What follows belongs to an exercise in optimizing a design on an open flow for small area and a short achievable clock period; a production flow would make more cautious choices. RTL that was checked went through simulation tests only; none was proved equivalent to the original. Some runs may be left out. An edit can pass the tests and still lose a function that they never use. No functional check of the RTL was part of run 2. In runs 4 to 8 the design's own scripts or RTL, not TritonCTS, make the clock network. The clock port is modelled as an ideal driver, which makes a skipped or thinned clock tree look cheaper than it is; a real chip needs a root buffer or a tree. Power figures rest on the tool's default switching activity, not on a simulated workload.

**Run 1: routed metal per tile**

(3 px per um) The die is cut into 28 by 28 equal tiles; dark blue is low, red is high, scaled to the fullest tile. Values are wire area over tile area, all layers added.
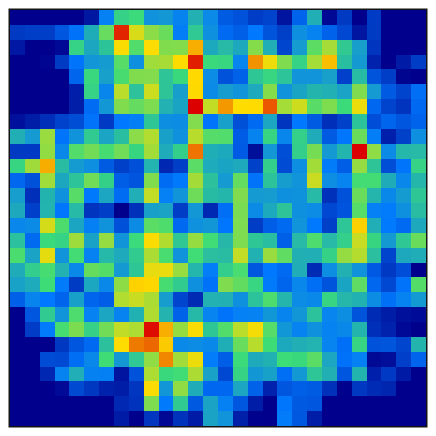
**Run 1: M1 wires**

(3 px per um)
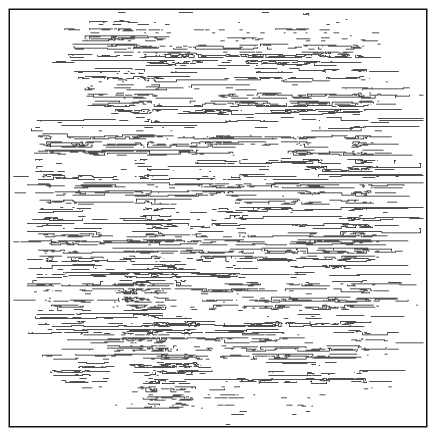
**Run 1: the whole layout, all layers**

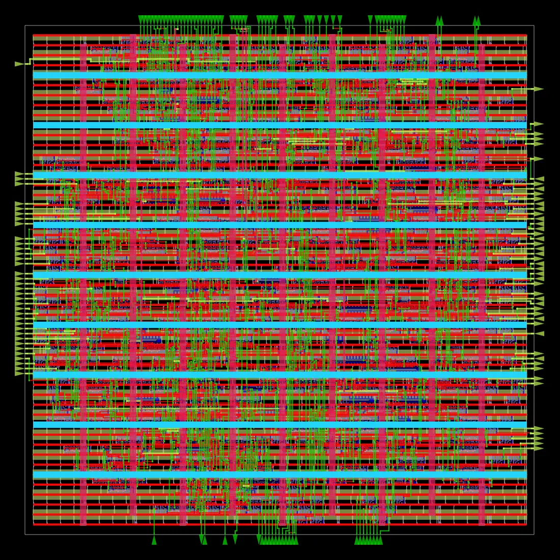
### flow/run.sh
#!/bin/bash
# synth_recipe.tcl (not shown) runs the flow's synth.tcl, then flattens the netlist and writes it again
# the make line also repeats each setting of config.mk as NAME=value (left out here)
make -C /OpenROAD-flow-scripts/flow DESIGN_CONFIG=/design/flow/config.mk WORK_HOME=/design/flow/orfs CLKGATE_MAP_FILE= SYNTH_SCRIPT=/design/flow/synth_recipe.tcl finish
### flow/config.mk
export PLATFORM = sky130hd
export DESIGN_NAME = axis_dwidth_downsizer
export DESIGN_NICKNAME = axis_dwidth_downsizer
export VERILOG_FILES = /design/flow/design.v
export SDC_FILE = /design/flow/constraint.sdc
export NUM_CORES = 4
export LEC_CHECK = 0
export CAP_MARGIN = 20
export CORE_MARGIN = 2
export CORE_UTILIZATION = 40
export SLEW_MARGIN = 20
### flow/constraint.sdc
create_clock -name core_clock -period 4.0 [get_ports {aclk}]
set_input_delay 0.8000 -clock core_clock [delete_from_list [all_inputs] [get_ports {aclk}]]
set_output_delay 0.8000 -clock core_clock [all_outputs]
set_load 0.01 [all_outputs]
### flow/design.v
module axis_dwidth_downsizer #(
  parameter WIDTH      = 32,  
  parameter NUM_REG    =  4  
)(
    input  logic aclk,                     
    input  logic aresetn,               
    input  logic s_axis_tvalid,   
    output logic s_axis_tready,   
    input  logic [WIDTH*NUM_REG-1:0] s_axis_tdata,     
    input  logic s_axis_tlast,   
    output logic m_axis_tvalid,   
    input  logic m_axis_tready,   
    output [WIDTH-1:0] m_axis_tdata,     
    output m_axis_tlast
);
    localparam READY = 0;
    localparam SHIFT = 1;
    localparam LAST = 2;
  logic [NUM_REG*WIDTH - 1:0] s_reg;
  logic [32:0] cnt;
  logic [1:0] state_reg;
  logic m_axis_tlast_local;
  assign m_axis_tdata = s_reg[NUM_REG*WIDTH - 1:(NUM_REG-1)*WIDTH];
  assign m_axis_tlast = (cnt == NUM_REG - 1) & m_axis_tlast_local;
  always @(posedge aclk) begin
    if (aresetn == 0) begin
      state_reg       <= READY;
      cnt             <=  0;
      s_axis_tready   <=  1;
      m_axis_tvalid   <=  0;
      m_axis_tlast_local <= 0;
      s_reg           <= '0;
    end else begin
      if (s_axis_tlast == 1) m_axis_tlast_local <= 1;
      case (state_reg)
        READY:
          begin
            cnt <=  0;
            if (s_axis_tvalid == 1) begin
              s_reg       <= s_axis_tdata;
              state_reg   <= SHIFT;
              s_axis_tready <= 0;
              m_axis_tvalid <= 1;
            end
          end
        SHIFT:
          begin
            if (cnt < NUM_REG - 1  & m_axis_tready == 1) begin
                cnt   <= cnt + 1;
                s_reg <= s_reg << WIDTH;
            end else if (cnt < NUM_REG - 1 & m_axis_tready == 0) 
                state_reg <= SHIFT;
            else begin
                state_reg <= LAST;
	              m_axis_tvalid <= 0;
                m_axis_tlast_local <= 0;
	          end
          end
        LAST:
          begin
            if (m_axis_tready == 1) begin
                state_reg     <= READY;
                s_axis_tready <= 1;	
	        end
          end
      endcase
    end
  end
endmodule
==> reports/summary.log, run 1 <==
qor: critical_path.worst-endpoint-arrival 2.67 ns
qor: power.static_leakage 0.00383 uW
qor: outcome.status timing/DRC/antenna clean
qor: job.drv.max_cap_violation_count 0
qor: cts.cts-hold-fix-buffers 0
qor: timing.clock.fmax 288 MHz
qor: yosys.syn_area 0.00726 sq mm
qor: timing.finalWorstPathRequiredPeriod 3.47 ns
qor: drt.route.met3.wl 941 um
qor: final_layout.clockBufferCount 24
qor: final_layout.area.growth.synth_to_final 29.3%
qor: yosys.post_synth_fa_ha_maj_area_fraction 0.862%
qor: grt.pin_count_of_the_biggest_net_entering_global_routing 97
qor: die.tapCellCount 229
qor: yosys.ys_async_sr_fraction 0%
qor: cts.post-cts-setup-buffer-count 0
qor: cts.h_tree_level_count 4
qor: timing.skew 0.00821 ns
qor: final_layout.layout.non_clock_inverters 8
qor: timing.timing_hold_violations_final 0
qor: critical_path.worst_ep_required_time 3.20 ns
qor: grt.most_crowded_layer_after_global_routing met2
qor: timing.holdWs 0.465 ns
qor: drt.met1_wl 9200 um
qor: final_layout.nNonClkBuffers 177
qor: grt.initial_antenna_violation_count 1
qor: drt.met2_wirelength_from_detailed_routing 8240 um
qor: cts.cts.path.max_buffers 2
qor: yosys.synth_compound_gate_area_share 21.4%
qor: timing.timing.final.crit_share 86.8%
qor: yosys.synth-edff-count 0
qor: critical_path.r2r-start cnt[10]
qor: final_layout.signal_buffer_area_fraction 18.7%
qor: hold_path.whs_endpoint cnt[18]
qor: final_layout.layoutNonFillerInstCount 1035
qor: yosys.syn_nets 836
qor: placed_design.detailed_place_hpwl 12900 um
qor: placed_design.placed_cells_incl_taps 1002
qor: cts.clk_latency 0.42 ns
qor: die.core_region_area 0.0179 sq mm
qor: yosys.ys.warnings.count 1
qor: yosys.post_synth_and_or_nand_nor_area_fraction 10.8%
qor: die.fp.dieArea 0.0192 sq mm
qor: yosys.synth_ff_type dfxtp_1
qor: die.die_h 139 um
qor: timing.finalWorstSetupSlack 0.528 ns
qor: final_layout.nFlopsAndLatches 166
qor: cts.cts-resized-gates 0
qor: critical_path.timing.critical_path.from cnt[10]
qor: final_layout.fillCellCount 1575
qor: yosys.postSynthRegisterBits 166
qor: timing.tightestPinTransition 1.03 ns
qor: final_layout.antenna_cells 1
qor: yosys.netlist_instances 698
qor: grt.grt_pass1_wl 29100 um
qor: final_layout.seqAreaFraction 35.4%
qor: placed_design.portBuffers 167
qor: critical_path.worstSetupEndpointType primary output
qor: final_layout.top_area_cell_class multi-input gates
qor: final_layout.mostFrequentLayoutCells dfxtp_1, clkdlybuf4s50_1, nand2_1, mux2i_1, o221a_2
qor: final_layout.post_route_cells_drive_above_1_share 12.8%
qor: drt.ant_nets 0
About 'routed metal per tile':
densest ninth of the die: north
fullest tile: 0.47
nearly empty tiles: 12%
mean over tiles: 0.15
emptiest ninth of the die: south-east

About 'M1 wires':
nets with wire on the layer: 836
longest straight run: 49.7 um
main direction: horizontal
Vias: 5615
drt total wl: 18700 um
met1 global-route usage: 26.7%

About 'the whole layout, all layers':
final std cell area, no fill: 0.00938 sq mm
final core utilization: 52.4%

-- run 1: power breakdown --
part / switching, uW / internal [uW] / leakage [uW] / total [uW]
Combinational: 517 / 544 / 0.00219 / 1060
Clock: 622 / 966 / 0.000276 / 1590
Sequential: 121 / 1850 / 0.00136 / 1970
Total: 1260 / 3360 / 0.00383 / 4620
-- run 1: cell usage after synthesis, types with 3 or more instances --
cell type	number	area (sq um)
dfxtp_1	166	3320
nand2_1	106	398
mux2i_1	96	961
o221a_2	56	631
clkbuf_1	47	176
o221a_1	40	450
buf_4	36	270
a32o_1	32	320
and3_1	29	181
buf_2	10	50.1
a21oi_1	9	45.0
buf_1	8	30.0
inv_1	8	30.0
nor2_1	7	26.3
ha_1	5	62.6
nand3_1	5	25.0
or4_1	5	37.5
nor4_1	4	25.0
nand4_1	3	18.8
nor2b_1	3	18.8
nor3_1	3	15.0
-- run 1: critical path, stage by stage, from the launching register on --
cell and delay (ns):
dfxtp_1 0.32, or4_1 0.53, nor4_1 0.56, nand2_1 0.16, nor2_1 0.13, clkdlybuf4s50_1 0.54
==> inputs of run 2 (changes only) <==
==> flow/design.v (replaced) <==
module axis_dwidth_downsizer #(
  parameter WIDTH      = 32,  
  parameter NUM_REG    =  4  
)(
    input  logic aclk,
    input  logic aresetn,
    input  logic s_axis_tvalid,
    output logic s_axis_tready,
    input  logic [WIDTH*NUM_REG-1:0] s_axis_tdata,
    input  logic s_axis_tlast,
    output logic m_axis_tvalid,
    input  logic m_axis_tready,
    output [WIDTH-1:0] m_axis_tdata,
    output m_axis_tlast
);
  logic [WIDTH-1:0] out_reg;
  logic [(NUM_REG-1)*WIDTH-1:0] hold_reg;
  logic [NUM_REG-1:0] sel;
  logic last_seen;    
  logic last_reg;     
  logic idle;         
  assign m_axis_tdata = out_reg;
  assign m_axis_tlast = last_reg;
  logic [WIDTH-1:0] next_word;
  logic [WIDTH-1:0] pick [NUM_REG];
  assign pick[0] = {WIDTH{idle}} & s_axis_tdata[NUM_REG*WIDTH-1 -: WIDTH];
  for (genvar k = 0; k < NUM_REG-1; k++) begin : g_pick
    assign pick[k+1] = pick[k] |
      ({WIDTH{sel[k]}} & hold_reg[(NUM_REG-1-k)*WIDTH-1 -: WIDTH]);
  end
  assign next_word = pick[NUM_REG-1];
  always @(posedge aclk) begin
    if (idle) hold_reg <= s_axis_tdata[(NUM_REG-1)*WIDTH-1:0];
    if (idle | m_axis_tready) out_reg <= next_word;
    last_reg <= sel[NUM_REG-2] & m_axis_tready & (last_seen | s_axis_tlast);
  end
  always @(posedge aclk) begin
    if (aresetn == 0) begin
      s_axis_tready <= 1;
      idle          <= 1;
      m_axis_tvalid <= 0;
      sel           <= '0;
      last_seen     <= 0;
    end else begin
      last_seen <= ~sel[NUM_REG-1] & (last_seen | s_axis_tlast);
      if (idle) begin
        sel <= {{(NUM_REG-1){1'b0}}, s_axis_tvalid};
        if (s_axis_tvalid) begin
          s_axis_tready <= 0;
          idle          <= 0;
          m_axis_tvalid <= 1;
        end
      end else begin
        sel <= m_axis_tready ? sel << 1 : {1'b0, sel[NUM_REG-2:0]};
        if (sel[NUM_REG-1]) m_axis_tvalid <= 0;
        if (!m_axis_tvalid & m_axis_tready) begin
          s_axis_tready <= 1;
          idle          <= 1;
        end
      end
    end
  end
endmodule
==> flow/flow/run.sh (new file) <==
#!/bin/bash
# Standard ORFS layout, with the port buffers made from the smallest plain buffer
# instead of the cell buffer_ports would pick on its own.
set -euo pipefail
export BUFFER_PORTS_ARGS="-buffer_cell sky130_fd_sc_hd__buf_1"
bash standard.sh finish > standard.log 2>&1
==> flow/standard.sh (new file) <==
#!/bin/bash
# synth_recipe.tcl (not shown) runs the flow's synth.tcl, then flattens the netlist and writes it again
# the make line also repeats each setting of config.mk as NAME=value (left out here)
make -C /OpenROAD-flow-scripts/flow DESIGN_CONFIG=/design/flow/config.mk WORK_HOME=/design/flow/orfs CLKGATE_MAP_FILE= SYNTH_SCRIPT=/design/flow/synth_recipe.tcl "${@:-finish}"
--- a/flow/config.mk
+++ b/flow/config.mk
@@ -7,5 +7,5 @@
 export LEC_CHECK = 0
 export CAP_MARGIN = 20
 export CORE_MARGIN = 2
-export CORE_UTILIZATION = 40
+export CORE_UTILIZATION = 60
 export SLEW_MARGIN = 20
removed: flow/run.sh
**Run 2: logic cells by family**

(6 px per um)
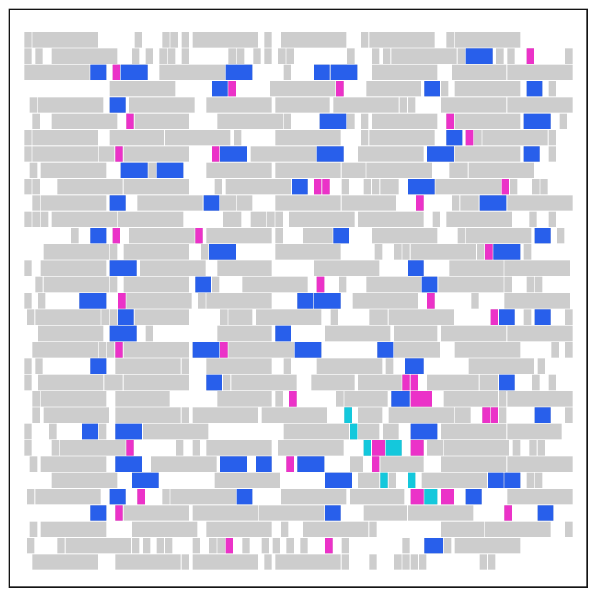
[nor cells] cyan | cells: 7
[aoi and oai cells] blue | cells: 68 | where: all over the die
[nand cells] magenta | cells: 40 | where: all over the die
fraction of standard cell area in multi-input logic: 14.1%
most common cell after layout, fill and taps aside: buf_1
filler-free cell count of the finished design: 563

==> reports/summary.log, run 2 <==
qor: final_layout.signal_buffer_area_fraction 10.3%
qor: cts.cts-resized-gates 0
qor: power.power.net_switching 803 uW
qor: cts.post-cts-setup-buffer-count 0
qor: yosys.syn_nets 405
qor: grt.initial_antenna_violation_count 0
qor: critical_path.cp_cell_sequence buf_4 > and2b_1 > o21ai_2
qor: cts.h_tree_level_count 4
qor: grt.pin_count_of_the_biggest_net_entering_global_routing 77
qor: critical_path.critical_path_depth 3
qor: critical_path.r2r-start idle
qor: critical_path.delay_of_the_slowest_cell_on_the_worst_path 0.85 ns
qor: die.fp.dieArea 0.00923 sq mm
qor: power.share_seq_of_total_power 50.8%
qor: drt.ant_nets 0
qor: yosys.netlist_top_cells_count edfxtp_1, a22oi_1, nand2_1
qor: yosys.synth_ff_type edfxtp_1
qor: grt.gr_util_all_layers 22.5%
qor: critical_path.crit_slowest_cell dfxtp_4
qor: outcome.status timing/DRC/antenna clean
qor: final_layout.mostFrequentLayoutCells buf_1, edfxtp_1, a22oi_1, nand2_1, a22oi_2
qor: yosys.yosysMostFrequentCell edfxtp_1
qor: yosys.post_synthesis_cell_type_with_the_largest_combined_area edfxtp_1
qor: critical_path.path_class reg -> reg
qor: die.core_region_area 0.00822 sq mm
qor: final_layout.layout.non_clock_inverters 0
qor: power.clkPwrFrac 43.5%
qor: drt.num_vias 2984
qor: drt.drt_total_wl 9860 um
qor: critical_path.timing.critical_path.from idle
qor: final_layout.post_route_cells_drive_above_1_share 15.1%
qor: yosys.synth-edff-count 128
qor: placed_design.portBuffers 167
qor: die.placementRows 33
qor: yosys.ys_async_sr_fraction 0%
qor: yosys.synth_top_cells_by_area edfxtp_1, a22oi_2, a22oi_1
qor: hold_path.whs_endpoint last_seen
qor: final_layout.antenna_cells 0
qor: critical_path.worst-path-buf-inv 1
qor: timing.timing.final.crit_share 55.7%
qor: cts.cts.path.max_buffers 2
qor: critical_path.worstSetupEndpointType register
qor: final_layout.fillCellCount 527
qor: placed_design.detailed_place_hpwl 6380 um
qor: grt.grt_pass1_wl 14600 um
qor: critical_path.worst_path_dominant_cell_family flip-flops
qor: timing.skew 0.00943 ns
qor: power.pg_seq 1780 uW
qor: cts.clk_latency 0.52 ns
qor: final_layout.clockBufferCount 17
qor: cts.cts-hold-fix-buffers 0
qor: yosys.ys.warnings.count 2
qor: power.comb_power 201 uW
qor: yosys.syn_area 0.00509 sq mm
qor: final_layout.nFlopsAndLatches 137
qor: die.ios 168
qor: timing.tightestPinTransition 1.02 ns
qor: power.top_power_consumer_group sequential cells
qor: yosys.proportion_of_netlist_area_held_by_the_largest_area_contributor 75.6%
qor: die.tapCellCount 105
qor: critical_path.worst-endpoint-arrival 2.67 ns
qor: final_layout.top_area_cell_class flip-flops and latches
qor: timing.clock.fmax 449 MHz
qor: power.p_comb_share 5.7%
qor: yosys.netlist_instances 272
qor: critical_path.path_max_fanout 76
qor: power.cellInternalPower 2710 uW
qor: timing.timing_hold_violations_final 0
qor: yosys.postSynthRegisterBits 137
qor: power.switching_share 22.8%
qor: final_layout.nNonClkBuffers 170
qor: final_layout.area.growth.synth_to_final 23.6%
qor: placed_design.placed_cells_incl_taps 531
qor: critical_path.worst_ep_required_time 4.45 ns
**Run 2: the worst timing path**

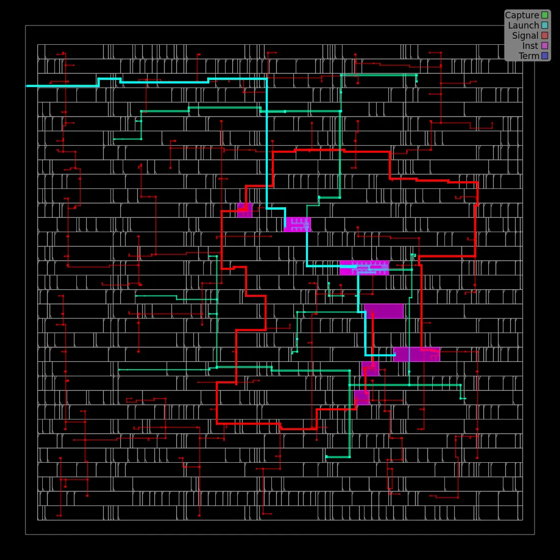
final core utilization: 76.5%
Total Negative Setup Slacks: 0 ns
minimum setup slack in the final design: 1.77 ns
time the worst path needs with I/O delays and setup: 2.23 ns

[run 2: cell count changes after synthesis, sizes merged, moves of 39 or more]
cell / change
clkbuf: -47
buf: -39
dfxtp: -157
a22oi: +64
mux2i: -94
o221a: -96
nand2: -71
edfxtp: +128
[run 2: through the flow]
step	power, uW	utilization [%]	area [sq um]	setup WS (ns)	hold slack [ns]
2_1_floorplan	1920	-	5090	0.207	0.391
3_3_place_gp	2010	69.3	5700	1.82	0.413
3_5_place_dp	2020	69.3	5700	1.77	0.405
4_1_cts	3550	76.5	6290	1.76	0.423
5_1_grt	3650	76.5	6290	1.61	0.416
6_report	3520	76.5	6290	1.77	0.418
[run 2: metal layers]
layer / GRT usage (%) / vias up / part of all wire (%)
li1: - / 1437 / -
met2: 36.9 / 127 / 51
met3: 11.9 / 9 / 10
met4: 6.67 / 0 / 0.92
met1: 25.8 / 1411 / 38
met5: 0 / - / 0
[run 2: cells by family (layout without fill, tap and decap cells)]
kind of cell,count (synthesis),after routing,synth area share (%)
AOI/OAI and AO/OA,68,68,12.9
DFF,137,137,79.1
and+or+nand+nor,49,49,4.18
buffers and inverters,16,202,3.47
muxes,2,2,0.394
==> inputs of run 3 (changes only) <==
==> flow/design.v (replaced) <==
module axis_dwidth_downsizer #(
  parameter WIDTH      = 32,  
  parameter NUM_REG    =  4  
)(
    input  logic aclk,
    input  logic aresetn,
    input  logic s_axis_tvalid,
    output logic s_axis_tready,
    input  logic [WIDTH*NUM_REG-1:0] s_axis_tdata,
    input  logic s_axis_tlast,
    output logic m_axis_tvalid,
    input  logic m_axis_tready,
    output [WIDTH-1:0] m_axis_tdata,
    output m_axis_tlast
);
  logic [WIDTH-1:0] out_reg;
  logic [(NUM_REG-1)*WIDTH-1:0] hold_reg;
  logic [NUM_REG-1:0] sel;
  logic last_seen;    
  logic last_reg;     
  assign m_axis_tdata = out_reg;
  assign m_axis_tlast = last_reg;
  logic [WIDTH-1:0] next_word;
  logic [WIDTH-1:0] pick [NUM_REG];
  assign pick[0] = {WIDTH{s_axis_tready}} & s_axis_tdata[NUM_REG*WIDTH-1 -: WIDTH];
  for (genvar k = 0; k < NUM_REG-1; k++) begin : g_pick
    assign pick[k+1] = pick[k] |
      ({WIDTH{sel[k]}} & hold_reg[(NUM_REG-1-k)*WIDTH-1 -: WIDTH]);
  end
  assign next_word = pick[NUM_REG-1];
  always @(posedge aclk) begin
    if (s_axis_tready) hold_reg <= s_axis_tdata[(NUM_REG-1)*WIDTH-1:0];
    if (s_axis_tready | m_axis_tready) out_reg <= next_word;
    last_reg <= sel[NUM_REG-2] & m_axis_tready & (last_seen | s_axis_tlast);
  end
  always @(posedge aclk) begin
    if (aresetn == 0) begin
      s_axis_tready <= 1;
      m_axis_tvalid <= 0;
      sel           <= '0;
      last_seen     <= 0;
    end else begin
      last_seen <= ~sel[NUM_REG-1] & (last_seen | s_axis_tlast);
      if (s_axis_tready) begin
        sel <= {{(NUM_REG-1){1'b0}}, s_axis_tvalid};
        if (s_axis_tvalid) begin
          s_axis_tready <= 0;
          m_axis_tvalid <= 1;
        end
      end else begin
        sel <= m_axis_tready ? sel << 1 : {1'b0, sel[NUM_REG-2:0]};
        if (sel[NUM_REG-1]) m_axis_tvalid <= 0;
        if (!m_axis_tvalid & m_axis_tready) s_axis_tready <= 1;
      end
    end
  end
endmodule
==> flow/run.sh (new file) <==
#!/bin/bash
# synth_recipe.tcl (not shown) runs the flow's synth.tcl, then flattens the netlist and writes it again
# the make line also repeats each setting of config.mk as NAME=value (left out here)
make -C /OpenROAD-flow-scripts/flow DESIGN_CONFIG=/design/flow/config.mk WORK_HOME=/design/flow/orfs CLKGATE_MAP_FILE= SYNTH_SCRIPT=/design/flow/synth_recipe.tcl finish
--- a/flow/config.mk
+++ b/flow/config.mk
@@ -7,5 +7,5 @@
 export LEC_CHECK = 0
 export CAP_MARGIN = 20
 export CORE_MARGIN = 2
-export CORE_UTILIZATION = 60
+export CORE_UTILIZATION = 40
 export SLEW_MARGIN = 20
removed: flow/flow/run.sh
removed: flow/standard.sh
**Run 3: the whole layout, all layers**

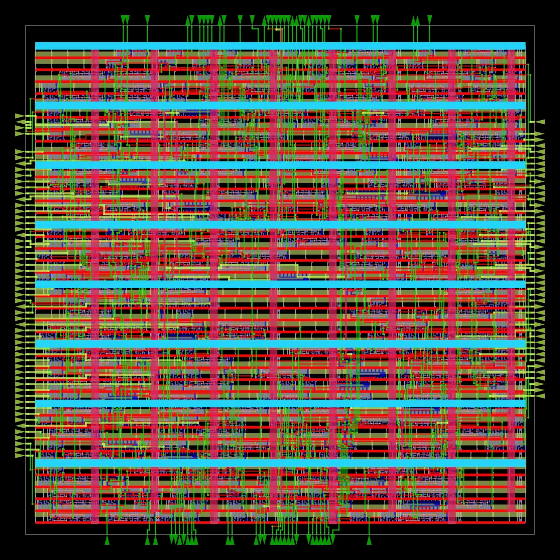
filler-free cell count of the finished design: 623
x dimension of the die: 116 um
final core utilization: 59.8%
Die H: 116 um
final std cell area, no fill: 0.00727 sq mm

==> reports/summary.log, run 3 <==
qor: power.switching_share 20.2%
qor: placed_design.placed_cells_incl_taps 591
qor: yosys.postSynthRegisterBits 136
qor: critical_path.worst-path-buf-inv 1
qor: power.static_leakage 0.00257 uW
qor: final_layout.nets 575
qor: cts.cts-hold-fix-buffers 0
qor: cts.ctsRootBufferMaster clkbuf_16
qor: timing.number_of_pins_exceeding_their_max_slew_limit_in_the_final_report 0
qor: yosys.seq_area_frac_synth 79.5%
qor: power.top_power_consumer_group sequential cells
qor: yosys.post_synthesis_cell_type_with_the_largest_combined_area edfxtp_1
qor: drt.ant_nets 0
qor: timing.rsz_0062_raised_after_global_routing false
qor: critical_path.cp_cell_sequence clkdlybuf4s50_1
qor: cts.path_clk_slew 0.05 ns
qor: grt.pin_count_of_the_biggest_net_entering_global_routing 72
qor: yosys.distinct_cells_synth 17
qor: timing.tightestPinTransition 0.981 ns
qor: yosys.syn_nets 401
qor: drt.route.detailed.vias_per_inst 4.75
qor: die.fp.dieArea 0.0135 sq mm
qor: power.power_after_layout 3390 uW
qor: die.core_region_area 0.0122 sq mm
qor: yosys.ys.warnings.count 2
qor: die.ios 168
qor: final_layout.mostFrequentLayoutCells clkdlybuf4s50_1, edfxtp_1, a22oi_1, nand2_1, a22oi_2
qor: cts.post-cts-setup-buffer-count 0
qor: yosys.netlist_top_cells_count edfxtp_1, a22oi_1, nand2_1
qor: job.drv.max_cap_violation_count 0
qor: cts.cts-resized-gates 0
qor: yosys.netlist_instances 268
qor: critical_path.delay_of_the_slowest_cell_on_the_worst_path 0.63 ns
qor: drt.first_pass_iters 4
qor: placed_design.dpl-instance-area 0.00678 sq mm
qor: timing.timing_hold_violations_final 0
qor: timing.skew 0.00794 ns
qor: timing.clock.fmax 405 MHz
qor: timing.tns 0 ns
qor: grt.initial_antenna_violation_count 0
qor: cts.clk_latency 0.41 ns
qor: final_layout.largest_register_ff_count 96
qor: yosys.synth.avg_cell_area 18.8 sq um
qor: power.pg_seq 1770 uW
qor: yosys.synth_compound_gate_area_share 12.8%
qor: final_layout.post_route_cells_drive_above_1_share 12.5%
qor: drt.drc 0
qor: placed_design.place_congestion 0.726
qor: yosys.synth_top_cells_by_area edfxtp_1, a22oi_2, a22oi_1
qor: critical_path.worst-endpoint-arrival 1.67 ns
qor: critical_path.worstSetupEndpointType primary output
qor: hold_path.hp-class reg -> reg
qor: yosys.post_synth_and_or_nand_nor_area_fraction 3.83%
qor: yosys.synthMuxAreaShare 0.398%
qor: power.p_comb_share 10.1%
qor: die.start_util 41.4%
qor: timing.holdWs 0.406 ns
qor: placed_design.portBuffers 167
qor: yosys.post_synth_fa_ha_maj_area_fraction 0%
qor: cts.clkSinkCount 136
qor: power.share_seq_of_total_power 52.1%
qor: yosys.synth_top_family_by_area compound AO/OA/AOI/OAI gates
qor: critical_path.path_class reg -> out
qor: yosys.ys_async_sr_fraction 0%
qor: grt.grt_pass1_wl 16400 um
qor: power.comb_power 342 uW
qor: critical_path.crit_slowest_cell clkdlybuf4s50_1
qor: yosys.synth_ff_type edfxtp_1
qor: cts.h_tree_level_count 4
qor: grt.gr_util_all_layers 17.0%
qor: final_layout.antenna_cells 0
qor: grt.globalRoute.totalOverflow 0
qor: critical_path.path_max_fanout 33
qor: yosys.synth-edff-count 128
qor: power.powerDensity 466 mW/mm^2
qor: outcome.status timing/DRC/antenna clean
qor: placed_design.detailed_place_hpwl 7270 um
qor: power.power.net_switching 685 uW
qor: placed_design.post-place-ws 1.41 ns
qor: power.clkPwrFrac 37.8%
qor: timing.max_slew_margin 34.5%
qor: grt.first_global_vias 3153
qor: final_layout.area.growth.synth_to_final 44.4%
qor: timing.timing.final.setup_violations 0
qor: timing.finalWorstSetupSlack 1.53 ns
qor: final_layout.fillCellCount 992
qor: yosys.synth_xor_xnor_area_share 0%
qor: power.max-vdd-ir-drop 0.258 mV
qor: drt.routed_len_inst 17.3 um
qor: yosys.yosysMostFrequentCell edfxtp_1
qor: timing.timing.final.crit_share 61.7%
qor: critical_path.worst_path_dominant_cell_family buffers and inverters
qor: die.placementRows 40
qor: power.p_clk 1280 uW
qor: yosys.syn_area 0.00503 sq mm
qor: critical_path.timing.critical_path.from_type register
qor: drt.drt_first_iter_violations 153
qor: power.cellInternalPower 2700 uW
qor: yosys.proportion_of_netlist_area_held_by_the_largest_area_contributor 76.4%
qor: cts.cts.path.max_buffers 2
qor: cts.tritoncts done
qor: cts.cts_inserted_buffers 17
qor: final_layout.final_common_cell clkdlybuf4s50_1
qor: critical_path.worst_ep_required_time 3.20 ns
qor: timing.finalWorstPathRequiredPeriod 2.47 ns
**Run 3: M1 wires**

(4 px per um)
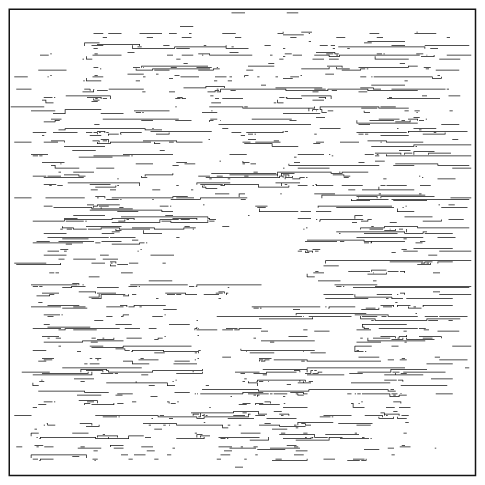
Vias: 2959
met1 global-route usage: 20.2%
drt total wl: 10800 um

-- run 3: area by class of cell --
type / instances / area [sq um] / share of cell area (%)
Sequential cell: 136 / 4010 / 55.2
Tap cell: 168 / 210 / 2.89
Inverter: 1 / 3.75 / 0.0516
Multi-Input combinational cell: 115 / 857 / 11.8
Clock inverter: 7 / 28.8 / 0.396
Timing Repair Buffer: 171 / 1700 / 23.4
Clock buffer: 25 / 455 / 6.27
-- run 3: per-layer routing --
layer	vias up	share of wire (%)	GRT usage, %
met4	0	1.9	7.46
met2	126	47	26.4
met3	17	9.9	8.15
met5	-	0	0
met1	1396	41	20.2
li1	1420	-	-
-- run 3: cells by family after synthesis --
kind of cell	Yosys count
buffers and inverters	17
AO/OA/AOI/OAI	67
flip-flops	136
multiplexers	2
AND/OR/NAND/NOR	46
-- run 3: worst paths after layout --
check / start / cells past startpoint / end / slack, ns
setup / recovery: s_axis_tready / 1 / s_axis_tready / 1.53
hold / removal: sel[3] / 1 / last_seen / 0.41
setup reg to reg: s_axis_tready / 3 / out_reg[9] / 2.12
hold reg to reg: sel[3] / 1 / last_seen / 0.41
## Run 4: files that changed since run 3, shown whole
removed: flow/run.sh
==> flow/design.v <==
module axis_dwidth_downsizer #(
  parameter WIDTH      = 32,  
  parameter NUM_REG    =  4  
)(
    input  logic aclk,
    input  logic aresetn,
    input  logic s_axis_tvalid,
    output logic s_axis_tready,
    input  logic [WIDTH*NUM_REG-1:0] s_axis_tdata,
    input  logic s_axis_tlast,
    output logic m_axis_tvalid,
    input  logic m_axis_tready,
    output [WIDTH-1:0] m_axis_tdata,
    output m_axis_tlast
);
  logic [WIDTH-1:0] out_reg;
  logic [(NUM_REG-1)*WIDTH-1:0] hold_reg;
  logic [NUM_REG-1:0] sel;
  logic last_seen;    
  logic last_reg;     
  logic idle;         
  assign m_axis_tdata = out_reg;
  assign m_axis_tlast = last_reg;
  logic hold;
  assign hold = ~idle & ~m_axis_tready;
  logic [WIDTH-1:0] out_next;
  logic [WIDTH-1:0] pick [NUM_REG];
  assign pick[0] = ({WIDTH{idle}} & s_axis_tdata[NUM_REG*WIDTH-1 -: WIDTH]) |
                   ({WIDTH{hold}} & out_reg);
  for (genvar k = 0; k < NUM_REG-1; k++) begin : g_pick
    assign pick[k+1] = pick[k] |
      ({WIDTH{sel[k] & m_axis_tready}} & hold_reg[(NUM_REG-1-k)*WIDTH-1 -: WIDTH]);
  end
  assign out_next = pick[NUM_REG-1];
  always @(posedge aclk) begin
    if (idle) hold_reg <= s_axis_tdata[(NUM_REG-1)*WIDTH-1:0];
    out_reg <= out_next;
    last_reg <= sel[NUM_REG-2] & m_axis_tready & (last_seen | s_axis_tlast);
  end
  always @(posedge aclk) begin
    if (aresetn == 0) begin
      s_axis_tready <= 1;
      idle          <= 1;
      m_axis_tvalid <= 0;
      sel           <= '0;
      last_seen     <= 0;
    end else begin
      last_seen <= ~sel[NUM_REG-1] & (last_seen | s_axis_tlast);
      if (idle) begin
        sel <= {{(NUM_REG-1){1'b0}}, s_axis_tvalid};
        if (s_axis_tvalid) begin
          s_axis_tready <= 0;
          idle          <= 0;
          m_axis_tvalid <= 1;
        end
      end else begin
        sel <= m_axis_tready ? sel << 1 : {1'b0, sel[NUM_REG-2:0]};
        if (sel[NUM_REG-1]) m_axis_tvalid <= 0;
        if (!m_axis_tvalid & m_axis_tready) begin
          s_axis_tready <= 1;
          idle          <= 1;
        end
      end
    end
  end
endmodule
==> flow/flow/run.sh <==
#!/bin/bash
# The standard ORFS layout (standard.sh) with two changes:
#  - the port buffers are the smallest plain buffer, not the cell buffer_ports picks itself;
#  - the clock tree is one level of CTS_LEAVES buffers driven by the clock port, built by
#    flow/cts_tree.tcl in place of TritonCTS (the rest of ORFS's CTS step runs as usual).
set -euo pipefail
here=$(cd "$(dirname "$0")" && pwd)
export BUFFER_PORTS_ARGS="-buffer_cell sky130_fd_sc_hd__buf_1"
export PRE_CTS_TCL="$here/cts_tree.tcl"
export CTS_LEAVES=4
export CTS_LEAF_BUF=sky130_fd_sc_hd__clkbuf_16
bash standard.sh finish > standard.log 2>&1
==> flow/flow/cts_tree.tcl <==
# Sourced by ORFS's cts.tcl through PRE_CTS_TCL. Replaces TritonCTS with a one-level clock
# tree: the clock port drives CTS_LEAVES buffers of type CTS_LEAF_BUF, each placed at the centre
# of an equal share of the flip-flops (found by splitting them in halves along x and y in turn).
rename clock_tree_synthesis _tritoncts_unused
proc clock_tree_synthesis {args} {
  set nleaf $::env(CTS_LEAVES)
  set block [ord::get_db_block]
  set master [[ord::get_db] findMaster $::env(CTS_LEAF_BUF)]
  set clk [get_clocks *]
  set port_name [get_full_name [lindex [get_property $clk sources] 0]]
  set bterm [$block findBTerm $port_name]
  set net [$bterm getNet]
  set sinks {}
  foreach it [$net getITerms] {
    set bb [[$it getInst] getBBox]
    lappend sinks [list [expr {([$bb xMin] + [$bb xMax]) / 2}] [expr {([$bb yMin] + [$bb yMax]) / 2}] $it]
  }
  set groups [split_sinks $sinks $nleaf 0]
  set k 0
  foreach g $groups {
    set sx 0; set sy 0
    foreach s $g { set sx [expr {$sx + [lindex $s 0]}]; set sy [expr {$sy + [lindex $s 1]}] }
    set n [llength $g]
    set inst [odb::dbInst_create $block $master "clkbuf_leaf_$k"]
    set lnet [odb::dbNet_create $block "clknet_leaf_$k"]
    $lnet setSigType CLOCK
    $inst setLocation [expr {$sx / $n}] [expr {$sy / $n}]
    $inst setPlacementStatus PLACED
    foreach s $g {
      set it [lindex $s 2]
      $it disconnect
      $it connect $lnet
    }
    foreach it [$inst getITerms] {
      set m [$it getMTerm]
      if {[$m getSigType] ne "SIGNAL"} continue
      if {[$m getIoType] eq "INPUT"} { $it connect $net } else { $it connect $lnet }
    }
    puts "clock leaf $k: [$master getName] drives $n sinks"
    incr k
  }
  set_propagated_clock [all_clocks]
}
# Split sinks (lists x y iterm) into n groups of near-equal size, cutting across the longer side.
proc split_sinks {sinks n depth} {
  if {$n <= 1} { return [list $sinks] }
  set xs [lmap s $sinks {lindex $s 0}]
  set ys [lmap s $sinks {lindex $s 1}]
  set dx [expr {[tcl::mathfunc::max {*}$xs] - [tcl::mathfunc::min {*}$xs]}]
  set dy [expr {[tcl::mathfunc::max {*}$ys] - [tcl::mathfunc::min {*}$ys]}]
  set axis [expr {$dx >= $dy ? 0 : 1}]
  set sorted [lsort -integer -index $axis $sinks]
  set n1 [expr {$n / 2}]
  set cut [expr {round(double([llength $sorted]) * $n1 / $n)}]
  return [concat [split_sinks [lrange $sorted 0 [expr {$cut - 1}]] $n1 [expr {$depth + 1}]] \
                 [split_sinks [lrange $sorted $cut end] [expr {$n - $n1}] [expr {$depth + 1}]]]
}
==> flow/standard.sh <==
#!/bin/bash
# synth_recipe.tcl (not shown) runs the flow's synth.tcl, then flattens the netlist and writes it again
# the make line also repeats each setting of config.mk as NAME=value (left out here)
make -C /OpenROAD-flow-scripts/flow DESIGN_CONFIG=/design/flow/config.mk WORK_HOME=/design/flow/orfs CLKGATE_MAP_FILE= SYNTH_SCRIPT=/design/flow/synth_recipe.tcl "${@:-finish}"
==> flow/config.mk <==
export PLATFORM = sky130hd
export DESIGN_NAME = axis_dwidth_downsizer
export DESIGN_NICKNAME = axis_dwidth_downsizer
export VERILOG_FILES = /design/flow/design.v
export SDC_FILE = /design/flow/constraint.sdc
export NUM_CORES = 4
export LEC_CHECK = 0
export CAP_MARGIN = 20
export CORE_MARGIN = 2
export CORE_UTILIZATION = 60
export SETUP_SLACK_MARGIN = 2.4
export SLEW_MARGIN = 20
**Run 4: the worst timing path**

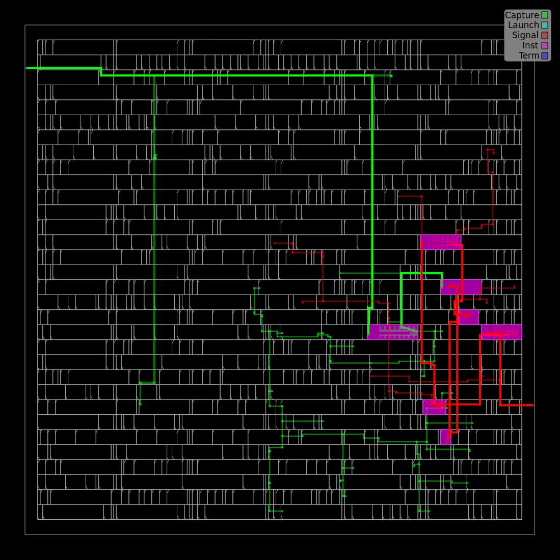
filler-free cell count of the finished design: 552
final core utilization: 74.2%
minimum setup slack in the final design: 2.42 ns
time the worst path needs with I/O delays and setup: 1.58 ns

==> reports/summary.log, run 4 <==
qor: timing.holdWs 0.447 ns
qor: final_layout.largest_register_ff_count 96
qor: timing.skew 0.0114 ns
qor: drt.top_layer_used met4
qor: timing.timing.final.crit_share 39.5%
qor: grt.met1_global_route_usage 31.0%
qor: critical_path.timing.reg2reg.worst_path_depth 4
qor: grt.met2_usage 41.4%
qor: placed_design.detailed_place_hpwl 6310 um
qor: yosys.syn_area 0.00470 sq mm
qor: timing.tightestPinTransition 0.519 ns
qor: final_layout.antenna_cells 0
qor: critical_path.timing.critical_path.mode_cell buf_12
qor: yosys.post_synthesis_cell_type_with_the_largest_combined_area edfxtp_1
qor: power.powerDensity 433 mW/mm^2
qor: yosys.synth_top_cells_by_area edfxtp_1, dfxtp_1, a222oi_1
qor: drt.met1_wl 4130 um
qor: power.static_leakage 0.00187 uW
qor: timing.max_slew_margin 65.3%
qor: grt.pin_count_of_the_biggest_net_entering_global_routing 50
qor: placed_design.placed_cells_incl_taps 535
qor: cts.path_clk_slew 0.12 ns
qor: critical_path.worst_path_dominant_cell_family compound AO/OA/AOI/OAI gates
qor: die.x_dimension_of_the_die 92.5 um
qor: drt.first_pass_iters 6
qor: critical_path.critical_path_depth 5
qor: final_layout.mostFrequentLayoutCells buf_1, edfxtp_1, dfxtp_1, a22oi_1, o21ai_1
qor: power.max-vdd-ir-drop 0.326 mV
qor: power.power_after_layout 2460 uW
qor: critical_path.cp_cell_sequence buf_12 > nor2_4 > buf_12 > a222oi_1 > o21ai_1
qor: grt.initial_antenna_violation_count 0
qor: yosys.seq_area_frac_synth 78.9%
qor: cts.post-cts-setup-buffer-count 7
qor: yosys.syn_nets 416
qor: critical_path.crit_slowest_cell a222oi_1
qor: final_layout.final_common_cell buf_1
qor: yosys.synth.avg_cell_area 16.6 sq um
qor: critical_path.worst-endpoint-arrival 1.63 ns
qor: grt.globalRoute.totalOverflow 0
qor: critical_path.worst-path-buf-inv 2
qor: drt.met2_wirelength_from_detailed_routing 5380 um
qor: yosys.proportion_of_netlist_area_held_by_the_largest_area_contributor 61.4%
qor: yosys.netlist_instances 283
qor: job.drv.max_cap_violation_count 0
qor: timing.clock.fmax 633 MHz
qor: timing.number_of_pins_exceeding_their_max_slew_limit_in_the_final_report 0
qor: final_layout.nets 585
qor: cts.cts-hold-fix-buffers 0
qor: critical_path.path_class in -> reg
qor: grt.use_met3 3.91%
qor: grt.first_global_vias 2967
qor: grt.grt_pass1_wl 15400 um
qor: yosys.ys_async_sr_fraction 0%
qor: critical_path.delay_of_the_slowest_cell_on_the_worst_path 0.35 ns
qor: drt.drt_first_iter_violations 238
qor: outcome.status timing/DRC/antenna clean
qor: final_layout.post_route_cells_drive_above_1_share 5.78%
qor: drt.routed_len_inst 19.2 um
qor: critical_path.worstSetupEndpointType register
qor: final_layout.area.growth.synth_to_final 20.9%
qor: drt.route.met3.wl 928 um
qor: placed_design.portBuffers 167
**Run 4: logic cells by family**

(8 px per um)
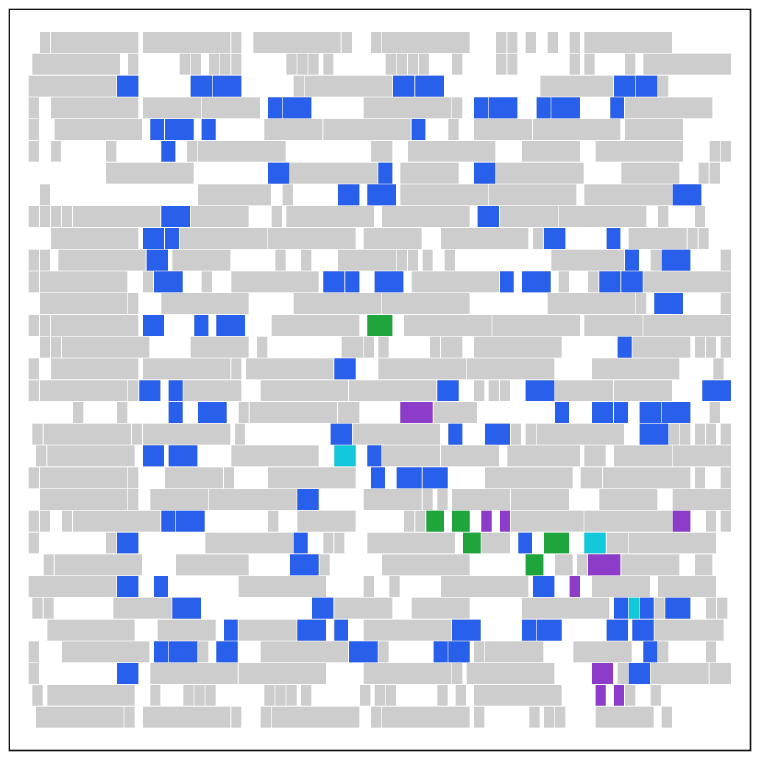
[aoi and oai cells] blue | cells: 102 | where: all over the die
[inv cells] cyan | cells: 3
[and/or cells] green | cells: 6
[nor cells] purple | cells: 9 | where: south-east
fraction of standard cell area in multi-input logic: 15.7%

==> run 4: power by group <==
group / leakage [uW] / internal, uW / total, uW / switching (uW)
clock network: 0.0000493 / 187 / 512 / 325
registers: 0.00132 / 1650 / 1700 / 53.2
logic: 0.000495 / 108 / 241 / 133
total: 0.00187 / 1950 / 2460 / 511
==> run 4: area by class of cell <==
cell class	count	area (sq um)
Buffer	4	100
Fill cell	520	1970
Inverter	2	11.3
Multi-Input combinational cell	125	893
Sequential cell	137	3710
Tap cell	102	128
Timing Repair Buffer	181	828
Timing Repair inverter	1	7.51
==> run 4: path summary, 6_finish.rpt <==
check	startpoint	endpoint	slack, ns
setup reg to reg	idle	out_reg[0]	2.45
hold reg to reg	sel[3]	last_seen	0.45
hold / removal	sel[3]	last_seen	0.45
setup / recovery	m_axis_tready	out_reg[0]	2.42
==> run 4: logic make-up (layout without fill, tap and decap cells) <==
| logic type | after synthesis | after routing | synth area share, % |
|---|---|---|---|
| AO/OA/AOI/OAI | 102 | 102 | 16.1 |
| flip-flops | 137 | 137 | 78.9 |
| AND/OR/NAND/NOR | 20 | 22 | 2.21 |
| multiplexers | 1 | 1 | 0.213 |
| buffers and inverters | 23 | 188 | 2.64 |
==> inputs of run 5 (changes only) <==
==> flow/design.v (replaced) <==
module axis_dwidth_downsizer #(
  parameter WIDTH      = 32,  
  parameter NUM_REG    =  4  
)(
    input  logic aclk,
    input  logic aresetn,
    input  logic s_axis_tvalid,
    output logic s_axis_tready,
    input  logic [WIDTH*NUM_REG-1:0] s_axis_tdata,
    input  logic s_axis_tlast,
    output logic m_axis_tvalid,
    input  logic m_axis_tready,
    output [WIDTH-1:0] m_axis_tdata,
    output m_axis_tlast
);
  localparam NH = NUM_REG - 1;
  logic [WIDTH-1:0] out_reg;
  logic [NH*WIDTH-1:0] hold_reg;
  logic [NUM_REG-1:0] sel;
  logic last_seen;    
  logic last_reg;     
  logic busy;         
  logic [NH-1:0] free;
  assign m_axis_tdata = out_reg;
  assign m_axis_tlast = last_reg;
  logic hold;
  assign hold = busy & ~m_axis_tready;
  logic [WIDTH-1:0] pick [NUM_REG];
  assign pick[0] = ({WIDTH{~busy}} & s_axis_tdata[NUM_REG*WIDTH-1 -: WIDTH]) |
                   ({WIDTH{hold}} & out_reg);
  for (genvar k = 0; k < NH; k++) begin : g_pick
    assign pick[k+1] = pick[k] |
      ({WIDTH{sel[k] & m_axis_tready}} & hold_reg[(NH-k)*WIDTH-1 -: WIDTH]);
  end
  always @(posedge aclk) begin
    for (int k = 0; k < NH; k++)
      if (free[k]) hold_reg[(NH-k)*WIDTH-1 -: WIDTH] <= s_axis_tdata[(NH-k)*WIDTH-1 -: WIDTH];
    out_reg <= pick[NH];
    last_reg <= sel[NUM_REG-2] & m_axis_tready & (last_seen | s_axis_tlast);
  end
  always @(posedge aclk) begin
    if (aresetn == 0) begin
      s_axis_tready <= 1;
      busy          <= 0;
      free          <= '1;
      m_axis_tvalid <= 0;
      sel           <= '0;
      last_seen     <= 0;
    end else begin
      last_seen <= ~sel[NUM_REG-1] & (last_seen | s_axis_tlast);
      if (s_axis_tready) begin
        sel <= {{(NUM_REG-1){1'b0}}, s_axis_tvalid};
        if (s_axis_tvalid) begin
          s_axis_tready <= 0;
          busy          <= 1;
          free          <= '0;
          m_axis_tvalid <= 1;
        end
      end else begin
        sel <= m_axis_tready ? sel << 1 : {1'b0, sel[NUM_REG-2:0]};
        if (m_axis_tready) free <= free | sel[NH-1:0];
        if (sel[NUM_REG-1]) m_axis_tvalid <= 0;
        if (!m_axis_tvalid & m_axis_tready) begin
          s_axis_tready <= 1;
          busy          <= 0;
        end
      end
    end
  end
endmodule
**Run 5: pin placement**

(4 px per um) Pins as bars across the die edge, other pins in grey.
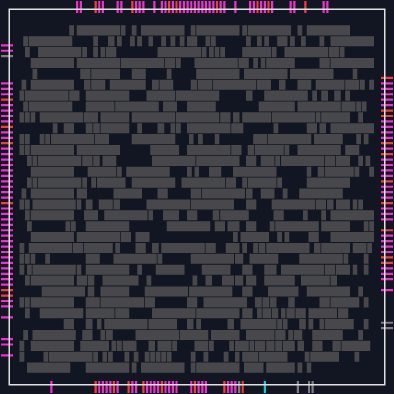
[`m_axis_tdata`] red | pins: 32 | direction: output | edge: 10 east, 8 north, 8 south, 6 west
[`s_axis_tdata`] magenta | pins: 128 | direction: input | edge: 42 west, 35 north, 28 east, 23 south
[`aresetn`] cyan | pins: 1 | direction: input | edge: south
all pins by edge: 49 west, 43 north, 40 east, 36 south
x dimension of the die: 93.5 um
count of input and output buffers: 167
Die H: 93.5 um

==> reports/summary.log, run 5 <==
qor: outcome.status timing/DRC/antenna clean
qor: yosys.synth-edff-count 96
qor: die.core_region_area 0.00773 sq mm
qor: grt.gr_util_all_layers 24.4%
qor: timing.number_of_pins_exceeding_their_max_slew_limit_in_the_final_report 0
qor: timing.timing_hold_violations_final 0
qor: critical_path.worst-r2r-setup-slack 2.54 ns
qor: critical_path.worst-path-buf-inv 1
qor: grt.first_global_vias 3209
qor: drt.first_pass_iters 7
qor: timing.timing.final.setup_violations 0
qor: yosys.seq_area_frac_synth 78.3%
qor: final_layout.multi_input_logic_area 922 sq um
qor: power.static_leakage 0.00186 uW
qor: yosys.distinct_cells_synth 26
qor: placed_design.placed_cells_incl_taps 543
qor: timing.tightestPinTransition 0.888 ns
qor: hold_path.whs_path_depth 1
qor: critical_path.r2r-start busy
qor: critical_path.endpoint m_axis_tvalid
qor: timing.clock.fmax 648 MHz
qor: drt.drt_total_wl 11300 um
qor: yosys.netlist_top_cells_count edfxtp_1, dfxtp_1, a22oi_1
qor: critical_path.cp_cell_sequence buf_1
qor: critical_path.timing.critical_path.from m_axis_tvalid
qor: critical_path.worst_path_dominant_cell_family flip-flops
qor: hold_path.worst_hold_startpoint sel[3]
qor: timing.rsz_0062_raised_after_global_routing true
qor: grt.grt_pass1_wl 16400 um
qor: final_layout.area_of_all_sequential_standard_cells 0.00377 sq mm
qor: critical_path.critical_path_depth 1
qor: yosys.proportion_of_netlist_area_held_by_the_largest_area_contributor 60.0%
qor: drt.ant_nets 0
qor: power.powerDensity 442 mW/mm^2
qor: yosys.postSynthRegisterBits 140
qor: hold_path.hp-class reg -> reg
qor: cts.cts-hold-fix-buffers 0
qor: job.drv.max_cap_violation_count 0
qor: critical_path.worst_r2r_endpoint out_reg[20]
qor: yosys.netlist_instances 294
qor: power.max-vdd-ir-drop 0.282 mV
qor: yosys.yosysMostFrequentCell edfxtp_1
qor: drt.num_vias 3281
qor: hold_path.whs_endpoint last_seen
qor: placed_design.dpl-instance-area 0.00546 sq mm
qor: timing.finalWorstPathRequiredPeriod 1.54 ns
qor: critical_path.timing.reg2reg.worst_path_depth 4
qor: critical_path.path_max_fanout 4
qor: critical_path.worstSetupEndpointType primary output
qor: yosys.post_synthesis_cell_type_with_the_largest_combined_area edfxtp_1
qor: critical_path.delay_of_the_slowest_cell_on_the_worst_path 0.40 ns
qor: yosys.syn_area 0.00480 sq mm
qor: drt.route.detailed.vias_per_inst 5.89
qor: final_layout.nets 590
qor: placed_design.post-place-ws 1.56 ns
qor: power.power_after_layout 2510 uW
qor: grt.globalRoute.totalOverflow 0
qor: timing.finalWorstSetupSlack 2.46 ns
qor: final_layout.area.growth.synth_to_final 18.1%
qor: final_layout.final_core_utilization 73.4%
qor: final_layout.fillCellCount 528
qor: die.start_util 62.2%
qor: grt.initial_antenna_violation_count 0
qor: yosys.ys_async_sr_fraction 0%
qor: final_layout.mostFrequentLayoutCells buf_1, edfxtp_1, dfxtp_1, a22oi_1
qor: critical_path.path_class reg -> out
qor: drt.routed_len_inst 20.3 um
qor: critical_path.worst_ep_required_time 3.20 ns
qor: yosys.synth.avg_cell_area 16.3 sq um
qor: final_layout.post_route_cells_drive_above_1_share 5.49%
qor: grt.pin_count_of_the_biggest_net_entering_global_routing 36
qor: placed_design.detailed_place_hpwl 6680 um
qor: cts.path_clk_slew 0.12 ns
qor: final_layout.layoutNonFillerInstCount 557
qor: timing.holdWs 0.435 ns
qor: yosys.synth_ff_type edfxtp_1
qor: drt.drc 0
qor: die.ios 168
qor: timing.timing.final.crit_share 38.6%
qor: critical_path.worst-endpoint-arrival 0.74 ns
qor: die.fp.dieArea 0.00874 sq mm
qor: final_layout.final_common_cell buf_1
qor: timing.skew 0.00827 ns
qor: yosys.ys.warnings.count 2
qor: yosys.synth_top_cells_by_area edfxtp_1, dfxtp_1, a222oi_1
qor: timing.tns 0 ns
qor: final_layout.largest_register_ff_count 96
qor: final_layout.antenna_cells 0
qor: yosys.syn_nets 427
qor: cts.clk_latency 0.18 ns
qor: timing.max_slew_margin 40.8%
qor: critical_path.crit_slowest_cell dfxtp_1
qor: placed_design.place_congestion 0.781
qor: critical_path.timing.critical_path.from_type register
qor: drt.drt_first_iter_violations 362
**Run 5: the whole layout, all layers**

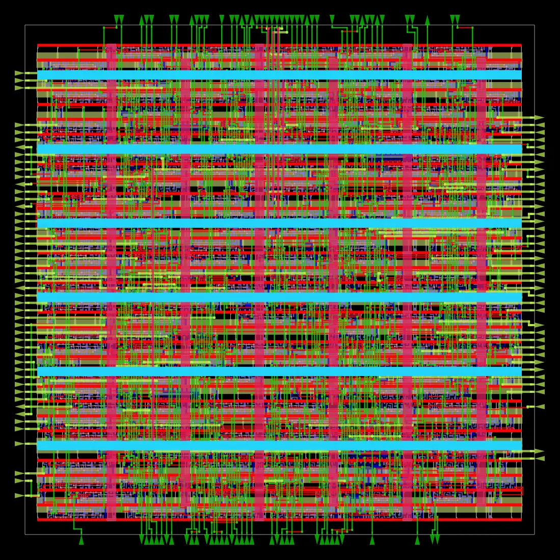
row count: 32
final std cell area, no fill: 0.00567 sq mm

run 5: changes by cell type after synthesis, sizes merged, moves of 3 or more:
cell    before  now
a21oi        1    5
nand2        5    2
dfxtp       41   44
clkbuf      11   14
run 5: repair_timing:
item | in CTS | in global routing
gates resized for setup | 8 | 3
setup endpoints to repair | 36 | 32
hold endpoints to repair | 0 | 0
cloned | 3 | 1
buffers inserted | 3 | 3
pin swaps | 1 | 1
run 5: layer usage:
layer  GRT usage (%)  wire, um  vias to the layer above
li1                -         -                     1525
met1            32.4      4340                     1581
met2            42.9      5760                      164
met3            4.51      1040                       11
met4            4.53       183                        0
met5               0         0                        -
run 5: power breakdown:
group	total (uW)	internal (uW)	switching (uW)
logic	220	101	119
registers	1770	1690	82.9
clock network	514	187	326
run 5: cell families after synthesis:
| kind of cell | share of synthesized area [%] |
|---|---|
| and+or+nand+nor | 1.98 |
| DFF | 78.3 |
| muxes | 0.208 |
| buffers and inverters | 2.99 |
| AOI/OAI and AO/OA | 16.5 |
run 5: cell type report:
cell class	count	area share, %
repair inverters	2	0.265
repair buffers	176	12.7
flip-flops and latches	140	66.4
well taps	102	2.25
multi-input cells	129	16.3
inverters	4	0.397
plain buffers	4	1.76
==> inputs of run 6 (changes only) <==
--- a/flow/config.mk
+++ b/flow/config.mk
@@ -8,5 +8,5 @@
 export CAP_MARGIN = 20
 export CORE_MARGIN = 2
 export CORE_UTILIZATION = 60
-export SETUP_SLACK_MARGIN = 2.4
+export SETUP_SLACK_MARGIN = 2.45
 export SLEW_MARGIN = 20
**Run 6: logic cells by family**

(8 px per um)
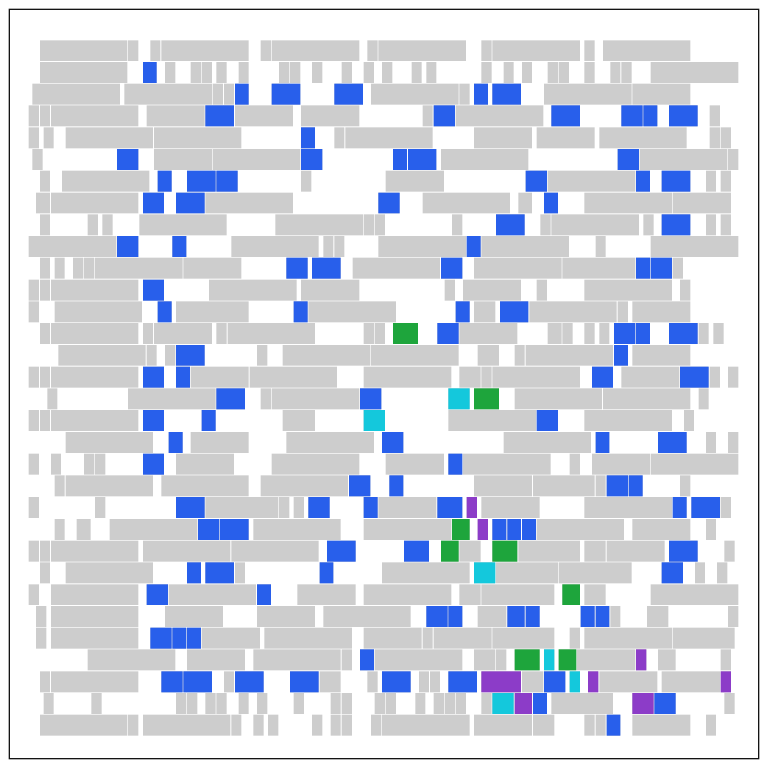
[and/or cells] green | cells: 8
[inv cells] cyan | cells: 6
[aoi and oai cells] blue | cells: 108 | where: all over the die
[nor cells] purple | cells: 8 | where: south-east

==> reports/summary.log, run 6 <==
qor: outcome.status timing/DRC/antenna clean
qor: grt.most_crowded_layer_after_global_routing met2
qor: timing.holdWs 0.422 ns
qor: die.die_h 93.5 um
qor: yosys.seq_area_frac_synth 78.3%
qor: grt.met1_global_route_usage 32.5%
qor: grt.initial_antenna_violation_count 0
qor: grt.pin_count_of_the_biggest_net_entering_global_routing 36
qor: timing.timing.final.crit_share 37.8%
qor: timing.finalWorstPathRequiredPeriod 1.51 ns
qor: power.max-vdd-ir-drop 0.330 mV
qor: drt.num_vias 3366
qor: die.x_dimension_of_the_die 93.5 um
qor: yosys.synth_top_cells_by_area edfxtp_1, dfxtp_1, a222oi_1
qor: yosys.netlist_instances 294
qor: placed_design.place_congestion 0.773
qor: critical_path.endpoint m_axis_tdata[22]
qor: critical_path.worst_ep_required_time 3.20 ns
qor: critical_path.worst-endpoint-arrival 0.71 ns
qor: hold_path.hp-class reg -> reg
qor: drt.drt_first_iter_violations 306
qor: critical_path.crit_slowest_cell dfxtp_1
qor: drt.first_pass_iters 7
qor: critical_path.worstSetupEndpointType primary output
qor: power.top_power_consumer_group sequential cells
qor: drt.top_layer_used met4
qor: power.power.net_switching 528 uW
qor: drt.routed_len_inst 20.4 um
qor: critical_path.worst-r2r-setup-slack 2.62 ns
qor: drt.met1_wl 4270 um
qor: critical_path.worst-path-buf-inv 1
qor: final_layout.largest_register_ff_count 96
qor: yosys.distinct_cells_synth 26
qor: final_layout.antenna_cells 0
qor: timing.rsz_0062_raised_after_global_routing false
qor: yosys.ys_async_sr_fraction 0%
qor: grt.use_met3 3.38%
qor: yosys.synth-edff-count 96
qor: cts.path_clk_slew 0.12 ns
qor: yosys.syn_nets 427
qor: timing.clock.fmax 661 MHz
qor: yosys.synth_ff_type edfxtp_1
qor: placed_design.detailed_place_hpwl 6860 um
qor: drt.drt_total_wl 11500 um
qor: grt.first_global_vias 3276
qor: placed_design.post-place-ws 1.57 ns
qor: critical_path.path_max_fanout 2
qor: yosys.netlist_top_cells_count edfxtp_1, dfxtp_1, a22oi_1
qor: drt.met2_wirelength_from_detailed_routing 5870 um
qor: die.core_region_area 0.00773 sq mm
qor: timing.tightestPinTransition 0.886 ns
qor: grt.gr_util_all_layers 24.7%
qor: timing.skew 0.00676 ns
qor: critical_path.worst_r2r_endpoint free[2]
qor: yosys.post_synthesis_cell_type_with_the_largest_combined_area edfxtp_1
qor: cts.cts-hold-fix-buffers 0
qor: drt.route.met3.wl 1100 um
qor: power.p_clk 513 uW
qor: critical_path.r2r-start sel[2]
qor: critical_path.cp_cell_sequence buf_1
qor: power.powerDensity 439 mW/mm^2
qor: power.clkPwrFrac 20.4%
qor: timing.max_slew_margin 40.9%
qor: power.share_seq_of_total_power 70.6%
qor: final_layout.mostFrequentLayoutCells buf_1, edfxtp_1, dfxtp_1, a22oi_1, o21ai_1
qor: cts.clk_latency 0.18 ns
qor: final_layout.final_common_cell buf_1
qor: drt.drc 0
qor: timing.number_of_pins_exceeding_their_max_slew_limit_in_the_final_report 0
qor: timing.finalWorstSetupSlack 2.49 ns
qor: yosys.synth.avg_cell_area 16.3 sq um
qor: drt.ant_nets 0
qor: final_layout.nets 594
qor: power.static_leakage 0.00189 uW
qor: final_layout.post_route_cells_drive_above_1_share 7.84%
qor: power.pg_seq 1770 uW
qor: timing.timing.final.setup_violations 0
qor: yosys.ys.warnings.count 2
qor: power.switching_share 21.0%
qor: critical_path.path_class reg -> out
**Run 6: routed metal per tile**

(4 px per um) The die is cut into 19 by 19 equal tiles; dark blue is low, red is high, scaled to the fullest tile. Values are wire area over tile area, all layers added.
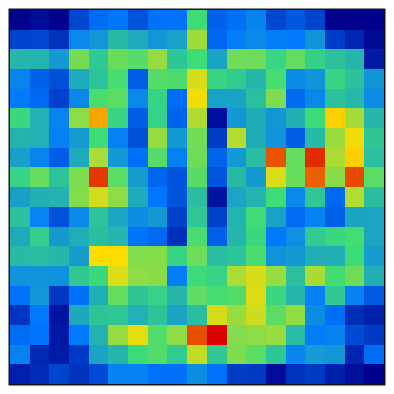
tiles over half the peak: 26%
mean over tiles: 0.22
nearly empty tiles: 1.7%
fullest tile: 0.57

## run 6: final cells by class
class                      count  area (sq um)
sequential                   140          3770
fill                         524          2000
multi-input combinational    129           922
timing repair buffer         180           767
tap                          102           128
buffer                         4           100
inverter                       4          22.5
timing repair inverter         2          15.0
## run 6: what timing repair did
item / 4_1_cts / 5_1_grt
gates resized for setup: 10 / 10
buffers inserted: 8 / 1
setup endpoints to repair: 36 / 19
pin swaps: 0 / 2
gates cloned: 3 / 2
## run 6: cells by family after synthesis
kind of cell / after synthesis / synth area share (%)
AOI/OAI and AO/OA: 109 / 16.5
buffers and inverters: 27 / 2.99
muxes: 1 / 0.208
and+or+nand+nor: 17 / 1.98
DFF: 140 / 78.3
## run 6: worst min path at each step
stage,cells past startpoint,start,end
final,1,sel[3],last_seen
after detailed placement,1,sel[3],last_seen
after floorplan,1,sel[3],last_seen
after global placement,1,sel[3],last_seen
after CTS,1,sel[3],last_seen
after global routing,1,sel[3],last_seen
## run 6: per-stage QoR
stage	area [sq um]	util (%)	cells
2_1_floorplan	4810	-	294
3_3_place_gp	5460	70.6	543
3_5_place_dp	5460	70.6	543
4_1_cts	5670	73.3	558
5_1_grt	5730	74.1	561
6_report	5730	74.1	561
==> inputs of run 7 (changes only) <==
==> flow/flow/run.sh (replaced) <==
#!/bin/bash
# The standard ORFS layout (standard.sh, including its synthesis) with these changes:
#  - the input port buffers are the smallest plain buffer, not the cell buffer_ports picks itself;
#  - the clock tree is one level of CTS_LEAVES buffers driven by the clock port, built by
#    flow/cts_tree.tcl in place of TritonCTS (the rest of ORFS's CTS step runs as usual);
#  - at the start of CTS the output port buffers become OUT_BUF_CELL.
set -euo pipefail
here=$(cd "$(dirname "$0")" && pwd)
export BUFFER_PORTS_ARGS="-buffer_cell sky130_fd_sc_hd__buf_1"
export PRE_CTS_TCL="$here/cts_tree.tcl"
export CTS_LEAVES=4
export CTS_LEAF_BUF=sky130_fd_sc_hd__clkbuf_16
export OUT_BUF_CELL=sky130_fd_sc_hd__buf_2
bash standard.sh finish > standard.log 2>&1
--- a/flow/flow/cts_tree.tcl
+++ b/flow/flow/cts_tree.tcl
@@ -40,6 +40,25 @@
     incr k
   }
   set_propagated_clock [all_clocks]
+  presize_outputs
+}
+# Upsize the output port buffers and the registers that drive them (drive strength only).
+proc presize_outputs {} {
+  if {[info exists ::env(OUT_BUF_CELL)] && $::env(OUT_BUF_CELL) ne ""} {
+    foreach bterm [[ord::get_db_block] getBTerms] {
+      if {[$bterm getIoType] ne "OUTPUT"} continue
+      foreach it [[$bterm getNet] getITerms] {
+        if {![$it isOutputSignal]} continue
+        set inst [$it getInst]
+        if {[string match "*buf*" [[$inst getMaster] getName]]} {
+          replace_cell [get_cells [$inst getName]] $::env(OUT_BUF_CELL)
+        }
+      }
+    }
+  }
+  if {[info exists ::env(OUT_FLOP_CELL)] && $::env(OUT_FLOP_CELL) ne ""} {
+    foreach c [get_cells $::env(OUT_FLOP_PATTERN)] { replace_cell $c $::env(OUT_FLOP_CELL) }
+  }
 }
 # Split sinks (lists x y iterm) into n groups of near-equal size, cutting across the longer side.
 proc split_sinks {sinks n depth} {
**Run 7: logic cells by family**

(8 px per um)
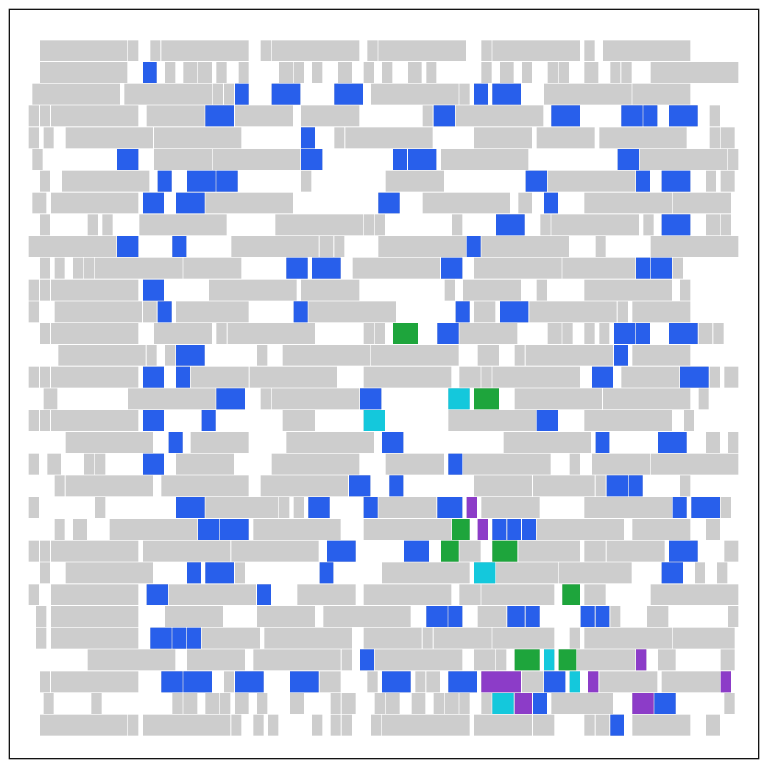
[nor cells] purple | cells: 8 | where: south-east
[and/or cells] green | cells: 8
[inv cells] cyan | cells: 6
[aoi and oai cells] blue | cells: 108 | where: all over the die

==> reports/summary.log, run 7 <==
qor: drt.routed_len_inst 20.4 um
qor: yosys.ys.warnings.count 2
qor: critical_path.worst_path_dominant_cell_family flip-flops
qor: hold_path.hp-class reg -> reg
qor: yosys.netlist_instances 294
qor: power.top_power_consumer_group sequential cells
qor: timing.clock.fmax 669 MHz
qor: cts.clk_latency 0.18 ns
qor: final_layout.final_core_utilization 74.6%
qor: yosys.seq_area_frac_synth 78.3%
qor: timing.skew 0.0125 ns
qor: timing.timing.final.crit_share 37.3%
qor: job.drv.max_cap_violation_count 0
qor: power.comb_power 233 uW
qor: cts.cts-resized-gates 10
qor: placed_design.placed_cells_incl_taps 543
qor: cts.path_clk_slew 0.12 ns
qor: power.static_leakage 0.00199 uW
qor: yosys.synth_xor_xnor_area_share 0%
qor: yosys.distinct_cells_synth 26
qor: yosys.post_synth_and_or_nand_nor_area_fraction 1.98%
qor: yosys.synth_ff_type edfxtp_1
qor: yosys.synth-edff-count 96
qor: drt.num_vias 3325
qor: grt.grt_pass1_wl 16700 um
qor: timing.finalWorstPathRequiredPeriod 1.49 ns
qor: drt.drt_total_wl 11500 um
qor: placed_design.post-place-ws 1.57 ns
qor: yosys.synth.avg_cell_area 16.3 sq um
qor: die.start_util 62.2%
qor: final_layout.layoutNonFillerInstCount 561
qor: final_layout.antenna_cells 0
qor: timing.holdWs 0.424 ns
qor: timing.max_slew_margin 41.7%
qor: power.p_comb_share 9.2%
qor: critical_path.worstSetupEndpointType primary output
qor: timing.tightestPinTransition 0.874 ns
qor: yosys.ys_async_sr_fraction 0%
qor: placed_design.portBuffers 167
qor: outcome.status timing/DRC/antenna clean
qor: drt.route.detailed.vias_per_inst 5.93
qor: grt.gr_util_all_layers 24.7%
qor: grt.initial_antenna_violation_count 0
qor: yosys.syn_nets 427
qor: power.clkPwrFrac 20.4%
qor: timing.number_of_pins_exceeding_their_max_slew_limit_in_the_final_report 0
qor: critical_path.crit_slowest_cell dfxtp_1
qor: drt.ant_nets 0
qor: yosys.post_synthesis_cell_type_with_the_largest_combined_area edfxtp_1
qor: yosys.synthMuxAreaShare 0.208%
qor: final_layout.largest_register_ff_count 96
qor: grt.pin_count_of_the_biggest_net_entering_global_routing 36
qor: critical_path.worst-endpoint-arrival 0.69 ns
qor: final_layout.multi_input_logic_area 922 sq um
qor: timing.timing.final.setup_violations 0
qor: yosys.netlist_top_cells_count edfxtp_1, dfxtp_1, a22oi_1
qor: drt.drt_first_iter_violations 297
qor: critical_path.path_class reg -> out
qor: die.x_dimension_of_the_die 93.5 um
qor: power.share_seq_of_total_power 70.3%
qor: power.cellInternalPower 1990 uW
qor: final_layout.final_common_cell buf_1
qor: critical_path.worst-path-buf-inv 1
qor: yosys.post_synth_fa_ha_maj_area_fraction 0%
qor: timing.timing_hold_violations_final 0
qor: final_layout.area.growth.synth_to_final 20.0%
qor: yosys.synth_compound_gate_area_share 16.5%
qor: power.power.net_switching 528 uW
qor: power.max-vdd-ir-drop 0.331 mV
qor: final_layout.nets 594
qor: final_layout.area_of_all_sequential_standard_cells 0.00377 sq mm
qor: critical_path.worst_ep_required_time 3.20 ns
qor: placed_design.place_congestion 0.773
qor: final_layout.fillCellCount 512
qor: yosys.syn_area 0.00480 sq mm
qor: critical_path.cp_cell_sequence buf_2
qor: die.placementRows 32
qor: timing.rsz_0062_raised_after_global_routing false
qor: critical_path.path_max_fanout 2
qor: yosys.postSynthRegisterBits 140
qor: timing.finalWorstSetupSlack 2.51 ns
qor: cts.post-cts-setup-buffer-count 8
qor: grt.first_global_vias 3278
qor: die.ios 168
qor: timing.tns 0 ns
qor: final_layout.final_std_cell_area_no_fill 0.00576 sq mm
qor: power.power_after_layout 2520 uW
qor: drt.first_pass_iters 5
qor: critical_path.timing.critical_path.from_type register
qor: die.die_h 93.5 um
qor: power.pg_seq 1770 uW
qor: yosys.synth_top_cells_by_area edfxtp_1, dfxtp_1, a222oi_1
qor: grt.globalRoute.totalOverflow 0
qor: yosys.yosysMostFrequentCell edfxtp_1
qor: final_layout.mostFrequentLayoutCells buf_1, edfxtp_1, dfxtp_1, buf_2, a22oi_1
qor: cts.cts-hold-fix-buffers 0
qor: placed_design.detailed_place_hpwl 6860 um
qor: die.fp.dieArea 0.00874 sq mm
qor: final_layout.post_route_cells_drive_above_1_share 14.6%
qor: power.switching_share 20.9%
qor: yosys.synth_top_family_by_area compound AO/OA/AOI/OAI gates
qor: yosys.proportion_of_netlist_area_held_by_the_largest_area_contributor 60.0%
qor: critical_path.delay_of_the_slowest_cell_on_the_worst_path 0.38 ns
qor: power.p_clk 515 uW
qor: power.powerDensity 437 mW/mm^2
qor: drt.drc 0
qor: placed_design.dpl-instance-area 0.00546 sq mm
qor: die.core_region_area 0.00773 sq mm
**Run 7: routed metal per tile**

(4 px per um) The die is cut into 19 by 19 equal tiles; dark blue is low, red is high, scaled to the fullest tile. Values are wire area over tile area, all layers added.
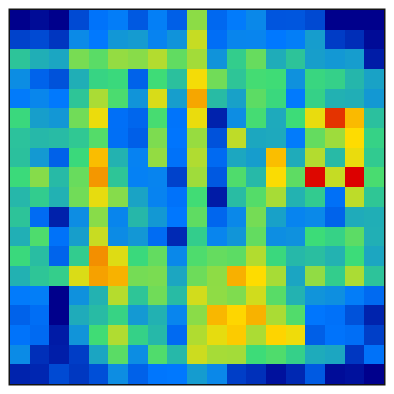
nearly empty tiles: 2.2%
fullest tile: 0.53
mean over tiles: 0.21
tiles over half the peak: 32%

==> run 7: cell counts after synthesis <==
Identical to the previous run, type by type.
==> run 7: area by class of cell <==
| type | count | area share [%] |
|---|---|---|
| sequential | 140 | 65.4 |
| multi-input combinational | 129 | 16.0 |
| timing repair buffer | 180 | 14.0 |
| tap | 102 | 2.21 |
| buffer | 4 | 1.74 |
| inverter | 4 | 0.391 |
| timing repair inverter | 2 | 0.260 |
==> run 7: worst paths after layout <==
kind | startpoint | to | slack, ns | depth (start not counted)
max | out_reg[16] | m_axis_tdata[16] | 2.51 | 1
min | sel[3] | last_seen | 0.42 | 1
max reg2reg | sel[2] | out_reg[24] | 2.64 | 3
min reg2reg | sel[3] | last_seen | 0.42 | 1
==> run 7: cell families (layout without fill, tap and decap cells) <==
family / count (synthesis) / count (layout)
mux: 1 / 1
buf+inv: 27 / 190
simple gates: 17 / 19
compound gates: 109 / 109
flops: 140 / 140
==> run 7: metal layers <==
layer  vias up  global-route usage [%]  part of all wire [%]
li1       1530                       -                     -
met1      1621                    32.6                    38
met2       160                    44.5                    52
met3        14                    3.38                   8.2
met4         0                    4.29                   1.9
met5         -                       0                     0
==> inputs of run 8 (changes only) <==
--- a/flow/design.v
+++ b/flow/design.v
@@ -20,28 +20,33 @@
   logic last_seen;    
   logic last_reg;     
   logic busy;         
+  logic idle;         
   logic [NH-1:0] free;
   assign m_axis_tdata = out_reg;
   assign m_axis_tlast = last_reg;
-  logic hold;
-  assign hold = busy & ~m_axis_tready;
+  logic [WIDTH-1:0] taken, kept, out_next;
   logic [WIDTH-1:0] pick [NUM_REG];
-  assign pick[0] = ({WIDTH{~busy}} & s_axis_tdata[NUM_REG*WIDTH-1 -: WIDTH]) |
-                   ({WIDTH{hold}} & out_reg);
+  assign pick[0] = '0;
   for (genvar k = 0; k < NH; k++) begin : g_pick
     assign pick[k+1] = pick[k] |
-      ({WIDTH{sel[k] & m_axis_tready}} & hold_reg[(NH-k)*WIDTH-1 -: WIDTH]);
+      ({WIDTH{sel[k]}} & hold_reg[(NH-k)*WIDTH-1 -: WIDTH]);
   end
+  assign taken = pick[NH];
+  assign kept = ({WIDTH{idle}} & s_axis_tdata[NUM_REG*WIDTH-1 -: WIDTH]) |
+                ({WIDTH{busy}} & out_reg);
+  axis_dwidth_downsizer_pick2 #(.WIDTH(WIDTH)) u_next (
+    .sel(busy & m_axis_tready), .one_n(~taken), .zero_n(~kept), .y(out_next));
   always @(posedge aclk) begin
     for (int k = 0; k < NH; k++)
       if (free[k]) hold_reg[(NH-k)*WIDTH-1 -: WIDTH] <= s_axis_tdata[(NH-k)*WIDTH-1 -: WIDTH];
-    out_reg <= pick[NH];
+    out_reg <= out_next;
     last_reg <= sel[NUM_REG-2] & m_axis_tready & (last_seen | s_axis_tlast);
   end
   always @(posedge aclk) begin
     if (aresetn == 0) begin
       s_axis_tready <= 1;
       busy          <= 0;
+      idle          <= 1;
       free          <= '1;
       m_axis_tvalid <= 0;
       sel           <= '0;
@@ -53,6 +58,7 @@
         if (s_axis_tvalid) begin
           s_axis_tready <= 0;
           busy          <= 1;
+          idle          <= 0;
           free          <= '0;
           m_axis_tvalid <= 1;
         end
@@ -63,8 +69,19 @@
         if (!m_axis_tvalid & m_axis_tready) begin
           s_axis_tready <= 1;
           busy          <= 0;
+          idle          <= 1;
         end
       end
     end
   end
 endmodule
+module axis_dwidth_downsizer_pick2 #(
+  parameter WIDTH = 32
+)(
+    input  logic sel,
+    input  logic [WIDTH-1:0] one_n,
+    input  logic [WIDTH-1:0] zero_n,
+    output logic [WIDTH-1:0] y
+);
+  assign y = sel ? ~one_n : ~zero_n;
+endmodule
==> flow/flow/run.sh (replaced) <==
#!/bin/bash
# The standard ORFS layout (standard.sh, including its synthesis) with these changes:
#  - the port buffers are the smallest plain buffer, not the cell buffer_ports picks itself;
#  - the clock tree is one level of CTS_LEAVES buffers driven by the clock port, built by
#    flow/cts_tree.tcl in place of TritonCTS (the rest of ORFS's CTS step runs as usual);
#  - at the start of CTS the output port buffers become OUT_BUF_CELL and the registers that
#    drive m_axis_tdata become OUT_FLOP_CELL (a stronger drive of the same flip-flop).
set -euo pipefail
here=$(cd "$(dirname "$0")" && pwd)
export BUFFER_PORTS_ARGS="-buffer_cell sky130_fd_sc_hd__buf_1"
export PRE_CTS_TCL="$here/cts_tree.tcl"
export CTS_LEAVES=4
export CTS_LEAF_BUF=sky130_fd_sc_hd__clkbuf_16
export OUT_BUF_CELL=sky130_fd_sc_hd__buf_2
export OUT_FLOP_CELL=sky130_fd_sc_hd__dfxtp_2
export OUT_FLOP_PATTERN='out_reg*'
bash standard.sh finish > standard.log 2>&1
--- a/flow/config.mk
+++ b/flow/config.mk
@@ -8,5 +8,7 @@
 export CAP_MARGIN = 20
 export CORE_MARGIN = 2
 export CORE_UTILIZATION = 60
-export SETUP_SLACK_MARGIN = 2.45
+export SETUP_SLACK_MARGIN = 2.5
 export SLEW_MARGIN = 20
+export SYNTH_HIERARCHICAL = 1
+export SYNTH_MINIMUM_KEEP_SIZE = 0
**Run 8: the worst timing path**

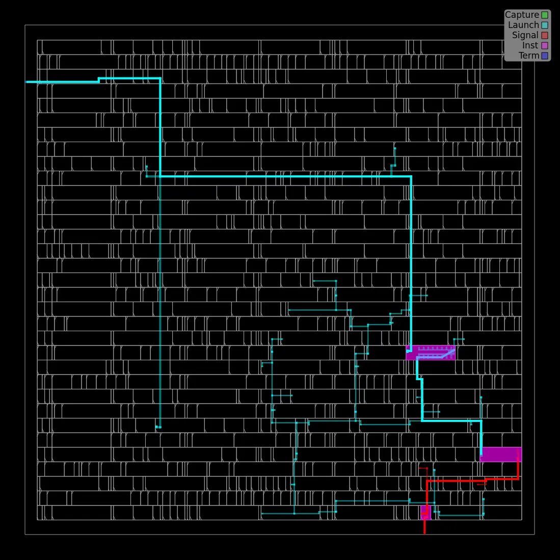
filler-free cell count of the finished design: 554
time the worst path needs with I/O delays and setup: 1.47 ns
minimum setup slack in the final design: 2.53 ns
final core utilization: 72.8%

==> reports/summary.log, run 8 <==
qor: hold_path.hp-class reg -> reg
qor: yosys.synth_top_family_by_area compound AO/OA/AOI/OAI gates
qor: timing.number_of_pins_exceeding_their_max_slew_limit_in_the_final_report 0
qor: timing.holdWs 0.423 ns
qor: power.switching_share 21.7%
qor: cts.path_clk_slew 0.12 ns
qor: die.fp.dieArea 0.00908 sq mm
qor: power.comb_power 289 uW
qor: yosys.postSynthRegisterBits 141
qor: grt.initial_antenna_violation_count 0
qor: drt.top_layer_used met4
qor: yosys.ys_async_sr_fraction 0%
qor: placed_design.detailed_place_hpwl 7070 um
qor: yosys.synth-edff-count 96
qor: yosys.seq_area_frac_synth 75.6%
qor: power.share_seq_of_total_power 69.3%
qor: grt.use_met3 4.03%
qor: final_layout.mostFrequentLayoutCells buf_1, edfxtp_1, dfxtp_2, mux2i_1, buf_2
qor: die.core_region_area 0.00813 sq mm
qor: critical_path.worst_r2r_endpoint sel[0]
qor: drt.met1_wl 4320 um
qor: grt.globalRoute.totalOverflow 0
qor: timing.timing.final.crit_share 36.8%
qor: timing.tightestPinTransition 0.902 ns
qor: critical_path.worst-endpoint-arrival 0.67 ns
qor: yosys.synth_xor_xnor_area_share 0%
qor: timing.timing.final.setup_violations 0
qor: grt.most_crowded_layer_after_global_routing met2
qor: die.x_dimension_of_the_die 95.3 um
qor: yosys.proportion_of_netlist_area_held_by_the_largest_area_contributor 57.6%
qor: grt.pin_count_of_the_biggest_net_entering_global_routing 37
qor: final_layout.area.growth.synth_to_final 18.4%
qor: critical_path.crit_slowest_cell dfxtp_2
qor: placed_design.placed_cells_incl_taps 545
qor: grt.met2_usage 44.9%
qor: yosys.syn_nets 426
qor: cts.cts-hold-fix-buffers 0
qor: placed_design.place_congestion 0.773
qor: critical_path.worst-path-buf-inv 1
qor: yosys.syn_area 0.00500 sq mm
qor: critical_path.timing.reg2reg.worst_path_depth 3
qor: hold_path.worst_hold_startpoint sel[3]
qor: outcome.status timing/DRC/antenna clean
qor: power.pg_seq 1820 uW
qor: drt.met2_wirelength_from_detailed_routing 5730 um
qor: final_layout.final_common_cell buf_1
qor: hold_path.whs_path_depth 1
qor: timing.rsz_0062_raised_after_global_routing false
qor: critical_path.worst_ep_required_time 3.20 ns
qor: power.clkPwrFrac 19.6%
qor: timing.clock.fmax 680 MHz
qor: yosys.synthMuxAreaShare 6.80%
qor: grt.grt_pass1_wl 16500 um
qor: critical_path.delay_of_the_slowest_cell_on_the_worst_path 0.37 ns
qor: die.ios 168
qor: die.start_util 61.5%
qor: yosys.post_synthesis_cell_type_with_the_largest_combined_area edfxtp_1
qor: critical_path.cp_cell_sequence buf_2
qor: critical_path.path_class reg -> out
qor: placed_design.portBuffers 167
qor: critical_path.worstSetupEndpointType primary output
qor: yosys.synth_ff_type edfxtp_1
qor: final_layout.post_route_cells_drive_above_1_share 20.0%
qor: yosys.yosysMostFrequentCell edfxtp_1
qor: timing.timing_hold_violations_final 0
qor: yosys.synth_compound_gate_area_share 12.3%
qor: power.top_power_consumer_group sequential cells
qor: power.p_clk 516 uW
qor: final_layout.fillCellCount 572
qor: power.static_leakage 0.00207 uW
qor: timing.skew 0.00917 ns
qor: die.die_h 95.3 um
qor: drt.ant_nets 0
qor: die.placementRows 33
qor: grt.gr_util_all_layers 23.9%
qor: yosys.ys.warnings.count 8
qor: cts.clk_latency 0.18 ns
qor: power.max-vdd-ir-drop 0.287 mV
qor: final_layout.antenna_cells 0
qor: power.p_comb_share 11.0%
qor: drt.first_pass_iters 6
qor: critical_path.worst_path_dominant_cell_family flip-flops
qor: yosys.post_synth_and_or_nand_nor_area_fraction 2.00%
qor: job.drv.max_cap_violation_count 0
qor: yosys.distinct_cells_synth 26
qor: final_layout.largest_register_ff_count 96
qor: yosys.netlist_top_cells_count edfxtp_1, dfxtp_1, mux2i_1
qor: yosys.post_synth_fa_ha_maj_area_fraction 0%
qor: drt.route.detailed.vias_per_inst 5.88
qor: critical_path.r2r-start sel[0]
qor: yosys.synth.avg_cell_area 17.1 sq um
qor: drt.drt_first_iter_violations 277
qor: grt.first_global_vias 3216
qor: timing.tns 0 ns
qor: cts.cts-resized-gates 6
qor: power.cellInternalPower 2060 uW
qor: critical_path.timing.critical_path.from_type register
qor: yosys.synth_top_cells_by_area edfxtp_1, dfxtp_1, mux2i_1
qor: cts.post-cts-setup-buffer-count 3
qor: final_layout.nets 584
qor: power.powerDensity 443 mW/mm^2
qor: critical_path.path_max_fanout 3
qor: drt.routed_len_inst 20.3 um
qor: yosys.netlist_instances 293
qor: drt.drc 0
qor: power.power.net_switching 570 uW
qor: hold_path.whs_endpoint last_seen
qor: drt.route.met3.wl 1020 um
qor: timing.max_slew_margin 39.9%
qor: critical_path.worst-r2r-setup-slack 2.65 ns
**Run 8: M1 wires**

(4 px per um)
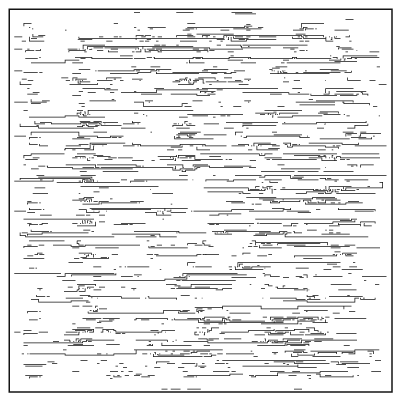
drt total wl: 11300 um
met1 global-route usage: 29.5%
Vias: 3260

==> run 8: final cells by class <==
cell class / instances / area, sq um / share of cell area (%)
buffer: 4 / 100 / 1.69
inverter: 3 / 11.3 / 0.190
multi-input combinational: 125 / 1070 / 18.1
sequential: 141 / 3830 / 64.7
tap: 105 / 131 / 2.22
timing repair buffer: 176 / 777 / 13.1
==> run 8: through the flow <==
step                cell area (sq um)  utilization [%]  power [uW]  setup slack (ns)
floorplan                        5010                -        1970              2.42
global placement                 5660             69.5        2090              1.99
detailed placement               5660             69.5        2110              1.91
CTS                              5900             72.6        2630              2.51
global route                     5920             72.8        2720              2.50
finish                           5920             72.8        2630              2.53
==> run 8: how the worst max path moves through the flow <==
stage / slack [ns] / cells past startpoint / start / endpoint
2_1_floorplan: 2.42 / 3 / m_axis_tready / busy
3_3_place_gp: 1.99 / 3 / m_axis_tready / out_reg[17]
3_5_place_dp: 1.91 / 3 / m_axis_tready / out_reg[18]
4_1_cts: 2.51 / 3 / sel[1] / out_reg[31]
5_1_grt: 2.50 / 1 / m_axis_tvalid / m_axis_tvalid
6_report: 2.53 / 1 / m_axis_tvalid / m_axis_tvalid

==> gallery <==
Pin placement.
image #1
(4 px per um) Pins as bars across the die edge, other pins in grey.
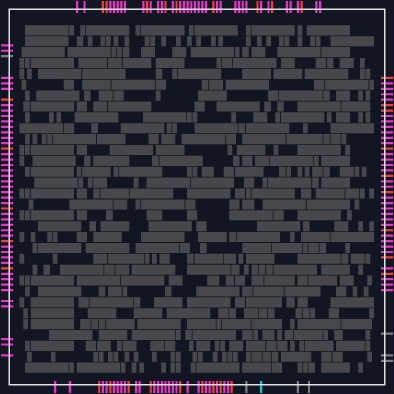
image #2
(3 px per um) Pins as bars across the die edge, other pins in grey.
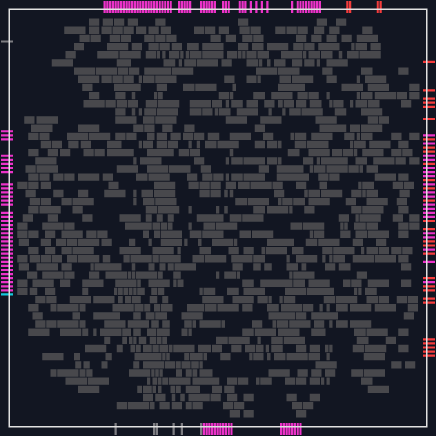
image #3
(4 px per um) Pins as bars across the die edge, other pins in grey.
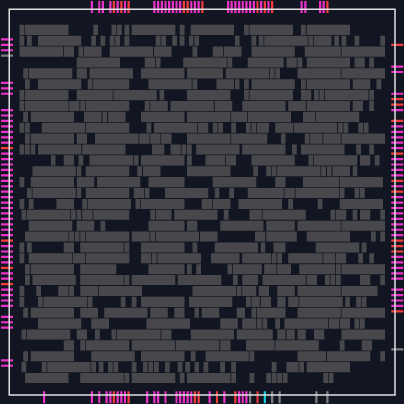
image #4
(4 px per um) Pins as bars across the die edge, other pins in grey.
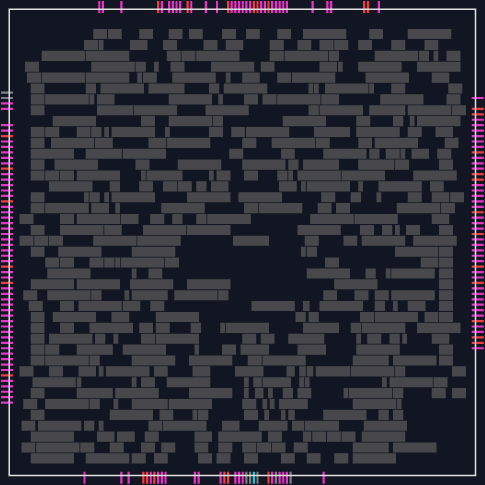
image #5
(4 px per um) Pins as bars across the die edge, other pins in grey.
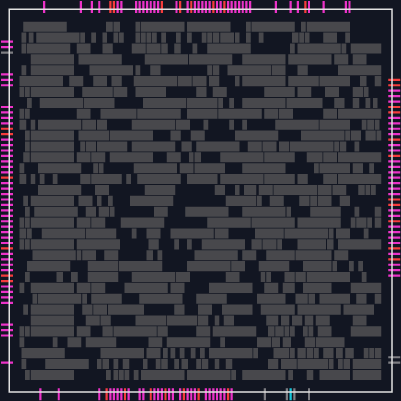
image #6
(4 px per um) Pins as bars across the die edge, other pins in grey.
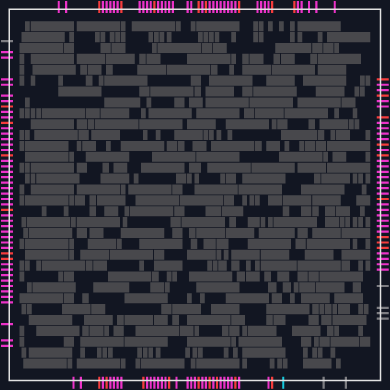
Image #6 comes from run 4.
Image #2 comes from run 1.
Image #4 comes from run 3.
Image #5 comes from run 8.
Image #1 comes from run 6.
Image #3 comes from run 2.
- largest die: image #2

Key to image #3:
[`aresetn`] cyan | pins: 1 | direction: input | edge: south
[`m_axis_tdata`] red | pins: 32 | direction: output | edge: 11 east, 10 north, 7 south, 4 west
[`s_axis_tdata`] magenta | pins: 128 | direction: input | edge: 44 west, 31 east, 31 north, 22 south
all pins by edge: 49 west, 43 east, 41 north, 35 south


==> gallery <==
The worst timing path.
(a)
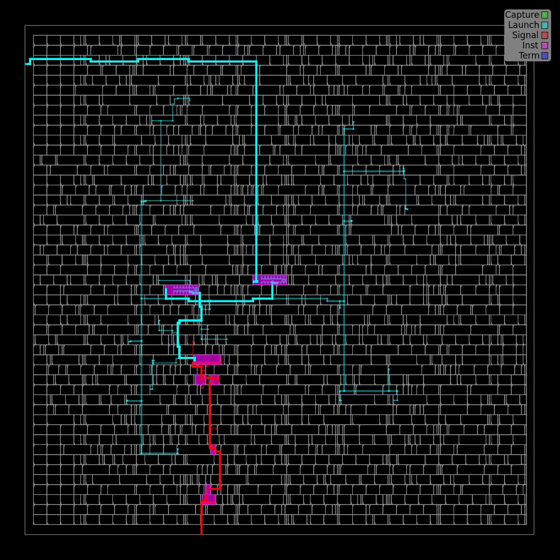
(b)
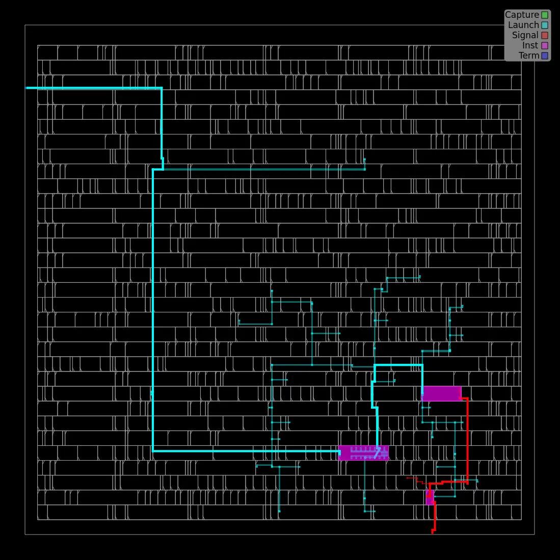
- run 1 = (a)
- run 5 = (b)

## separate check: timing with driven ports
How much do the figures lean on ideal ports? The routed layouts below were timed once more, with nothing changed but the port constraints. Step 1, drivers: a clkbuf_16 drives aclk and a buf_2 each remaining input, both assumed. Step 2, shift: input delay + t, output delay - t, t = (earliest + latest rising clock arrival at the registers) / 2. This alone moves slack from input paths to output paths. a / b / c = ideal / step 1 / step 2; a / b = the first two.
| run | shift t [ns] | slack for setup (ns) | worst data-port slew with drivers (ns) | pins driven straight from the clock port |
|---|---|---|---|---|
| run 1 | 0.458 | 0.528 / 0.484 / 0.816 | 0.08 | 1 |
| run 2 | 0.543 | 1.774 / 1.774 / 1.774 | 0.06 | 1 |
| run 3 | 0.438 | 1.534 / 1.497 / 1.463 | 0.07 | 1 |
| run 4 | 0.257 | 2.421 / 2.374 / 2.117 | 0.13 | 4 |
| run 5 | 0.253 | 2.457 / 2.379 / 2.245 | 0.06 | 4 |
| run 6 | 0.254 | 2.488 / 2.408 / 2.267 | 0.11 | 4 |
| run 7 | 0.256 | 2.506 / 2.426 / 2.270 | 0.11 | 4 |
| run 8 | 0.253 | 2.528 / 2.449 / 2.333 | 0.06 | 4 |
After both steps setup and hold are still met in every run listed. For run 4, which loses most, drivers alone change the setup slack by -0.047 ns; drivers and shift together by -0.304 ns.
